Background: an optimization exercise with open tools, aiming at small area. Do not read the settings as production practice.
RTL that was checked went through simulation tests only; none was proved equivalent to the original.
Not every run is shown, and edits may drop behaviour that the tests do not exercise.
Function not checked in runs 2 to 4: the RTL went through the layout flow alone.

==> design.v <==
`timescale 1ns/10ps
module firfilt (
    sig_in,
    sig_out,
    clk,
    rst
);
input signed [15:0] sig_in;
output signed [15:0] sig_out;
reg signed [15:0] sig_out;
input clk;
input rst;
reg signed [15:0] taps [0:33-1];
always @(posedge clk) begin: FIRFILT_HDL_SOP
    integer ii;
    integer sop;
    integer c;
    if (rst) begin
        for (ii=0; ii<33; ii=ii+1) begin
            taps[ii] <= 0;
        end
        sig_out <= 0;
    end
    else begin
        sop = 0;
        for (ii=0; ii<33; ii=ii+1) begin
            if ((ii == 0)) begin
                taps[ii] <= sig_in;
            end
            else begin
                taps[ii] <= taps[(ii - 1)];
            end
            case (ii)
                0: c = 7;
                1: c = 40;
                2: c = 82;
                3: c = 120;
                4: c = 117;
                5: c = 27;
                6: c = -174;
                7: c = -453;
                8: c = -701;
                9: c = -746;
                10: c = -416;
                11: c = 391;
                12: c = 1645;
                13: c = 3154;
                14: c = 4607;
                15: c = 5659;
                16: c = 6043;
                17: c = 5659;
                18: c = 4607;
                19: c = 3154;
                20: c = 1645;
                21: c = 391;
                22: c = -416;
                23: c = -746;
                24: c = -701;
                25: c = -453;
                26: c = -174;
                27: c = 27;
                28: c = 117;
                29: c = 120;
                30: c = 82;
                31: c = 40;
                default: c = 7;
            endcase
            sop = ($signed({1'b0, sop}) + (taps[ii] * c));
        end
        sig_out <= $signed(sop >>> 15);
    end
end
endmodule
==> run.sh <==
#!/bin/bash
# synth_recipe.tcl (not shown) runs the flow's synth.tcl, then flattens the netlist and writes it again
# the make line also repeats each setting of config.mk as NAME=value (left out here)
make -C /OpenROAD-flow-scripts/flow DESIGN_CONFIG=/design/flow/config.mk WORK_HOME=/design/flow/orfs CLKGATE_MAP_FILE= SYNTH_SCRIPT=/design/flow/synth_recipe.tcl finish
==> config.mk <==
export PLATFORM = sky130hd
export DESIGN_NAME = firfilt
export DESIGN_NICKNAME = firfilt
export VERILOG_FILES = /design/flow/design.v
export SDC_FILE = /design/flow/constraint.sdc
export NUM_CORES = 4
export LEC_CHECK = 0
export CAP_MARGIN = 20
export CORE_MARGIN = 2
export CORE_UTILIZATION = 40
export SLEW_MARGIN = 20
==> constraint.sdc <==
create_clock -name core_clock -period 14.0 [get_ports {clk}]
set_input_delay 2.8000 -clock core_clock [delete_from_list [all_inputs] [get_ports {clk}]]
set_output_delay 2.8000 -clock core_clock [all_outputs]
set_load 0.01 [all_outputs]
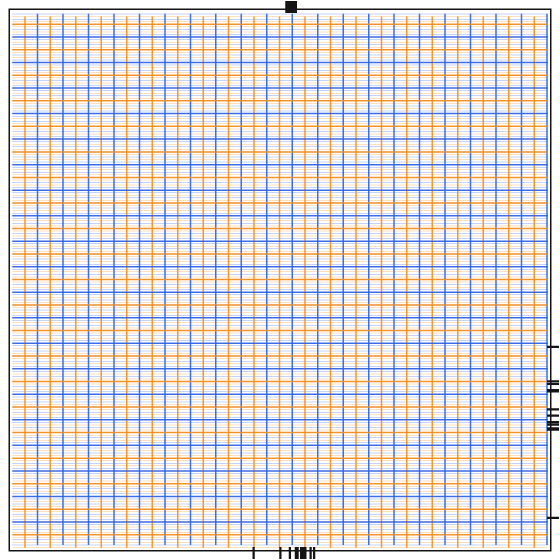
(run_1/pdn.png)
Pins as bars on the die edge.
legend:
  blue:
    net: VDD
  orange:
    net: VSS
signal pins: 34
rows: 209

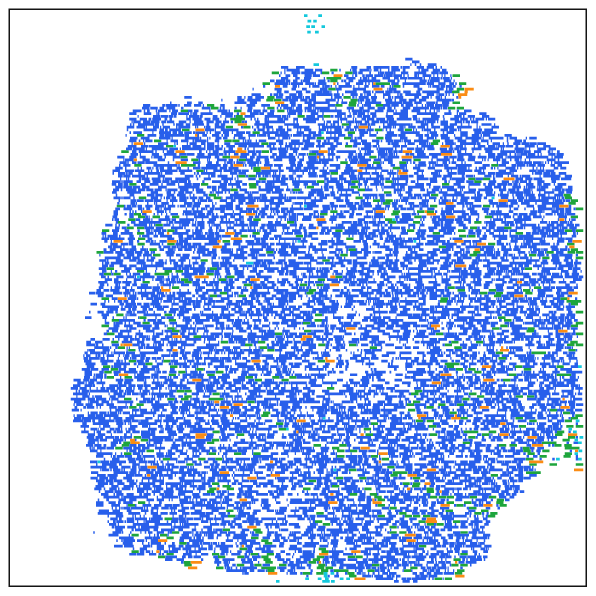
(run_1/cell_classes.png)
Drawn at 1 px/µm.
legend:
  orange:
    class: clock drivers and dummy loads
    cells: 161
  green:
    class: flip-flops
    cells: 544
  blue:
    class: all other logic
    cells: 11166
  cyan:
    class: other buffers and delay cells
    cells: 46

==> impl_results.md, run 1 <==
- Status: timing/DRC/antenna clean
- Initial Utilization: about 40%
- Hpwl dp: approximately 340000 µm
- CP max stage cell: fa_1
- Hold Vio Cnt, Final: 0
- Drt wl/cell: 22.4 µm
- Met1 usage: about a third
- Area post-placement: around 140000 µm²
- Mapped Avg Cell Area: 11.1 µm²
- DRT iter0 DRCs: about 3900
- Later-pin clock latency in the skew report: 790 ps
- CTS root buffer: clkbuf_16
- First-pass GRT wire length: 557000 µm
- DR vias: 74100
- Most common cell on crit path: fa_1
- Total GRT Usage: 23.2%
- GP Congestion: 0.976
- M3 GR Usage: 3.35%
- Final hold slack: 469 ps
- Fillers: 31000
- Max-slew headroom: 20.0%
- Post-Syn Instances: 11800
- Die Span Y: 576 µm
- Remaining Overflow, GRT: 0
- Max-cap violations: 0
- CTS tree: built
- Clock Pin Slew Worst Setup and Hold Paths: 60 ps
- CTS Hold Bufs: 0
- Grt met2 use: 38.1%
- Critical path type: register to register
- Period utilization: 81.4%
- CP Capture Type: register
- Hold crit path type: register to register
- RSZ-0062 raised after global routing: no
- DR DRC count: 0
- Post-Layout Inst Area: 139000 µm²
- Netlist Area Pre-Place: 131000 µm²
- Layout Cells excl Fill: around 16000
- IO Port Bufs: 33
- Drt total wl: 364000 µm
- I/O Pins: 34
- FP Rows: about 210
- Final antenna-violating net count: 0
- CTS H-Tree Depth: 3
- P&R area growth vs syn: 6.75%
- Vias per Instance: between 4 and 5
- Slew @ Worst Pin: 1190 ps
- DIE AREA: 331000 µm²
- Fin nets: 17700
- Maximum operating frequency: roughly 0.088 GHz
- Max-slew violations: 0
- Core box area: approximately 320000 µm²
- Multi-input logic area: 102000 µm²
- Startpoint types: register
- Die width: ~580 µm
- Post-CTS Setup Bufs: 0
- Sequential Area: 10900 µm²
- Dpl cells: 16100
- Final setup skew: ~57 ps
- Min cycle time layout: 11400 ps
- Req. time, crit path: 14650 ps
- Final setup TNS: 0 ps
- Cells resized by post-CTS repair: 0
- # setup viols final: 0
- Synth cell types: 36
- Syn. warnings: 2
- Arrival time at the worst endpoint: 12050 ps
- Share of layout cells above drive strength 1: 1.59%
- Most Used Layer, Global Route: met2
- CTS Buf Count: 88
- Vias in the first global route: roughly 86000
- Clock buffer depth: 3
- Crit Path Max Fanout: 6
- Sequential-to-total area share from yosys stat: between 8 and 9%
- Sink Count: roughly 540
- Largest net degree at the start of global routing: 116
- Yosys reg bits: 544
- Initial antenna violation count: 4
- Slowest stage delay, CP: 750 ps
- First-pass DRT Iterations: 7
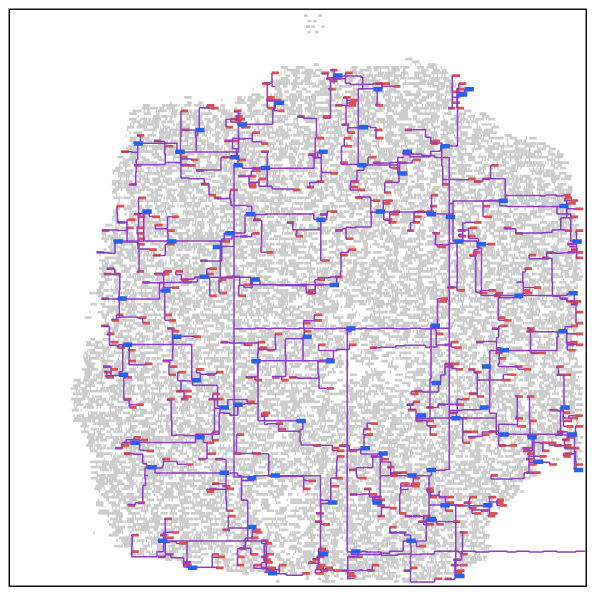
(run_1/clock_map.png)
Drawn at 1 px/µm.
legend:
  red:
    item: flip-flops
    count: 544
  blue:
    item: cells driving clock nets
    count: 88
  purple:
    item: clock wires
    length: 13700 µm
flops lie: widely spread
routed clock nets: 89

## run 1: layout by cell type (no fill, tap or decap), types with 3 or more instances in the layout
master and instances:
inv_1 4589, fa_1 3352, ha_1 2464, dfxtp_1 544, nor2b_1 327, nor2_1 244
clkbuf_16 88, xnor2_1 68, clkdlybuf4s50_1 32, a21oi_1 20, clkinv_2 17, clkbuf_8 16
or2_2 14, bufinv_16 14, nand2_1 13, xor2_1 13, buf_4 12, a21o_1 9
nor3_1 8, clkbuf_1 8, clkinv_4 6, o21ai_0 5, nand4_1 5, inv_6 5
and2_1 4, o21bai_1 4, o21a_1 4, a31oi_1 3
## run 1: final timing paths
| check | cells after the start | slack [ps] | to | from |
|---|---|---|---|---|
| max reg2reg | 37 | 2600 | sig_out[10] | taps[25][1] |
| min | 1 | 470 | taps[32][14] | taps[31][14] |
| max | 37 | 2600 | sig_out[10] | taps[25][1] |
| min reg2reg | 1 | 470 | taps[32][14] | taps[31][14] |
## run 1: area by class of cell
type	instances	share of cell area, %
Inverter	4589	12.3
Clock buffer	112	1.76
Clock inverter	49	0.526
Antenna cell	2	0.00359
Tap cell	4325	3.88
Sequential cell	544	7.81
Timing Repair Buffer	46	0.319
Multi-Input combinational cell	6577	73.4
## run 1: layer usage
metal | vias to the layer above | part of all wire (%)
met2 | 1388 | 47
met4 | 2 | 3.7
met1 | 39000 | 44
met3 | 353 | 5.0
met5 | - | 0.0030
li1 | 33300 | -
## run 1: synthesized netlist by cell type (all sizes together)
cell | instances | area, µm²
nor4 | 1 | 21.3
mux2i | 2 | 20.0
xnor2 | 68 | 596
nor3 | 8 | 40.0
nand4 | 5 | 31.3
nor2 | 244 | 916
o22ai | 1 | 12.5
a31oi | 3 | 18.8
nand2 | 13 | 48.8
and3 | 1 | 6.26
ha | 2464 | 30800
o21ai | 7 | 35.0
o21bai | 4 | 30.0
o21a | 4 | 30.0
fa | 3352 | 67100
and2 | 4 | 25.0
a221oi | 1 | 15.0
clkbuf | 59 | 221
nand2b | 2 | 12.5
dfxtp | 544 | 10900
o31ai | 2 | 42.5
and4 | 1 | 8.76
a21boi | 1 | 7.51
a31o | 1 | 8.76
inv | 4589 | 17200
a211oi | 1 | 12.5
nand3 | 2 | 10.0
a21o | 9 | 67.6
buf | 1 | 3.75
nor2b | 327 | 2050
nand4b | 1 | 8.76
a21oi | 21 | 116
or2 | 14 | 87.6
xor2 | 13 | 114
## run 1: cell families (layout without fill, tap and decap cells)
group	count (synthesis)	in the layout	share of synthesized area (%)
other	0	2	0
flip-flops	544	544	8.33
AND/OR/NAND/NOR	623	623	2.50
XOR/XNOR	81	81	0.543
multiplexers	2	2	0.0153
AO/OA/AOI/OAI	55	55	0.304
adder cells (fa/ha/maj)	5816	5816	75.0
buffers and inverters	4649	4796	13.4
## run 1: stage by stage
step / util, % / setup slack [ps]
3_5_place_dp: 42.0 / 2630
6_report: 43.0 / 2600
3_3_place_gp: 42.0 / 2680
4_1_cts: 43.0 / 2600
5_1_grt: 43.0 / 2140
2_1_floorplan: - / 3500
## run 1: worst max-delay path, delay by kind of cell, from the launching register on
kind	cells	cell delay [ps]
XOR/XNOR	1	160
flip-flops	1	390
buffers and inverters	12	820
AND/OR/NAND/NOR	1	60
adder cells (fa/ha/maj)	16	8400
AO/OA/AOI/OAI	7	1420
## run 1: sequential cells by signal (all words and copies together) (netlist names)
name     flops
sig_out     16
taps       528
--- run 2: outline of the changes from run 1 ---
design.v: 73 -> 2524 lines; modules unchanged: 0
  firfilt: edited, 72 -> 2516 lines
  fa: new, 4 lines
  ha: new, 4 lines
==> module fa as of run 2 <==
module fa (input a, input b, input c, output s, output co);
  assign s = a ^ b ^ c;
  assign co = (a & b) | (a & c) | (b & c);
endmodule
==> module ha as of run 2 <==
module ha (input a, input b, output s, output co);
  assign s = a ^ b;
  assign co = a & b;
endmodule
--- a/config.mk
+++ b/config.mk
@@ -6,6 +6,11 @@
 export NUM_CORES = 4
 export LEC_CHECK = 0
+export ABC_AREA = 1
 export CAP_MARGIN = 20
 export CORE_MARGIN = 2
-export CORE_UTILIZATION = 40
+export CORE_UTILIZATION = 55
+export CTS_BUF_LIST = sky130_fd_sc_hd__clkbuf_4 sky130_fd_sc_hd__clkbuf_8
+export CTS_CLUSTER_DIAMETER = 50
+export CTS_CLUSTER_SIZE = 25
 export SLEW_MARGIN = 20
+export SYNTH_HIERARCHICAL = 1
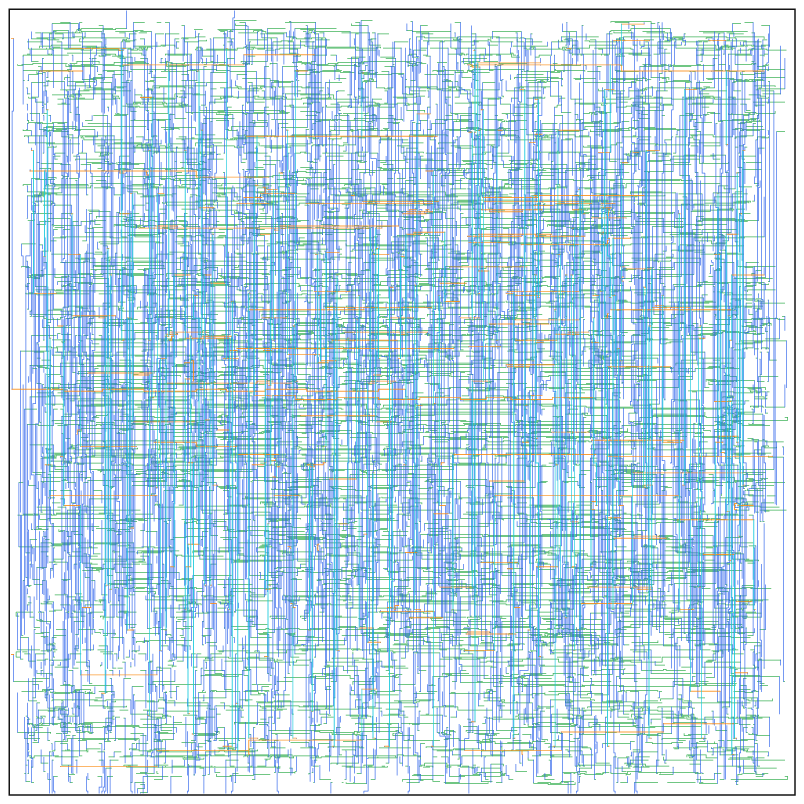
(run_2/metal_stack.png)
Drawn at 3 px/µm.
legend:
  blue:
    layer: met2
    wire_length: 60.5 mm
  orange:
    layer: met3
    wire_length: 3120 µm
  green:
    layer: met1
    wire_length: 34.5 mm
  cyan:
    layer: met4
    wire_length: 11100 µm

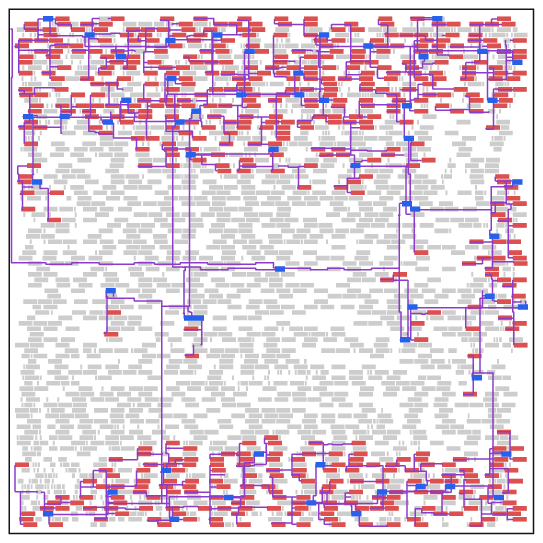
(run_2/clock_map.png)
Drawn at 2 px/µm.
legend:
  red:
    item: flip-flops
    count: 544
  purple:
    item: clock wires
    length: 6370 µm
  blue:
    item: cells driving clock nets
    count: 57
flops lie: widely spread

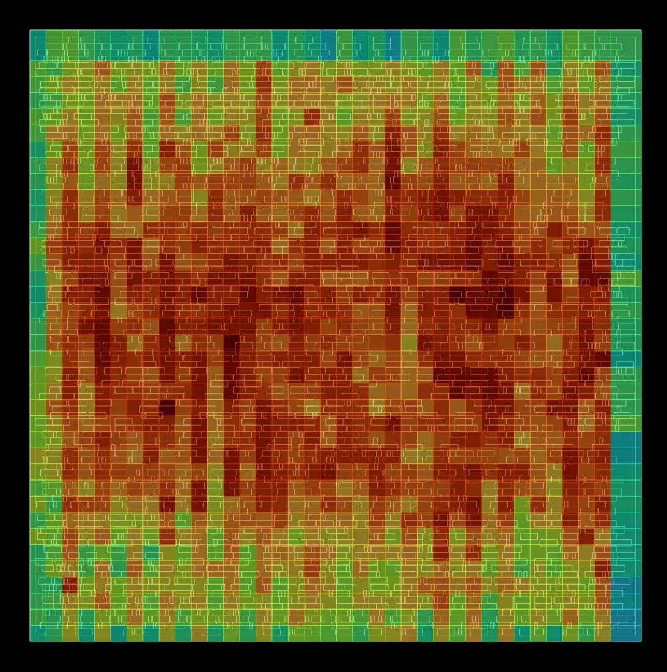
(run_2/final_congestion.png)
M3 GR Usage: 3.73%
grt met2 use: 63.8%
Most Used Layer, Global Route: met2
met1 usage: 36.2%
Final Util: 59.4%

==> impl_results.md, run 2 <==
- Hold Vio Cnt, Final: 0 (unchanged)
- Count leader, synth: fa_1 (was inv_1)
- Fin nets: 3719 (was 17700)
- CTS Hold Bufs: 0 (unchanged)
- First-pass GRT wire length: 160000 µm (was 557000 µm)
- First-pass DRT Iterations: 5 (was 7)
- Max-slew headroom: 33.9% (was 20.0%)
- Area post-placement: 37600 µm² (was 136000 µm²)
- Post-Layout Inst Area: 39000 µm² (was 139000 µm²)
- Vias per Instance: 5.33 (was 4.56)
- CTS tree: built (unchanged)
- Met3 WL: 3120 µm (was 18200 µm)
- Min cycle time layout: 13250 ps (was 11400 ps)
- CP max stage cell: fa_1 (unchanged)
- Main synth FF type: dfxtp_1 (unchanged)
- Most common cell on crit path: fa_1 (unchanged)
- CTS root buffer: clkbuf_8 (was clkbuf_16)
- Vias in the first global route: 22700 (was 85600)
- Met1 wire length: 34500 µm (was 160000 µm)
- CP Capture Type: register (unchanged)
- Hold Crit Depth: 1 (unchanged)
- Number of synthesized flops with an enable pin: 0 (unchanged)
- Share of layout cells above drive strength 1: 4.67% (was 1.59%)
- Max layer used: met4 (was met5)
- Top-area cell type share of the netlist area: 58.3% (was 51.4%)
- Final antenna-violating net count: 0 (unchanged)
- Final setup skew: 65.8 ps (was 56.7 ps)
- Crit Path Max Fanout: 3 (was 6)
- Buf/Inv on CP: 1 (was 12)
- Die Span Y: 261 µm (was 576 µm)
- Initial Utilization: 55.5% (was 40.3%)
- Startpoint types: register (unchanged)
- Later-pin clock latency in the skew report: 720 ps (was 790 ps)
- GP Congestion: 0.987 (was 0.976)
- Number of cells on the critical path: 35 (was 37)
- Most frequent cells in the layout: fa_1 (1061), dfxtp_1 (544), nand2_1 (299) (was inv_1 (4589), fa_1 (3352), ha_1 (2464))
- Hold crit path type: register to register (unchanged)
- Slew @ Worst Pin: 991 ps (was 1190 ps)
- Cell family with most CP delay: adder cells (unchanged)
- Die width: 261 µm (was 576 µm)
- Max-slew violations: 0 (unchanged)
- Reg2Reg Depth: 35 (was 37)
- Sequential-to-total area share from yosys stat: 29.9% (was 8.33%)
- Maximum operating frequency: 0.0755 GHz (was 0.0878 GHz)
- Remaining Overflow, GRT: 0 (unchanged)
- I/O Pins: 34 (unchanged)
- Clock Pin Slew Worst Setup and Hold Paths: 100 ps (was 60 ps)
- RSZ-0062 raised after global routing: no (unchanged)
- Cells resized by post-CTS repair: 0 (unchanged)
- Post-synth top area cell: fa_1 (unchanged)
- Syn. warnings: 7 (was 2)
- Sink Count: 544 (unchanged)
- Status: timing/DRC/antenna clean (unchanged)
- Top post-synthesis cells by area: fa_1 (58%), dfxtp_1 (30%), nand2_1 (3.1%) (was fa_1 (51%), ha_1 (24%), inv_1 (13%))
- Core box area: 65600 µm² (was 325000 µm²)
- Hpwl dp: 99100 µm (was 335000 µm)
- Total GRT Usage: 34.8% (was 23.2%)
- Max-cap violations: 0 (unchanged)
- Initial antenna violation count: 1 (was 4)
- Drt wl/cell: 31.4 µm (was 22.4 µm)
- DRT iter0 DRCs: 1141 (was 3857)
- Most common cell after layout, fill and taps aside: fa_1 (was inv_1)
- FP Rows: 94 (was 209)
- Drt total wl: 109000 µm (was 364000 µm)
- Slowest stage delay, CP: 720 ps (was 750 ps)
- Largest net degree at the start of global routing: 126 (was 116)
- Clock buffer depth: 3 (unchanged)
- Fraction of registers with async set/reset: 0% (unchanged)
- Yosys reg bits: 544 (unchanged)
- Synth cell types: 25 (was 36)
- Arrival time at the worst endpoint: 13820 ps (was 12050 ps)
- DIE AREA: 68300 µm² (was 331000 µm²)
- Netlist Area Pre-Place: 36400 µm² (was 131000 µm²)
- IO Port Bufs: 33 (unchanged)
- Req. time, crit path: 14570 ps (was 14650 ps)
- Final setup TNS: 0 ps (unchanged)
- # setup viols final: 0 (unchanged)
- Mapped Avg Cell Area: 14.4 µm² (was 11.1 µm²)
- CTS H-Tree Depth: 2 (was 3)
- DR DRC count: 0 (unchanged)
- P&R area growth vs syn: 6.93% (was 6.75%)
- CTS Buf Count: 57 (was 88)
- Critical path type: register to register (unchanged)
- WL met2: 60500 µm (was 173000 µm)
- Period utilization: 94.7% (was 81.4%)
- DR vias: 18500 (was 74100)
- Post-CTS Setup Bufs: 0 (unchanged)
- Post-Syn Instances: 2527 (was 11800)
- Synth top cells by count: fa_1 (1061), dfxtp_1 (544), nand2_1 (299) (was inv_1 (4589), fa_1 (3352), ha_1 (2464))
## run 2: cell types whose count changed after synthesis, sizes merged, moves of 9 or more
cell / previous run / this run
or2: 14 / 0
clkbuf: 59 / 0
a21oi: 21 / 3
ha: 2464 / 74
xor2: 13 / 0
fa: 3352 / 1061
inv: 4589 / 186
nor2b: 327 / 0
buf: 1 / 60
xnor2: 68 / 3
nor2: 244 / 272
a21o: 9 / 0
nand2: 13 / 301
## run 2: modules after synthesis (local to each module, per instance)
module	copies in the design	cell area [µm²]
firfilt	1	14800
ha	56	12.5
fa	1045	20.0
## run 2: cell families after synthesis
| family | after synthesis | share of synthesized area [%] |
|---|---|---|
| AND/OR/NAND/NOR | 585 | 6.14 |
| XOR/XNOR | 3 | 0.0721 |
| flip-flops | 544 | 29.9 |
| adder cells (fa/ha/maj) | 1136 | 60.9 |
| AO/OA/AOI/OAI | 12 | 0.209 |
| buffers and inverters | 247 | 2.84 |
## run 2: layout make-up
cell class	count	area, µm²
Antenna cell	1	2.50
Clock buffer	64	862
Clock inverter	42	514
Fill cell	5174	26700
Inverter	187	709
Multi-Input combinational cell	1736	24500
Sequential cell	544	10900
Tap cell	864	1080
Timing Repair Buffer	40	388
## run 2: metrics by stage
stage	hold WS (ps)	instances	setup WS (ps)	utilization, %
2_1_floorplan	366	2527	1460	-
3_3_place_gp	375	3371	775	57.3
3_5_place_dp	379	3371	670	57.3
4_1_cts	375	3477	660	59.4
5_1_grt	409	3478	272	59.4
6_report	373	3478	748	59.4
## run 2: layer usage
layer  up-vias  GRT usage, %
li1       7623             -
met1     10100          36.2
met2       532          63.8
met3       308          3.73
met4         0          27.7
met5         -             0
## run 2: path summary, 6_finish.rpt
path,from,end,slack [ps]
worst max-delay path,d7[0],sig_out[12],750
worst min-delay path,d3[8],d4[8],370
worst max register to register,d7[0],sig_out[12],750
worst min register to register,d3[8],d4[8],370
## run 2: worst reg2reg max path, delay by kind of cell, from the launching register on
| family | cells | cell delay [ps] |
|---|---|---|
| adders and majority gates | 29 | 12040 |
| AOI/OAI and AO/OA | 1 | 220 |
| DFF | 1 | 330 |
| buffers and inverters | 1 | 50 |
| and+or+nand+nor | 4 | 470 |
==> run 3: changes to the inputs <==
--- a/config.mk
+++ b/config.mk
@@ -10,7 +10,7 @@
 export CORE_MARGIN = 2
 export CORE_UTILIZATION = 55
-export CTS_BUF_LIST = sky130_fd_sc_hd__clkbuf_4 sky130_fd_sc_hd__clkbuf_8
-export CTS_CLUSTER_DIAMETER = 50
-export CTS_CLUSTER_SIZE = 25
+export CTS_BUF_LIST = sky130_fd_sc_hd__clkbuf_16
+export CTS_CLUSTER_DIAMETER = 45
+export CTS_CLUSTER_SIZE = 24
 export SLEW_MARGIN = 20
 export SYNTH_HIERARCHICAL = 1
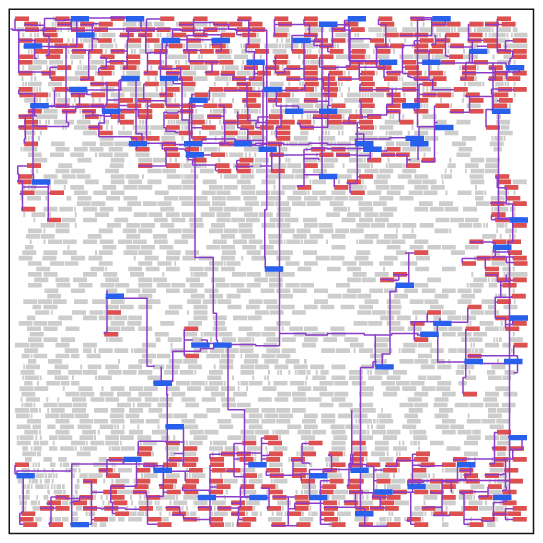
(run_3/clock_map.png)
Drawn at 2 px/µm.
legend:
  blue:
    item: cells driving clock nets
    count: 69
  red:
    item: flip-flops
    count: 544
  purple:
    item: clock wires
    length: 6900 µm
flops lie: widely spread
routed clock nets: 70

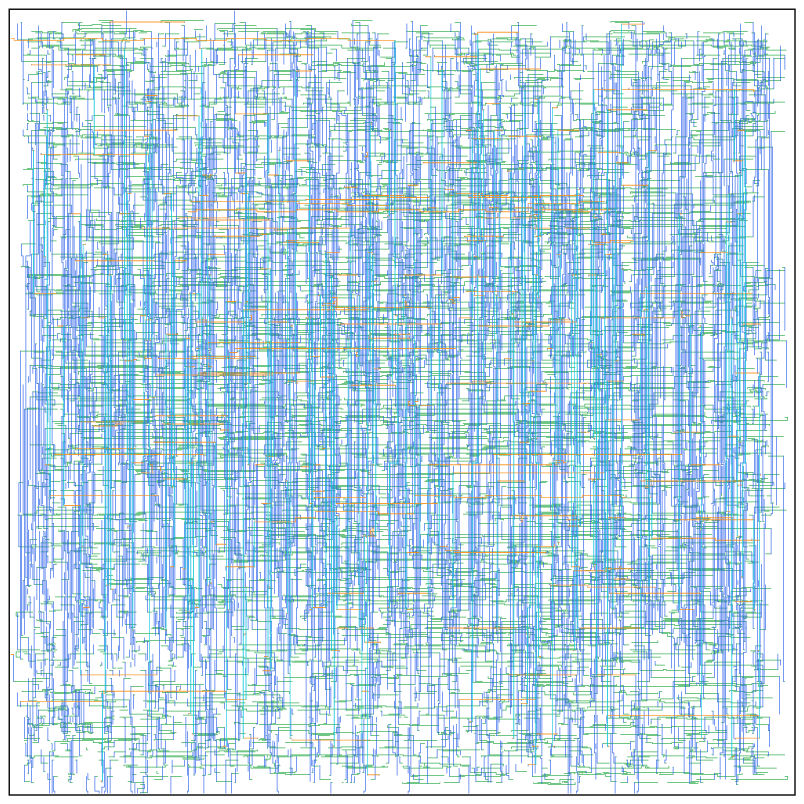
(run_3/metal_stack.png)
Drawn at 3 px/µm.
legend:
  green:
    layer: met1
    wire_length: 34.2 mm
  blue:
    layer: met2
    wire_length: 61.2 mm
  cyan:
    layer: met4
    wire_length: 11400 µm
  orange:
    layer: met3
    wire_length: 3420 µm

==> impl_results.md, run 3 <==
- Maximum operating frequency: 0.0751 GHz (was 0.0755 GHz)
- Synth cell types: 25 (unchanged)
- CP Capture Type: register (unchanged)
- Drt wl/cell: 31.5 µm (was 31.4 µm)
- Max-slew violations: 0 (unchanged)
- FP Rows: 94 (unchanged)
- Main synth FF type: dfxtp_1 (unchanged)
- Final hold slack: 393 ps (was 373 ps)
- RSZ-0062 raised after global routing: no (unchanged)
- WL met2: 61200 µm (was 60500 µm)
- Cells resized by post-CTS repair: 0 (unchanged)
- Sequential-to-total area share from yosys stat: 29.9% (unchanged)
- Min cycle time layout: 13320 ps (was 13250 ps)
- Dpl cells: 3371 (unchanged)
- Status: timing/DRC/antenna clean (unchanged)
- N_diodes: 0 (was 1)
- Most frequent cells in the layout: fa_1 (1061), dfxtp_1 (544), nand2_1 (299) (unchanged)
- Final Util: 61.0% (was 59.4%)
- Clock Pin Slew Worst Setup and Hold Paths: 60 ps (was 100 ps)
- Top post-synthesis cells by area: fa_1 (58%), dfxtp_1 (30%), nand2_1 (3.1%) (unchanged)
- Synth Area in Simple Gates: 6.14% (unchanged)
- Final worst slack: 684 ps (was 748 ps)
- Syn. warnings: 7 (unchanged)
- Share of layout cells above drive strength 1: 5.05% (was 4.67%)
- Layout Cells excl Fill: 3496 (was 3478)
- Met3 WL: 3420 µm (was 3120 µm)
- Count leader, synth: fa_1 (unchanged)
- Clock buffer depth: 3 (unchanged)
- Post-Syn Instances: 2527 (unchanged)
- Multiplexer share of the synthesized area: 0% (unchanged)
- IO Port Bufs: 33 (unchanged)
- Hpwl dp: 99100 µm (unchanged)
- Crit Path Max Fanout: 3 (unchanged)
- CTS tree: built (unchanged)
- CP max stage cell: fa_1 (unchanged)
- Initial Utilization: 55.5% (unchanged)
- Top-area cell type share of the netlist area: 58.3% (unchanged)
- Req. time, crit path: 14450 ps (was 14570 ps)
- CTS Hold Bufs: 0 (unchanged)
- Complex-gate fraction of the synthesized area: 0.209% (unchanged)
- First-pass GRT wire length: 161000 µm (was 160000 µm)
- Die width: 261 µm (unchanged)
- CTS Buf Count: 69 (was 57)
- Sink Count: 544 (unchanged)
- DRT iter0 DRCs: 1190 (was 1141)
- Startpoint types: register (unchanged)
- P&R area growth vs syn: 9.88% (was 6.93%)
- CTS H-Tree Depth: 3 (was 2)
- Vias per Instance: 5.34 (was 5.33)
- Hold crit path type: register to register (unchanged)
- Arrival time at the worst endpoint: 13770 ps (was 13820 ps)
- Max-cap violations: 0 (unchanged)
- Critical path type: register to register (unchanged)
- Buf/Inv on CP: 1 (unchanged)
- First-pass DRT Iterations: 7 (was 5)
- Netlist Area Pre-Place: 36400 µm² (unchanged)
- Fraction of registers with async set/reset: 0% (unchanged)
- Hold Vio Cnt, Final: 0 (unchanged)
- Period utilization: 95.1% (was 94.7%)
- Synth top cells by count: fa_1 (1061), dfxtp_1 (544), nand2_1 (299) (unchanged)
- Xor/xnor share of the synthesized area: 0.0721% (unchanged)
- Final setup TNS: 0 ps (unchanged)
- # setup viols final: 0 (unchanged)
- I/O Pins: 34 (unchanged)
- CTS root buffer: clkbuf_16 (was clkbuf_8)
- Max-slew headroom: 36.3% (was 33.9%)
- Mapped Avg Cell Area: 14.4 µm² (unchanged)
- Worst slack, placed: 670 ps (unchanged)
- DR DRC count: 0 (unchanged)
- DIE AREA: 68300 µm² (unchanged)
- Adder-cell area share of the yosys netlist: 60.9% (unchanged)
- Largest net degree at the start of global routing: 126 (unchanged)
- Die Span Y: 261 µm (unchanged)
- Final antenna-violating net count: 0 (unchanged)
- Max layer used: met4 (unchanged)
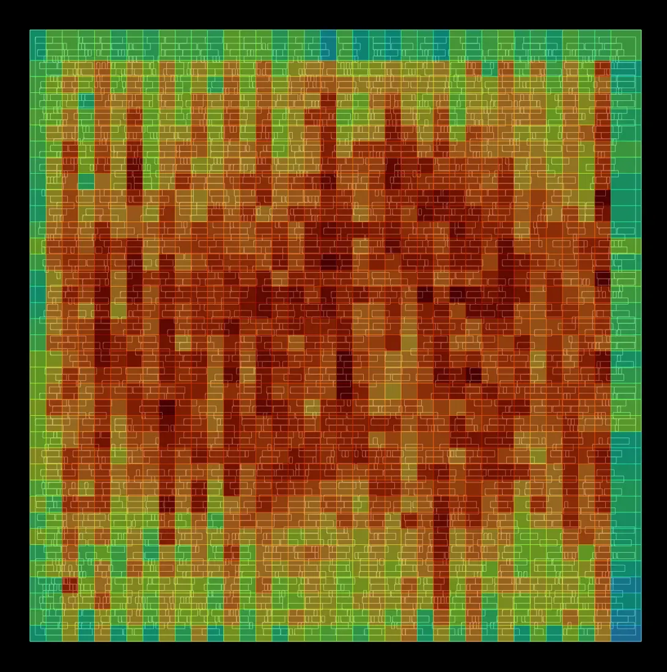
(run_3/final_congestion.png)
met1 usage: 36.2%
M3 GR Usage: 4.24%
Total GRT Usage: 35.1%

[run 3: cell counts after synthesis]
No cell type changed its count.
[run 3: area by class of cell]
type / instances / area [µm²]
multi-input cells: 1736 / 24500
well taps: 864 / 1080
repair buffers: 40 / 388
clock buffers: 70 / 1750
clock inverters: 55 / 704
inverters: 187 / 709
flip-flops and latches: 544 / 10900
fillers: 5021 / 25600
[run 3: through the flow]
step,area (µm²)
2_1_floorplan,36400
3_5_place_dp,37600
5_1_grt,40000
3_3_place_gp,37600
4_1_cts,40000
6_report,40000
[run 3: logic make-up after synthesis]
kind of cell,Yosys count
flip-flops,544
AND/OR/NAND/NOR,585
buffers and inverters,247
adder cells (fa/ha/maj),1136
XOR/XNOR,3
AO/OA/AOI/OAI,12
[run 3: per-layer routing]
layer | global-route usage [%] | vias up
met3 | 4.24 | 314
met5 | 0 | -
met4 | 28.1 | 0
li1 | - | 7646
met1 | 36.2 | 10100
met2 | 64.5 | 569
[run 3: final timing paths]
check / from / endpoint / slack, ps / depth (start not counted)
hold reg to reg: d25[15] / d26[15] / 390 / 1
hold / removal: d25[15] / d26[15] / 390 / 1
setup reg to reg: d7[0] / sig_out[12] / 680 / 35
setup / recovery: d7[0] / sig_out[12] / 680 / 35
[run 3: modules after synthesis, one instance, submodules excluded]
module / cell area [µm²] / flops+latches / times used / cells
fa: 20.0 / 0 / 1045 / 1
ha: 12.5 / 0 / 56 / 1
firfilt: 14800 / 544 / 1 / 1426
==> run_3/cell_classes.png <==
Drawn at 2 px/µm.
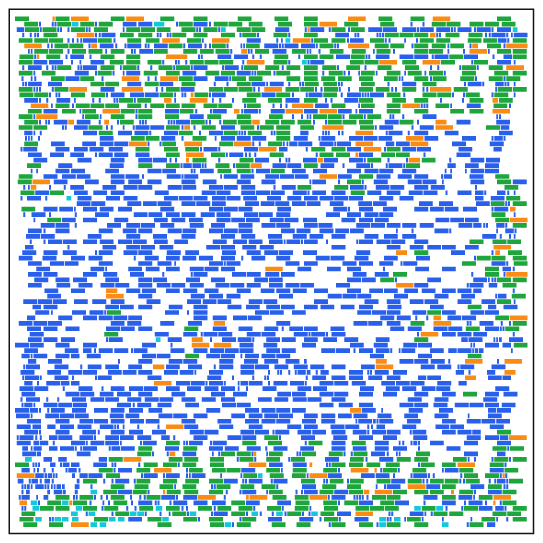

==> run 4: changes to the inputs <==
--- a/config.mk
+++ b/config.mk
@@ -10,7 +10,7 @@
 export CORE_MARGIN = 2
 export CORE_UTILIZATION = 55
-export CTS_BUF_LIST = sky130_fd_sc_hd__clkbuf_16
-export CTS_CLUSTER_DIAMETER = 45
-export CTS_CLUSTER_SIZE = 24
+export CTS_BUF_LIST = sky130_fd_sc_hd__clkbuf_8
+export CTS_CLUSTER_DIAMETER = 35
+export CTS_CLUSTER_SIZE = 16
 export SLEW_MARGIN = 20
 export SYNTH_HIERARCHICAL = 1
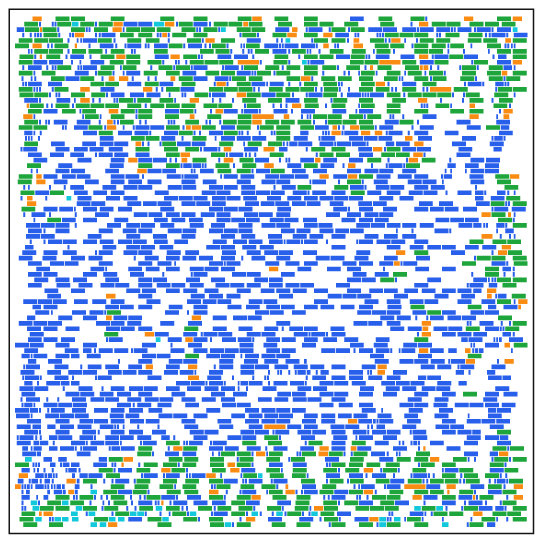
(run_4/cell_classes.png)
Drawn at 2 px/µm.
legend:
  cyan:
    class: other buffers and delay cells
    cells: 40
  blue:
    class: all other logic
    cells: 1923
  green:
    class: flip-flops
    cells: 544
  orange:
    class: clock drivers and dummy loads
    cells: 163

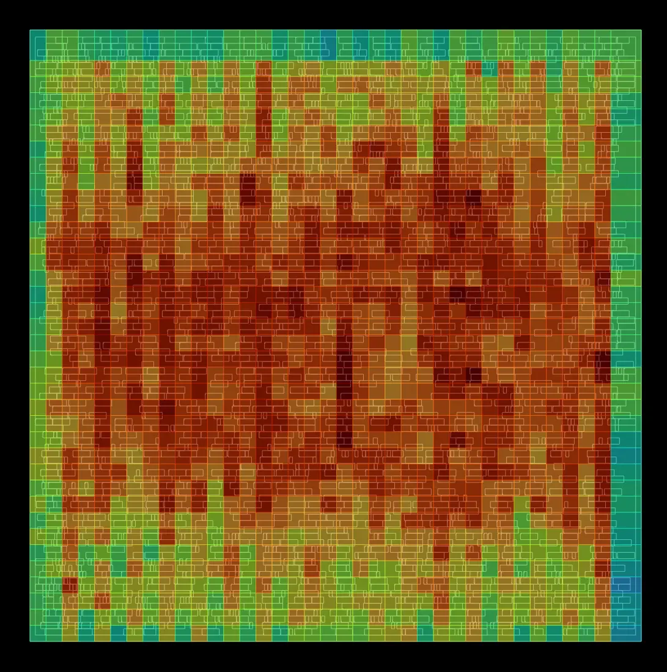
(run_4/final_congestion.png)
Final Util: 60.3%
Total GRT Usage: 35.1%

==> impl_results.md, run 4 <==
- Drt total wl: 110000 µm (about the same)
- Crit Path Max Fanout: 3 (unchanged)
- Final setup skew: 27.0 ps (was 25.3 ps)
- DR vias: 18700 (about the same)
- Yosys reg bits: 544 (unchanged)
- Maximum operating frequency: 0.0756 GHz (was 0.0751 GHz)
- Most common cell after layout, fill and taps aside: fa_1 (unchanged)
- Min-Delay Endpoint: d2[0] (was d26[15])
- Top-area cell type share of the netlist area: 58.3% (unchanged)
- P&R area growth vs syn: 8.69% (was 9.88%)
- CTS tree: built (unchanged)
- DR DRC count: 0 (unchanged)
- Max-slew violations: 0 (unchanged)
- CP Capture Type: register (unchanged)
- Vias per Instance: 5.29 (was 5.34)
- Grt met2 use: 64.2% (was 64.5%)
- Share of layout cells above drive strength 1: 6.37% (was 5.05%)
- Hold Crit Depth: 1 (unchanged)
- Sequential Area: 10900 µm² (unchanged)
- Sink Count: 544 (unchanged)
- Later-pin clock latency in the skew report: 710 ps (was 610 ps)
- Most frequent cells in the layout: fa_1 (1061), dfxtp_1 (544), nand2_1 (299) (unchanged)
- Netlist Area Pre-Place: 36400 µm² (unchanged)
- Met1 usage: 36.1% (was 36.2%)
- Largest net degree at the start of global routing: 126 (unchanged)
- Buf/Inv on CP: 1 (unchanged)
- Arrival time at the worst endpoint: 13780 ps (was 13770 ps)
- Final setup TNS: 0 ps (unchanged)
- Top post-synthesis cells by area: fa_1 (58%), dfxtp_1 (30%), nand2_1 (3.1%) (unchanged)
- M3 GR Usage: 4.57% (was 4.24%)
- Final antenna-violating net count: 0 (unchanged)
- Synth cell types: 25 (unchanged)
- RSZ-0062 raised after global routing: no (unchanged)
- Fin nets: 3749 (was 3731)
- IO Port Bufs: 33 (unchanged)
- Clock Pin Slew Worst Setup and Hold Paths: 70 ps (was 60 ps)
- CTS Buf Count: 87 (was 69)
- R2R Setup Slk: 770 ps (was 680 ps)
- Drt wl/cell: 31.1 µm (was 31.5 µm)
- Worst r2r dst: sig_out[12] (unchanged)
- Synth top cells by count: fa_1 (1061), dfxtp_1 (544), nand2_1 (299) (unchanged)
- Remaining Overflow, GRT: 0 (unchanged)
- Slowest stage delay, CP: 710 ps (was 770 ps)
- Critical path type: register to register (unchanged)
- Hold Vio Cnt, Final: 0 (unchanged)
- Core box area: 65600 µm² (unchanged)
- Fillers: 5126 (was 5021)
- DRT iter0 DRCs: 1194 (was 1190)
- Worst flop-to-flop path startpoint: d7[0] (unchanged)
- Cell family with most CP delay: adder cells (unchanged)
- Critical hold path startpoint: d1[0] (was d25[15])
- Cells resized by post-CTS repair: 0 (unchanged)
- Max-slew headroom: 35.1% (was 36.3%)
- Reg2Reg Depth: 35 (unchanged)
- Status: timing/DRC/antenna clean (unchanged)
- Die width: 261 µm (unchanged)
- Clock buffer depth: 3 (unchanged)
- # setup viols final: 0 (unchanged)
- Main synth FF type: dfxtp_1 (unchanged)
- I/O Pins: 34 (unchanged)
- Hpwl dp: 99100 µm (unchanged)
- Req. time, crit path: 14550 ps (was 14450 ps)
- First-pass GRT wire length: 161000 µm (about the same)
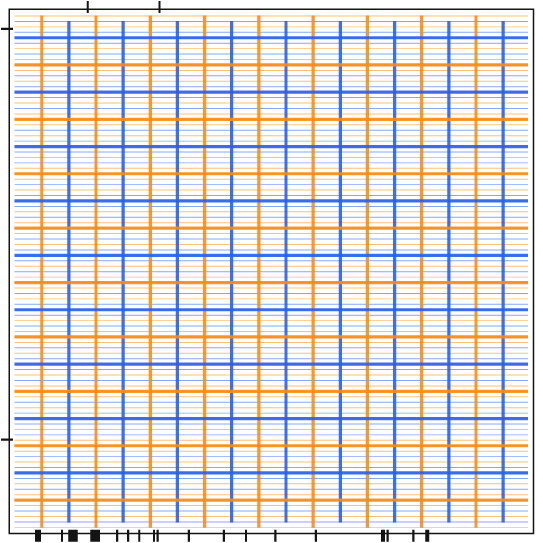
(run_4/pdn.png)
Drawn at 2 px/µm. Pins as bars on the die edge.
legend:
  orange:
    net: VSS
  blue:
    net: VDD
signal pins: 34
met1 rails: 95
met5 straps: 18
met4 straps: 18

-- run 4: cell counts after synthesis --
Identical to the previous run, type by type.
-- run 4: Yosys stat by module (local to each module, per instance) --
module   flip-flops and latches  area, µm²  times used
fa                            0       20.0        1045
firfilt                     544      14800           1
ha                            0       12.5          56
-- run 4: cell families after synthesis --
logic type,share of synthesized area [%]
fa+ha+maj,60.9
simple gates,6.14
flops,29.9
buf+inv,2.84
compound gates,0.209
xor+xnor,0.0721
-- run 4: how the worst max path moves through the flow --
stage	to	start	slack, ps
6_report	sig_out[12]	d7[0]	770
4_1_cts	sig_out[12]	d7[0]	660
5_1_grt	sig_out[12]	d7[0]	280
3_5_place_dp	sig_out[12]	d7[0]	670
3_3_place_gp	sig_out[12]	d7[0]	780
2_1_floorplan	sig_out[12]	d15[0]	1460
-- run 4: layout make-up --
| class | count | area share [%] |
|---|---|---|
| diodes | 1 | 0.00632 |
| clock buffers | 99 | 3.44 |
| clock inverters | 64 | 1.66 |
| inverters | 187 | 1.79 |
| multi-input cells | 1736 | 61.9 |
| flip-flops and latches | 544 | 27.5 |
| well taps | 864 | 2.73 |
| repair buffers | 40 | 0.979 |
-- run 4: layer usage --
metal	wire length (µm)	vias up
met5	0	-
li1	-	7706
met4	11200	0
met3	3500	325
met2	61000	561
met1	34400	10100
-- run 4: metrics by stage --
stage | cells | area (µm²) | hold WS (ps) | setup slack [ps]
global placement | 3371 | 37600 | 375 | 775
CTS | 3534 | 39600 | 393 | 656
finish | 3535 | 39600 | 391 | 771
floorplan | 2527 | 36400 | 366 | 1460
global route | 3535 | 39600 | 405 | 277
detailed placement | 3371 | 37600 | 379 | 670
==> run 5: changes to the inputs <==
--- a/design.v
+++ b/design.v
@@ -1782,6 +1782,6 @@
   fa un3547 (.a(n3541), .b(n3544), .c(n3532), .s(n3547), .co(n3548));
   wire n3550 = n3480 & n3547;
-  wire n3562 = ~(d16[2] ^ n1499);
-  wire n3563 = d16[2] | n1499;
+  wire n3562, n3563;
+  fa un3562 (.a(1'b1), .b(d16[2]), .c(n1499), .s(n3562), .co(n3563));
   wire n3565, n3566;
   fa un3565 (.a(n3542), .b(n4), .c(n260), .s(n3565), .co(n3566));
@@ -1802,10 +1802,10 @@
   fa un3600 (.a(n3594), .b(n3572), .c(n3597), .s(n3600), .co(n3601));
   wire n3603 = (n3600 & n3574) | (n3600 & n3482) | (n3574 & n3482);
-  wire n3620 = ~(d16[4] ^ n416);
-  wire n3621 = d16[4] | n416;
+  wire n3620, n3621;
+  fa un3620 (.a(1'b1), .b(d16[4]), .c(n416), .s(n3620), .co(n3621));
   wire n3623, n3624;
-  fa un3623 (.a(n3620), .b(n3589), .c(n34), .s(n3623), .co(n3624));
+  fa un3623 (.a(n3589), .b(n34), .c(n354), .s(n3623), .co(n3624));
   wire n3626, n3627;
-  fa un3626 (.a(n354), .b(n3623), .c(n8), .s(n3626), .co(n3627));
+  fa un3626 (.a(n3620), .b(n3623), .c(n8), .s(n3626), .co(n3627));
   wire n3629, n3630;
   fa un3629 (.a(n264), .b(n456), .c(n3592), .s(n3629), .co(n3630));
@@ -1820,9 +1820,9 @@
   fa un3663 (.a(d16[5]), .b(n32), .c(n288), .s(n3663), .co(n3664));
   wire n3666, n3667;
-  fa un3666 (.a(n320), .b(n3621), .c(n619), .s(n3666), .co(n3667));
+  fa un3666 (.a(n320), .b(n619), .c(n3621), .s(n3666), .co(n3667));
   wire n3669, n3670;
-  fa un3669 (.a(n3663), .b(n838), .c(n3666), .s(n3669), .co(n3670));
+  fa un3669 (.a(n3663), .b(n838), .c(n36), .s(n3669), .co(n3670));
   wire n3672, n3673;
-  fa un3672 (.a(n36), .b(n356), .c(n3624), .s(n3672), .co(n3673));
+  fa un3672 (.a(n356), .b(n3666), .c(n3624), .s(n3672), .co(n3673));
   wire n3675, n3676;
   fa un3675 (.a(n3669), .b(n3672), .c(n10), .s(n3675), .co(n3676));
@@ -1843,7 +1843,7 @@
   fa un3722 (.a(n322), .b(n3716), .c(n3667), .s(n3722), .co(n3723));
   wire n3725, n3726;
-  fa un3725 (.a(n624), .b(n3719), .c(n3722), .s(n3725), .co(n3726));
+  fa un3725 (.a(n624), .b(n3719), .c(n38), .s(n3725), .co(n3726));
   wire n3728, n3729;
-  fa un3728 (.a(n3670), .b(n38), .c(n358), .s(n3728), .co(n3729));
+  fa un3728 (.a(n358), .b(n3722), .c(n3670), .s(n3728), .co(n3729));
   wire n3731, n3732;
   fa un3731 (.a(n3673), .b(n843), .c(n3725), .s(n3731), .co(n3732));
@@ -1859,8 +1859,8 @@
   fa un3746 (.a(n3740), .b(n3743), .c(n3688), .s(n3746), .co(n3747));
   wire n3749 = (n3485 & n3690) | (n3485 & n3746) | (n3690 & n3746);
-  wire n3779 = ~(d16[7] ^ n96);
-  wire n3780 = d16[7] | n96;
+  wire n3779, n3780;
+  fa un3779 (.a(1'b1), .b(d16[7]), .c(n96), .s(n3779), .co(n3780));
   wire n3782, n3783;
-  fa un3782 (.a(n3779), .b(n3717), .c(n226), .s(n3782), .co(n3783));
+  fa un3782 (.a(n3717), .b(n226), .c(n3779), .s(n3782), .co(n3783));
   wire n3785, n3786;
   fa un3785 (.a(n1499), .b(n36), .c(n292), .s(n3785), .co(n3786));
@@ -1870,7 +1870,7 @@
   fa un3791 (.a(n3723), .b(n3785), .c(n3788), .s(n3791), .co(n3792));
   wire n3794, n3795;
-  fa un3794 (.a(n3726), .b(n1614), .c(n40), .s(n3794), .co(n3795));
+  fa un3794 (.a(n1614), .b(n40), .c(n360), .s(n3794), .co(n3795));
   wire n3797, n3798;
-  fa un3797 (.a(n360), .b(n3729), .c(n849), .s(n3797), .co(n3798));
+  fa un3797 (.a(n3726), .b(n3729), .c(n849), .s(n3797), .co(n3798));
   wire n3800, n3801;
   fa un3800 (.a(n3791), .b(n3732), .c(n3794), .s(n3800), .co(n3801));
@@ -1917,8 +1917,8 @@
   fa un3893 (.a(n3890), .b(n3816), .c(n3487), .s(n3893), .co(n3894));
   wire n3896 = n3818 & n3893;
-  wire n3933 = ~(d16[9] ^ n320);
-  wire n3934 = d16[9] | n320;
+  wire n3933, n3934;
+  fa un3933 (.a(1'b1), .b(d16[9]), .c(n320), .s(n3933), .co(n3934));
   wire n3936, n3937;
-  fa un3936 (.a(n3933), .b(n3852), .c(n290), .s(n3936), .co(n3937));
+  fa un3936 (.a(n3852), .b(n290), .c(n3933), .s(n3936), .co(n3937));
   wire n3939, n3940;
   fa un3939 (.a(n1367), .b(n100), .c(n3855), .s(n3939), .co(n3940));
@@ -2026,12 +2026,12 @@
   fa un4168 (.a(n4072), .b(n3492), .c(n4165), .s(n4168), .co(n4169));
   wire n4171 = (n4075 & n4168) | (n4075 & n4077) | (n4168 & n4077);
-  wire n4211 = ~(d16[12] ^ n326);
-  wire n4212 = d16[12] | n326;
+  wire n4211, n4212;
+  fa un4211 (.a(1'b1), .b(d16[12]), .c(n326), .s(n4211), .co(n4212));
   wire n4214, n4215;
-  fa un4214 (.a(n4118), .b(n4211), .c(n296), .s(n4214), .co(n4215));
+  fa un4214 (.a(n4118), .b(n296), .c(n4211), .s(n4214), .co(n4215));
   wire n4217, n4218;
-  fa un4217 (.a(n4121), .b(n106), .c(n4214), .s(n4217), .co(n4218));
+  fa un4217 (.a(n4121), .b(n106), .c(n4124), .s(n4217), .co(n4218));
   wire n4220, n4221;
-  fa un4220 (.a(n4124), .b(n236), .c(n4127), .s(n4220), .co(n4221));
+  fa un4220 (.a(n4214), .b(n236), .c(n4127), .s(n4220), .co(n4221));
   wire n4223, n4224;
   fa un4223 (.a(n1384), .b(n4217), .c(n46), .s(n4223), .co(n4224));
@@ -2063,10 +2063,10 @@
   fa un4262 (.a(n4259), .b(n4166), .c(n3493), .s(n4262), .co(n4263));
   wire n4265 = (n4169 & n4171) | (n4169 & n4262) | (n4171 & n4262);
-  wire n4306 = ~(d16[13] ^ n4212);
-  wire n4307 = d16[13] | n4212;
+  wire n4306, n4307;
+  fa un4306 (.a(1'b1), .b(d16[13]), .c(n328), .s(n4306), .co(n4307));
   wire n4309, n4310;
-  fa un4309 (.a(n328), .b(n4306), .c(n298), .s(n4309), .co(n4310));
+  fa un4309 (.a(n4212), .b(n298), .c(n4215), .s(n4309), .co(n4310));
   wire n4312, n4313;
-  fa un4312 (.a(n4215), .b(n108), .c(n4218), .s(n4312), .co(n4313));
+  fa un4312 (.a(n4306), .b(n108), .c(n4218), .s(n4312), .co(n4313));
   wire n4315, n4316;
   fa un4315 (.a(n4309), .b(n238), .c(n4221), .s(n4315), .co(n4316));
@@ -2102,14 +2102,14 @@
   fa un4360 (.a(n3495), .b(n4263), .c(n4357), .s(n4360), .co(n4361));
   wire n4363 = n4265 & n4360;
-  wire n4405 = ~(d16[14] ^ n4307);
-  wire n4406 = d16[14] | n4307;
+  wire n4405, n4406;
+  fa un4405 (.a(1'b1), .b(d16[14]), .c(n330), .s(n4405), .co(n4406));
   wire n4408, n4409;
-  fa un4408 (.a(n4405), .b(n330), .c(n300), .s(n4408), .co(n4409));
+  fa un4408 (.a(n4307), .b(n300), .c(n4310), .s(n4408), .co(n4409));
   wire n4411, n4412;
-  fa un4411 (.a(n4310), .b(n110), .c(n4313), .s(n4411), .co(n4412));
+  fa un4411 (.a(n4405), .b(n110), .c(n4313), .s(n4411), .co(n4412));
   wire n4414, n4415;
   fa un4414 (.a(n4408), .b(n240), .c(n4316), .s(n4414), .co(n4415));
   wire n4417, n4418;
-  fa un4417 (.a(n4411), .b(n1396), .c(n50), .s(n4417), .co(n4418));
+  fa un4417 (.a(n1396), .b(n4411), .c(n50), .s(n4417), .co(n4418));
   wire n4420, n4421;
   fa un4420 (.a(n306), .b(n338), .c(n4319), .s(n4420), .co(n4421));
@@ -2142,9 +2142,9 @@
   wire n4462 = (n4456 & n4363) | (n4456 & n4459) | (n4363 & n4459);
   wire n4501, n4502;
-  fa un4501 (.a(n4406), .b(n332), .c(n302), .s(n4501), .co(n4502));
+  fa un4501 (.a(n332), .b(n4406), .c(n302), .s(n4501), .co(n4502));
   wire n4504, n4505;
-  fa un4504 (.a(n4409), .b(n112), .c(n4412), .s(n4504), .co(n4505));
+  fa un4504 (.a(n4409), .b(n112), .c(n4501), .s(n4504), .co(n4505));
   wire n4507, n4508;
-  fa un4507 (.a(n4501), .b(n242), .c(n4415), .s(n4507), .co(n4508));
+  fa un4507 (.a(n4412), .b(n242), .c(n4415), .s(n4507), .co(n4508));
   wire n4510, n4511;
   fa un4510 (.a(n4504), .b(n1402), .c(n52), .s(n4510), .co(n4511));
@@ -2247,8 +2247,8 @@
   wire n4727, n4728;
   fa un4727 (.a(n4721), .b(n4642), .c(n4724), .s(n4727), .co(n4728));
-  wire n4766 = ~(n338 ^ n308);
-  wire n4767 = n338 | n308;
+  wire n4766, n4767;
+  fa un4766 (.a(1'b1), .b(n338), .c(n308), .s(n4766), .co(n4767));
   wire n4769, n4770;
-  fa un4769 (.a(n4680), .b(n4766), .c(n118), .s(n4769), .co(n4770));
+  fa un4769 (.a(n4680), .b(n118), .c(n4766), .s(n4769), .co(n4770));
   wire n4772, n4773;
   fa un4772 (.a(n4683), .b(n248), .c(n4769), .s(n4772), .co(n4773));
@@ -2283,10 +2283,10 @@
   wire n4817, n4818;
   ha un4817 (.a(n4728), .b(n4814), .s(n4817), .co(n4818));
-  wire n4854 = ~(n340 ^ n4767);
-  wire n4855 = n340 | n4767;
+  wire n4854, n4855;
+  fa un4854 (.a(1'b1), .b(n340), .c(n310), .s(n4854), .co(n4855));
   wire n4857, n4858;
-  fa un4857 (.a(n310), .b(n4854), .c(n120), .s(n4857), .co(n4858));
+  fa un4857 (.a(n4767), .b(n120), .c(n4770), .s(n4857), .co(n4858));
   wire n4860, n4861;
-  fa un4860 (.a(n4770), .b(n250), .c(n4773), .s(n4860), .co(n4861));
+  fa un4860 (.a(n4854), .b(n250), .c(n4773), .s(n4860), .co(n4861));
   wire n4863, n4864;
   fa un4863 (.a(n4857), .b(n1426), .c(n60), .s(n4863), .co(n4864));
@@ -2318,5 +2318,5 @@
   ha un4902 (.a(n4818), .b(n4899), .s(n4902), .co(n4903));
   wire n4936, n4937;
-  fa un4936 (.a(n342), .b(n4855), .c(n312), .s(n4936), .co(n4937));
+  fa un4936 (.a(n342), .b(n312), .c(n4855), .s(n4936), .co(n4937));
   wire n4939, n4940;
   fa un4939 (.a(n122), .b(n4858), .c(n4936), .s(n4939), .co(n4940));
@@ -2387,10 +2387,10 @@
   wire n5082, n5083;
   fa un5082 (.a(n3511), .b(n5079), .c(n5033), .s(n5082), .co(n5083));
-  wire n5103 = ~(n348 ^ n351);
-  wire n5104 = n348 | n351;
+  wire n5103, n5104;
+  fa un5103 (.a(1'b1), .b(n348), .c(n351), .s(n5103), .co(n5104));
   wire n5106, n5107;
   fa un5106 (.a(n318), .b(n5059), .c(n5103), .s(n5106), .co(n5107));
   wire n5109, n5110;
-  fa un5109 (.a(n5062), .b(n5106), .c(n1589), .s(n5109), .co(n5110));
+  fa un5109 (.a(n5062), .b(n1589), .c(n5106), .s(n5109), .co(n5110));
   wire n5112, n5113;
   fa un5112 (.a(n5065), .b(n1450), .c(n5068), .s(n5112), .co(n5113));
@@ -2406,5 +2406,5 @@
   fa un5139 (.a(n350), .b(n5104), .c(n5107), .s(n5139), .co(n5140));
   wire n5142, n5143;
-  fa un5142 (.a(n5139), .b(n5110), .c(n1456), .s(n5142), .co(n5143));
+  fa un5142 (.a(n5110), .b(n5139), .c(n1456), .s(n5142), .co(n5143));
   wire n5145, n5146;
   fa un5145 (.a(n5113), .b(n5142), .c(n5116), .s(n5145), .co(n5146));
@@ -2413,6 +2413,6 @@
   wire n5151, n5152;
   fa un5151 (.a(n5148), .b(n3514), .c(n5122), .s(n5151), .co(n5152));
-  wire n5166 = ~(n479 ^ n511);
-  wire n5167 = n479 | n511;
+  wire n5166, n5167;
+  fa un5166 (.a(1'b1), .b(n479), .c(n511), .s(n5166), .co(n5167));
   wire n5169, n5170;
   fa un5169 (.a(n5166), .b(n5140), .c(n1462), .s(n5169), .co(n5170));
@@ -2423,24 +2423,24 @@
   wire n5178, n5179;
   fa un5178 (.a(n3515), .b(n3516), .c(n5175), .s(n5178), .co(n5179));
-  wire n5189 = ~(n5167 ^ n1468);
-  wire n5190 = n5167 | n1468;
+  wire n5189, n5190;
+  fa un5189 (.a(1'b1), .b(n5167), .c(n1468), .s(n5189), .co(n5190));
   wire n5192, n5193;
   fa un5192 (.a(n5170), .b(n5189), .c(n5173), .s(n5192), .co(n5193));
   wire n5195, n5196;
   fa un5195 (.a(n5192), .b(n5176), .c(n3517), .s(n5195), .co(n5196));
-  wire n5205 = ~(n5190 ^ n1474);
-  wire n5206 = n5190 | n1474;
+  wire n5205, n5206;
+  fa un5205 (.a(1'b1), .b(n1474), .c(n5190), .s(n5205), .co(n5206));
   wire n5208, n5209;
   fa un5208 (.a(n5205), .b(n5193), .c(n3518), .s(n5208), .co(n5209));
   wire n5211, n5212;
   fa un5211 (.a(n3519), .b(n5196), .c(n5208), .s(n5211), .co(n5212));
-  wire n5221 = ~(n479 ^ n5206);
-  wire n5222 = n479 | n5206;
+  wire n5221, n5222;
+  fa un5221 (.a(1'b1), .b(n479), .c(n1479), .s(n5221), .co(n5222));
   wire n5224, n5225;
-  fa un5224 (.a(n1479), .b(n5221), .c(n5209), .s(n5224), .co(n5225));
+  fa un5224 (.a(n5206), .b(n5221), .c(n5209), .s(n5224), .co(n5225));
   wire n5227, n5228;
   fa un5227 (.a(n3520), .b(n5212), .c(n5224), .s(n5227), .co(n5228));
   wire n5236, n5237;
-  fa un5236 (.a(n5222), .b(n1483), .c(n3521), .s(n5236), .co(n5237));
+  fa un5236 (.a(n1483), .b(n5222), .c(n3521), .s(n5236), .co(n5237));
   wire n5239, n5240;
   fa un5239 (.a(n3522), .b(n5236), .c(n5225), .s(n5239), .co(n5240));
--- a/config.mk
+++ b/config.mk
@@ -10,7 +10,4 @@
 export CORE_MARGIN = 2
 export CORE_UTILIZATION = 55
-export CTS_BUF_LIST = sky130_fd_sc_hd__clkbuf_8
-export CTS_CLUSTER_DIAMETER = 35
-export CTS_CLUSTER_SIZE = 16
 export SLEW_MARGIN = 20
 export SYNTH_HIERARCHICAL = 1
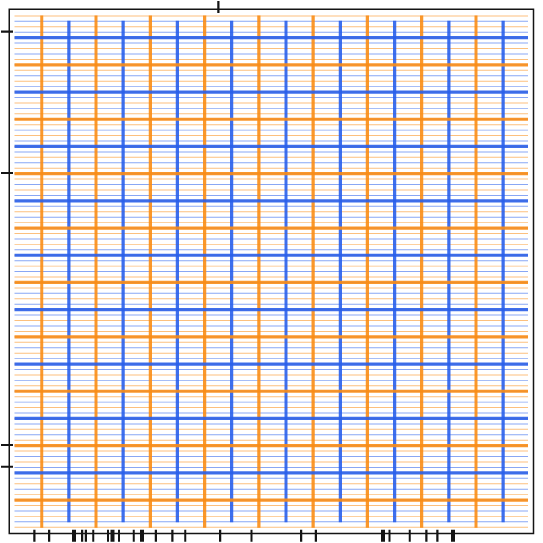
(run_5/pdn.png)
Drawn at 2 px/µm. Pins as bars on the die edge.
legend:
  blue:
    net: VDD
  orange:
    net: VSS
met1 rails: 95
rows: 94
met4 straps: 18

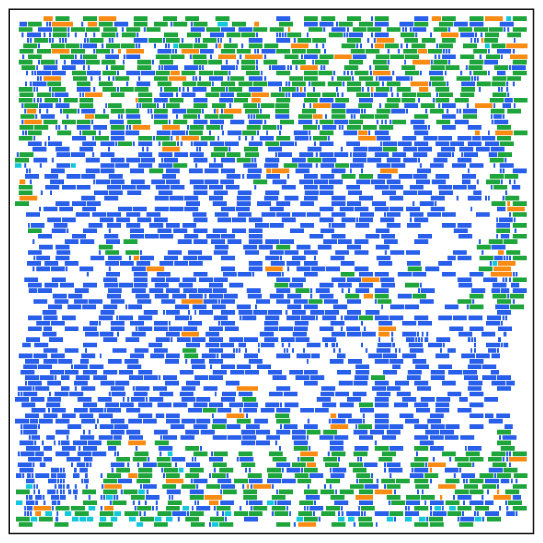
(run_5/cell_classes.png)
Drawn at 2 px/µm.
legend:
  green:
    class: flip-flops
    cells: 544
  cyan:
    class: other buffers and delay cells
    cells: 40
  blue:
    class: all other logic
    cells: 1905
  orange:
    class: clock drivers and dummy loads
    cells: 102

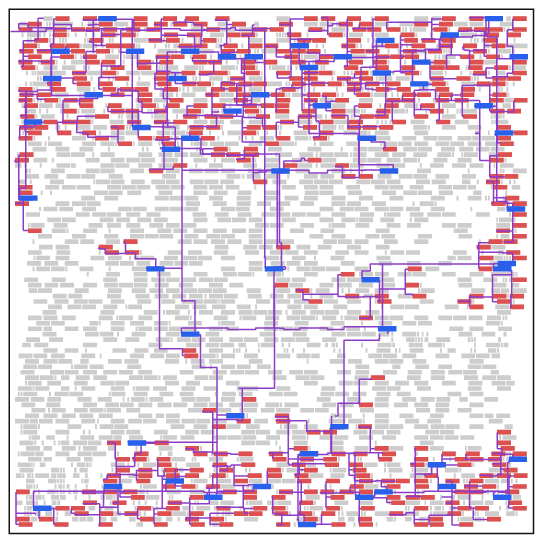
(run_5/clock_map.png)
Drawn at 2 px/µm.
legend:
  purple:
    item: clock wires
    length: 6640 µm
  red:
    item: flip-flops
    count: 544
  blue:
    item: cells driving clock nets
    count: 56
flops lie: widely spread
routed clock nets: 57

==> impl_results.md, run 5 <==
- Status: timing/DRC/antenna clean (unchanged)
- Max-slew violations: 0 (unchanged)
- CTS Buf Count: 56 (was 87)
- Total GRT Usage: 35.1% (about the same)
- Fraction of registers with async set/reset: 0% (unchanged)
- Core box area: 65600 µm² (unchanged)
- Drt wl/cell: 31.8 µm (was 31.1 µm)
- First-pass GRT wire length: 161000 µm (about the same)
- Final worst slack: 757 ps (was 771 ps)
- N_diodes: 0 (was 1)
- DR DRC count: 0 (unchanged)
- Yosys reg bits: 544 (unchanged)
- Later-pin clock latency in the skew report: 630 ps (was 710 ps)
- CP max stage cell: fa_1 (unchanged)
- Final setup skew: 22.9 ps (was 27.0 ps)
- First-pass DRT Iterations: 7 (unchanged)
- Crit Path Max Fanout: 3 (unchanged)
- Netlist Area Pre-Place: 36400 µm² (about the same)
- DRT iter0 DRCs: 1184 (was 1194)
- Most common cell after layout, fill and taps aside: fa_1 (unchanged)
- Area post-placement: 37600 µm² (about the same)
- Die width: 261 µm (about the same)
- Worst setup endpoint: sig_out[12] (unchanged)
- DR vias: 18500 (was 18700)
- Slew @ Worst Pin: 1100 ps (was 973 ps)
- Mapped Avg Cell Area: 14.6 µm² (was 14.4 µm²)
- Synth cell types: 24 (was 25)
- Fin nets: 3700 (was 3749)
- Initial Utilization: 55.5% (about the same)
- Startpoint types: register (unchanged)
- Count leader, synth: fa_1 (unchanged)
- Dpl cells: 3353 (was 3371)
- Layout Cells excl Fill: 3455 (was 3535)
- Min cycle time layout: 13240 ps (was 13230 ps)
- Clock Pin Slew Worst Setup and Hold Paths: 60 ps (was 70 ps)
- Top-area cell type share of the netlist area: 59.1% (was 58.3%)
- Cells resized by post-CTS repair: 0 (unchanged)
- Number of synthesized flops with an enable pin: 0 (unchanged)
- Vias in the first global route: 22600 (was 23000)
- GP Congestion: 0.997 (was 0.987)
- Worst slack, placed: 670 ps (about the same)
- Post-synth top area cell: fa_1 (unchanged)
- Final setup TNS: 0 ps (unchanged)
- DIE AREA: 68300 µm² (about the same)
- Reg2Reg Depth: 35 (unchanged)
- CTS H-Tree Depth: 2 (was 3)
- IO Port Bufs: 33 (unchanged)
- Critical hold path startpoint: d27[15] (was d1[0])
- Initial antenna violation count: 0 (was 1)
- Critical path type: register to register (unchanged)
- Synth top cells by count: fa_1 (1075), dfxtp_1 (544), nand2_1 (299) (was fa_1 (1061), dfxtp_1 (544), nand2_1 (299))
- CTS root buffer: clkbuf_16 (was clkbuf_8)
- Sequential-to-total area share from yosys stat: 29.9% (about the same)
- Hold Crit Depth: 1 (unchanged)
- CTS tree: built (unchanged)
- Vias per Instance: 5.36 (was 5.29)
- Worst r2r dst: sig_out[12] (unchanged)
- R2R Setup Slk: 760 ps (was 770 ps)
- Largest net degree at the start of global routing: 103 (was 126)
- Hold crit path type: register to register (unchanged)
- Remaining Overflow, GRT: 0 (unchanged)
- # setup viols final: 0 (unchanged)
- RSZ-0062 raised after global routing: no (unchanged)
- Most frequent cells in the layout: fa_1 (1075), dfxtp_1 (544), nand2_1 (299) (was fa_1 (1061), dfxtp_1 (544), nand2_1 (299))
- Final antenna-violating net count: 0 (unchanged)
- Maximum operating frequency: 0.0755 GHz (was 0.0756 GHz)
- Post-CTS Setup Bufs: 0 (unchanged)
- Share of layout cells above drive strength 1: 4.17% (was 6.37%)
- FP Rows: 94 (unchanged)
- Drt total wl: 110000 µm (about the same)
- Main synth FF type: dfxtp_1 (unchanged)
- Arrival time at the worst endpoint: 13790 ps (was 13780 ps)
- Hold Vio Cnt, Final: 0 (unchanged)
- Most common cell on crit path: fa_1 (unchanged)
- Req. time, crit path: 14550 ps (about the same)
- I/O Pins: 34 (unchanged)
- Worst flop-to-flop path startpoint: d7[0] (unchanged)
- Die Span Y: 261 µm (about the same)
- Sink Count: 544 (unchanged)
- Post-Syn Instances: 2496 (was 2527)
- Top post-synthesis cells by area: fa_1 (59%), dfxtp_1 (30%), nand2_1 (3.1%) (was fa_1 (58%), dfxtp_1 (30%), nand2_1 (3.1%))
- Max-cap violations: 0 (unchanged)
- P&R area growth vs syn: 8.62% (was 8.69%)
- Post-Layout Inst Area: 39600 µm² (about the same)
- Hpwl dp: 99500 µm (was 99100 µm)
- Critical Path Start: d7[0] (unchanged)
- Slowest stage delay, CP: 720 ps (was 710 ps)
- Clock buffer depth: 3 (unchanged)
- CTS Hold Bufs: 0 (unchanged)
- CP Capture Type: register (unchanged)
- Max-slew headroom: 27.0% (was 35.1%)
- Syn. warnings: 7 (unchanged)
- Period utilization: 94.6% (was 94.5%)
-- run 5: cells by family (layout without fill, tap and decap cells) --
kind of cell               after synthesis  after routing  synth area share (%)
AOI/OAI and AO/OA                       13             13                 0.223
adders and majority gates             1135           1135                  61.1
and+or+nand+nor                        587            587                  6.16
DFF                                    544            544                  29.9
buffers and inverters                  213            295                  2.49
other                                    1             14                0.0103
xor gates and xnor gates                 3              3                0.0721
-- run 5: modules after synthesis (local to each module, per instance) --
module   area [µm²]  copies in the design  flip-flops and latches  cells
fa             20.0                  1059                       0      1
ha             12.5                    56                       0      1
firfilt       14500                     1                     544   1381
-- run 5: cell type report --
| cell class | instances | area (µm²) |
|---|---|---|
| Fill cell | 5099 | 26100 |
| Tap cell | 864 | 1080 |
| Clock inverter | 18 | 253 |
| Clock buffer | 84 | 1700 |
| Sequential cell | 544 | 10900 |
| Inverter | 153 | 582 |
| Timing Repair Buffer | 40 | 388 |
| Multi-Input combinational cell | 1752 | 24700 |
-- run 5: worst min path at each step --
stage                   end
floorplan           d10[15]
global placement    d28[15]
detailed placement  d28[15]
CTS                 d28[15]
global route        d28[15]
finish              d28[15]
-- run 5: stage by stage --
stage	util [%]	hold slack (ps)
6_report	60.3	382
5_1_grt	60.3	406
2_1_floorplan	-	366
3_3_place_gp	57.3	376
3_5_place_dp	57.3	377
4_1_cts	60.3	387
-- run 5: layer usage --
metal | wire (µm) | GRT usage [%] | part of all wire [%]
met5 | 0 | 0 | 0
met4 | 12100 | 29.3 | 11
met3 | 3350 | 4.22 | 3.0
met2 | 59900 | 63.3 | 55
met1 | 34600 | 36.6 | 31
-- run 5: worst max-delay path, delay by kind of cell, from the launching register on --
kind	cells	cell delay, ps
fa+ha+maj	29	12060
simple gates	3	390
buf+inv	1	50
flops	1	320
compound gates	2	390
==> run 6: changes to the inputs <==
--- a/config.mk
+++ b/config.mk
@@ -9,5 +9,6 @@
 export CAP_MARGIN = 20
 export CORE_MARGIN = 2
-export CORE_UTILIZATION = 55
+export CORE_UTILIZATION = 65
+export GPL_TIMING_DRIVEN = 0
 export SLEW_MARGIN = 20
 export SYNTH_HIERARCHICAL = 1
==> impl_results.md, run 6 <==
- Status: timing/DRC/antenna clean (unchanged)
- DR vias: 19700 (was 18500)
- Critical Path Start: d12[0] (was d7[0])
- CTS tree: built (unchanged)
- CP max stage cell: fa_1 (unchanged)
- CTS Buf Count: 57 (was 56)
- Synth cell types: 24 (unchanged)
- FP Rows: 86 (was 94)
- Share of layout cells above drive strength 1: 6.24% (was 4.17%)
- Max-slew headroom: 57.2% (was 27.0%)
- Number of synthesized flops with an enable pin: 0 (unchanged)
- DIE AREA: 58000 µm² (was 68300 µm²)
- Yosys reg bits: 544 (unchanged)
- # setup viols final: 0 (unchanged)
- First-pass GRT wire length: 156000 µm (was 161000 µm)
- Post-CTS Setup Bufs: 0 (unchanged)
- RSZ-0062 raised after global routing: no (unchanged)
- Fraction of registers with async set/reset: 0% (unchanged)
- Hold Crit Depth: 1 (unchanged)
- IO Port Bufs: 33 (unchanged)
- Crit Path Max Fanout: 4 (was 3)
- Post-Layout Inst Area: 39700 µm² (was 39600 µm²)
- P&R area growth vs syn: 9.05% (was 8.62%)
- Final antenna-violating net count: 0 (unchanged)
- DR DRC count: 0 (unchanged)
- Clock buffer depth: 3 (unchanged)
- I/O Pins: 34 (unchanged)
- Main synth FF type: dfxtp_1 (unchanged)
- Netlist Area Pre-Place: 36400 µm² (unchanged)
- Die width: 241 µm (was 261 µm)
- Hold crit path type: register to register (unchanged)
- Most frequent cells in the layout: fa_1 (1069), dfxtp_1 (544), nand2_1 (299) (was fa_1 (1075), dfxtp_1 (544), nand2_1 (299))
- First-pass DRT Iterations: 5 (was 7)
- Hpwl dp: 97300 µm (was 99500 µm)
- Max-cap violations: 0 (unchanged)
- Synth top cells by count: fa_1 (1075), dfxtp_1 (544), nand2_1 (299) (unchanged)
- Req. time, crit path: 14530 ps (was 14550 ps)
- Post-synth top area cell: fa_1 (unchanged)
- Min cycle time layout: 13680 ps (was 13240 ps)
- Max-slew violations: 0 (unchanged)
- Initial Utilization: 66.0% (was 55.5%)
- Critical hold path startpoint: d21[15] (was d27[15])
- Mapped Avg Cell Area: 14.6 µm² (unchanged)
- Fin nets: 3754 (was 3700)
- Syn. warnings: 7 (unchanged)
- Largest net degree at the start of global routing: 16 (was 103)
- Reg2Reg Depth: 35 (unchanged)
- Hold Vio Cnt, Final: 0 (unchanged)
- Vias in the first global route: 23500 (was 22600)
- CTS H-Tree Depth: 2 (unchanged)
- Sink Count: 544 (unchanged)
- Most common cell on crit path: fa_1 (unchanged)
- Final setup skew: 27.3 ps (was 22.9 ps)
- Dpl cells: 3290 (was 3353)
- Clock Pin Slew Worst Setup and Hold Paths: 60 ps (about the same)
- Maximum operating frequency: 0.0731 GHz (was 0.0755 GHz)
- Slowest stage delay, CP: 730 ps (was 720 ps)
- Layout Cells excl Fill: 3394 (was 3455)
- Final setup TNS: 0 ps (unchanged)
- CP Capture Type: register (unchanged)
- Post-Syn Instances: 2496 (unchanged)
- Sequential-to-total area share from yosys stat: 29.9% (unchanged)
- Final hold slack: 392 ps (was 382 ps)
- Top post-synthesis cells by area: fa_1 (59%), dfxtp_1 (30%), nand2_1 (3.1%) (unchanged)
- Initial antenna violation count: 2 (was 0)
- Area post-placement: 37700 µm² (was 37600 µm²)
- Count leader, synth: fa_1 (unchanged)
- Die Span Y: 241 µm (was 261 µm)
- Slew @ Worst Pin: 642 ps (was 1100 ps)
- Critical path type: register to register (unchanged)
- Core box area: 55200 µm² (was 65600 µm²)
- Period utilization: 97.7% (was 94.6%)
- Remaining Overflow, GRT: 0 (unchanged)
- Fillers: 3540 (was 5099)
- Later-pin clock latency in the skew report: 630 ps (about the same)
- CTS root buffer: clkbuf_16 (unchanged)
- Vias per Instance: 5.79 (was 5.36)
- Most common cell after layout, fill and taps aside: fa_1 (unchanged)
- DRT iter0 DRCs: 1678 (was 1184)
- Startpoint types: register (unchanged)
- Drt wl/cell: 32.4 µm (was 31.8 µm)
- Top-area cell type share of the netlist area: 59.1% (unchanged)
- Worst flop-to-flop path startpoint: d12[0] (was d7[0])
- Drt total wl: 110000 µm (about the same)
- Arrival time at the worst endpoint: 14210 ps (was 13790 ps)
- GP Congestion: 1.03 (was 0.997)
==> run 6: cell types whose count changed in the layout (fill, tap and decap cells not counted), moves of 4 or more <==
cell / before / now
buf_2: 0 / 48
buf_4: 7 / 11
clkbuf_8: 17 / 9
fa_1: 1075 / 1069
fa_2: 0 / 6
==> run 6: metrics by stage <==
stage	util (%)	worst slack [ps]
global placement	68.4	543
finish	72.0	321
CTS	71.9	158
global route	71.9	15.5
floorplan	-	1460
detailed placement	68.4	265
==> run 6: Yosys stat by module (local to each module, per instance) <==
module / times used / area, µm²
fa: 1059 / 20.0
firfilt: 1 / 14500
ha: 56 / 12.5
==> run 6: area by class of cell <==
type,instances,area (µm²),area share [%]
flip-flops and latches,544,10900,27.4
multi-input cells,1752,24700,62.2
inverters,153,574,1.45
clock inverters,26,375,0.945
repair buffers,33,330,0.832
diodes,3,7.51,0.0189
clock buffers,75,1580,3.99
plain buffers,60,334,0.841
well taps,748,936,2.36
==> run 6: timing repair <==
action | in CTS | in global routing
endpoints found under the setup margin | 0 | 5
gates resized for setup | 0 | 6
hold buffers | 0 | 0
==> run 6: worst paths after layout <==
kind | slack, ps | endpoint
worst max-delay path | 320 | sig_out[12]
worst min-delay path | 390 | d22[15]
worst max register to register | 320 | sig_out[12]
worst min register to register | 390 | d22[15]
==> run 6: metal layers <==
metal	vias up	share of wire (%)	routed length, µm	track usage (%)
met1	10800	38	41500	53.6
met4	6	2.2	2470	9.32
met3	160	18	19500	27.6
met2	1065	42	46400	56.4
li1	7651	-	-	-
met5	-	0.12	127	1.43
==> run 6: logic make-up (layout without fill, tap and decap cells) <==
kind of cell	count (synthesis)	in the layout	synth area share, %
xor+xnor	3	3	0.0721
compound gates	13	13	0.223
simple gates	587	587	6.16
fa+ha+maj	1135	1135	61.1
flops	544	544	29.9
other cells	1	17	0.0103
buf+inv	213	347	2.49
==> run 6: critical path: cells and delay by family (launching register included) <==
kind / cells / cell delay (ps)
buf+inv: 1 / 60
simple gates: 3 / 510
compound gates: 2 / 460
flops: 1 / 320
fa+ha+maj: 29 / 12200
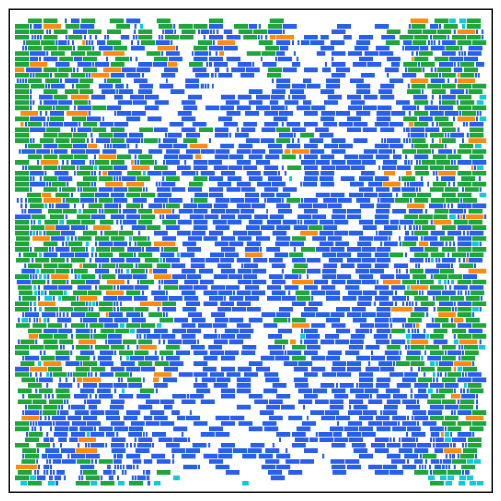
(run_6/cell_classes.png)
Drawn at 2 px/µm.
legend:
  blue:
    class: all other logic
    cells: 1905
  cyan:
    class: other buffers and delay cells
    cells: 93
  orange:
    class: clock drivers and dummy loads
    cells: 101
  green:
    class: flip-flops
    cells: 544

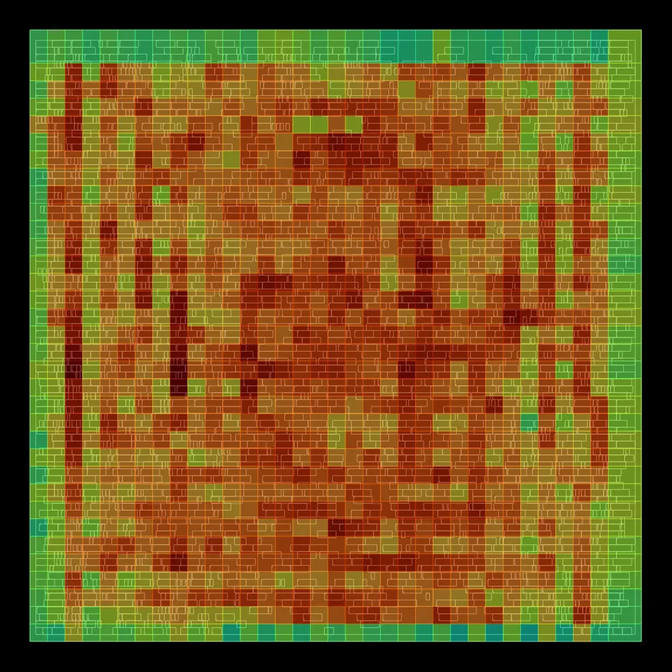
(run_6/final_congestion.png)
Final Util: 72.0%
Total GRT Usage: 40.8%
M3 GR Usage: 27.6%

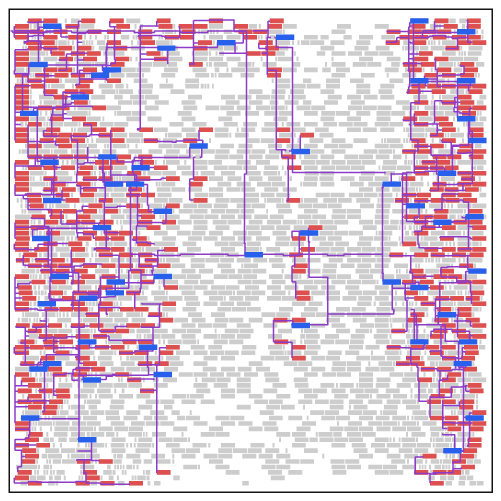
(run_6/clock_map.png)
Drawn at 2 px/µm.
legend:
  blue:
    item: cells driving clock nets
    count: 57
  purple:
    item: clock wires
    length: 6250 µm
  red:
    item: flip-flops
    count: 544
flops lie: widely spread


==> gallery <==
Wiring by layer.
shot_01.png
Drawn at 3 px/µm.
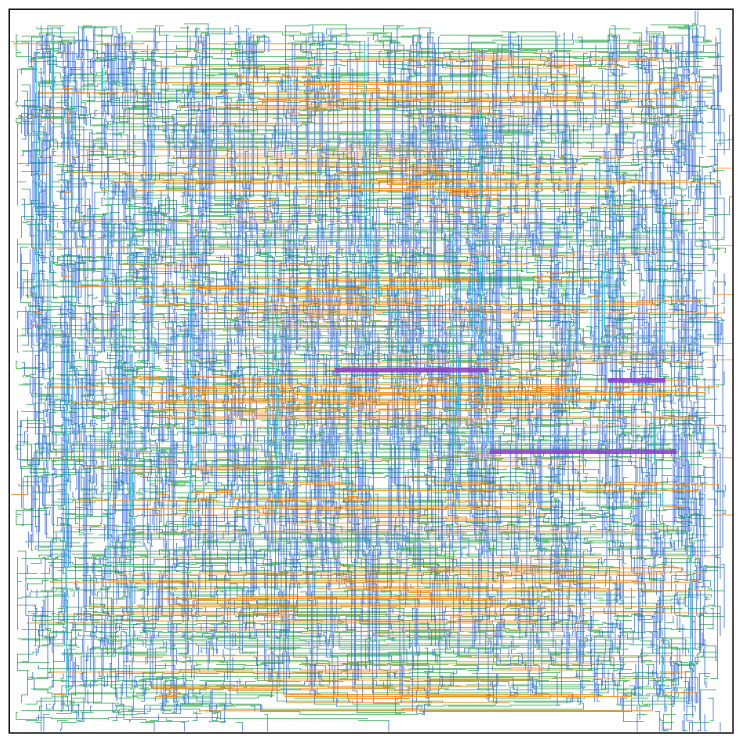
shot_02.png
Drawn at 3 px/µm.
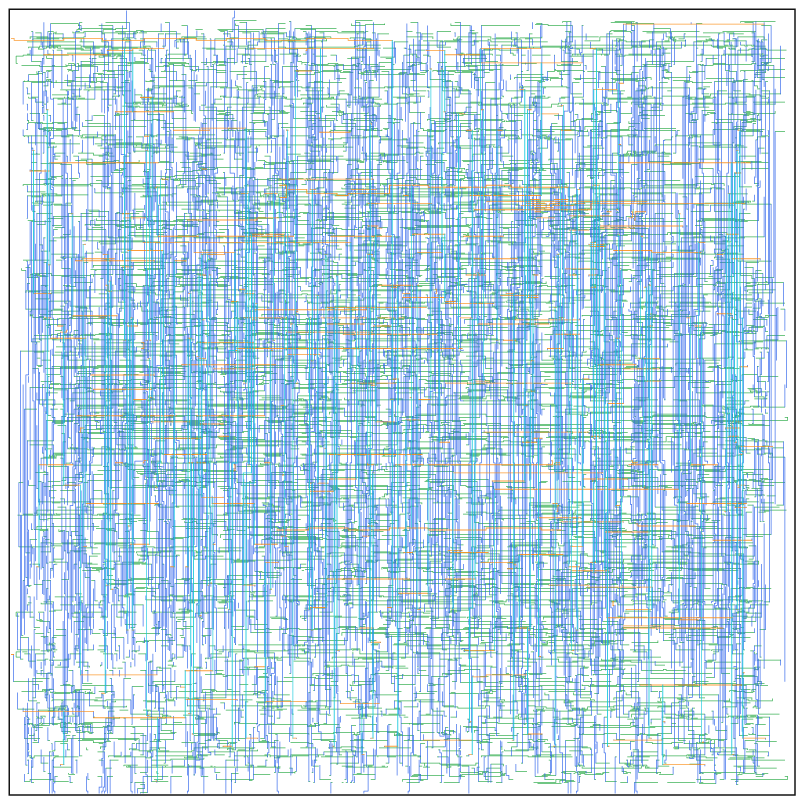
shot_03.png
Drawn at 1.5 px/µm.
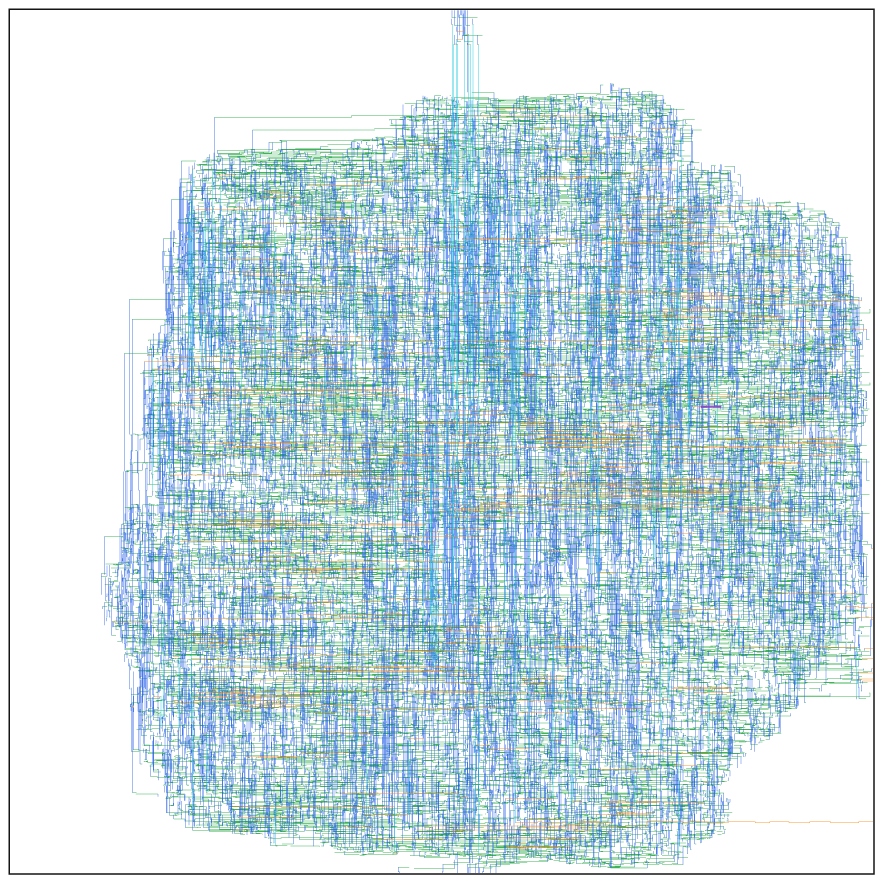
shot_01.png: run 6
shot_03.png: run 1
shot_02.png: run 4
The one with the most wire is shot_03.png.
The one with the smallest die is shot_01.png.

[re-timing with driven ports]
In the flow no input, the clock included, has a driving cell. The finished layouts below were timed again as built, in two steps.
Step 1 sets driving cells, clkbuf_16 on the clock port and buf_2 on the other inputs (assumed; they add their load-dependent delay and slew).
Step 2 adds t to the input delays and takes it off the output delays; t is the mean of the earliest and latest rising clock arrival at the registers after step 1. Input paths then give back, and output paths get back, about the clock's delay inside the block.
Three values: ideal ports, drivers, drivers and shift; two values: the first two.
| run | shift t [ns] | slack for setup (ns) | latest minus earliest clock arrival (ns) | worst data-port slew with drivers (ns) |
|---|---|---|---|---|
| run 1 | 0.867 | 2.604 / 2.604 / 2.604 | 0.060 / 0.061 | 0.07 |
| run 2 | 0.744 | 0.748 / 0.748 / 0.748 | 0.066 / 0.066 | 0.05 |
| run 3 | 0.665 | 0.684 / 0.684 / 0.684 | 0.025 / 0.025 | 0.05 |
| run 4 | 0.762 | 0.771 / 0.771 / 0.771 | 0.027 / 0.027 | 0.05 |
| run 5 | 0.691 | 0.757 / 0.757 / 0.757 | 0.029 / 0.029 | 0.05 |
| run 6 | 0.674 | 0.321 / 0.321 / 0.321 | 0.032 / 0.031 | 0.05 |
After both steps every run listed still meets setup and hold.
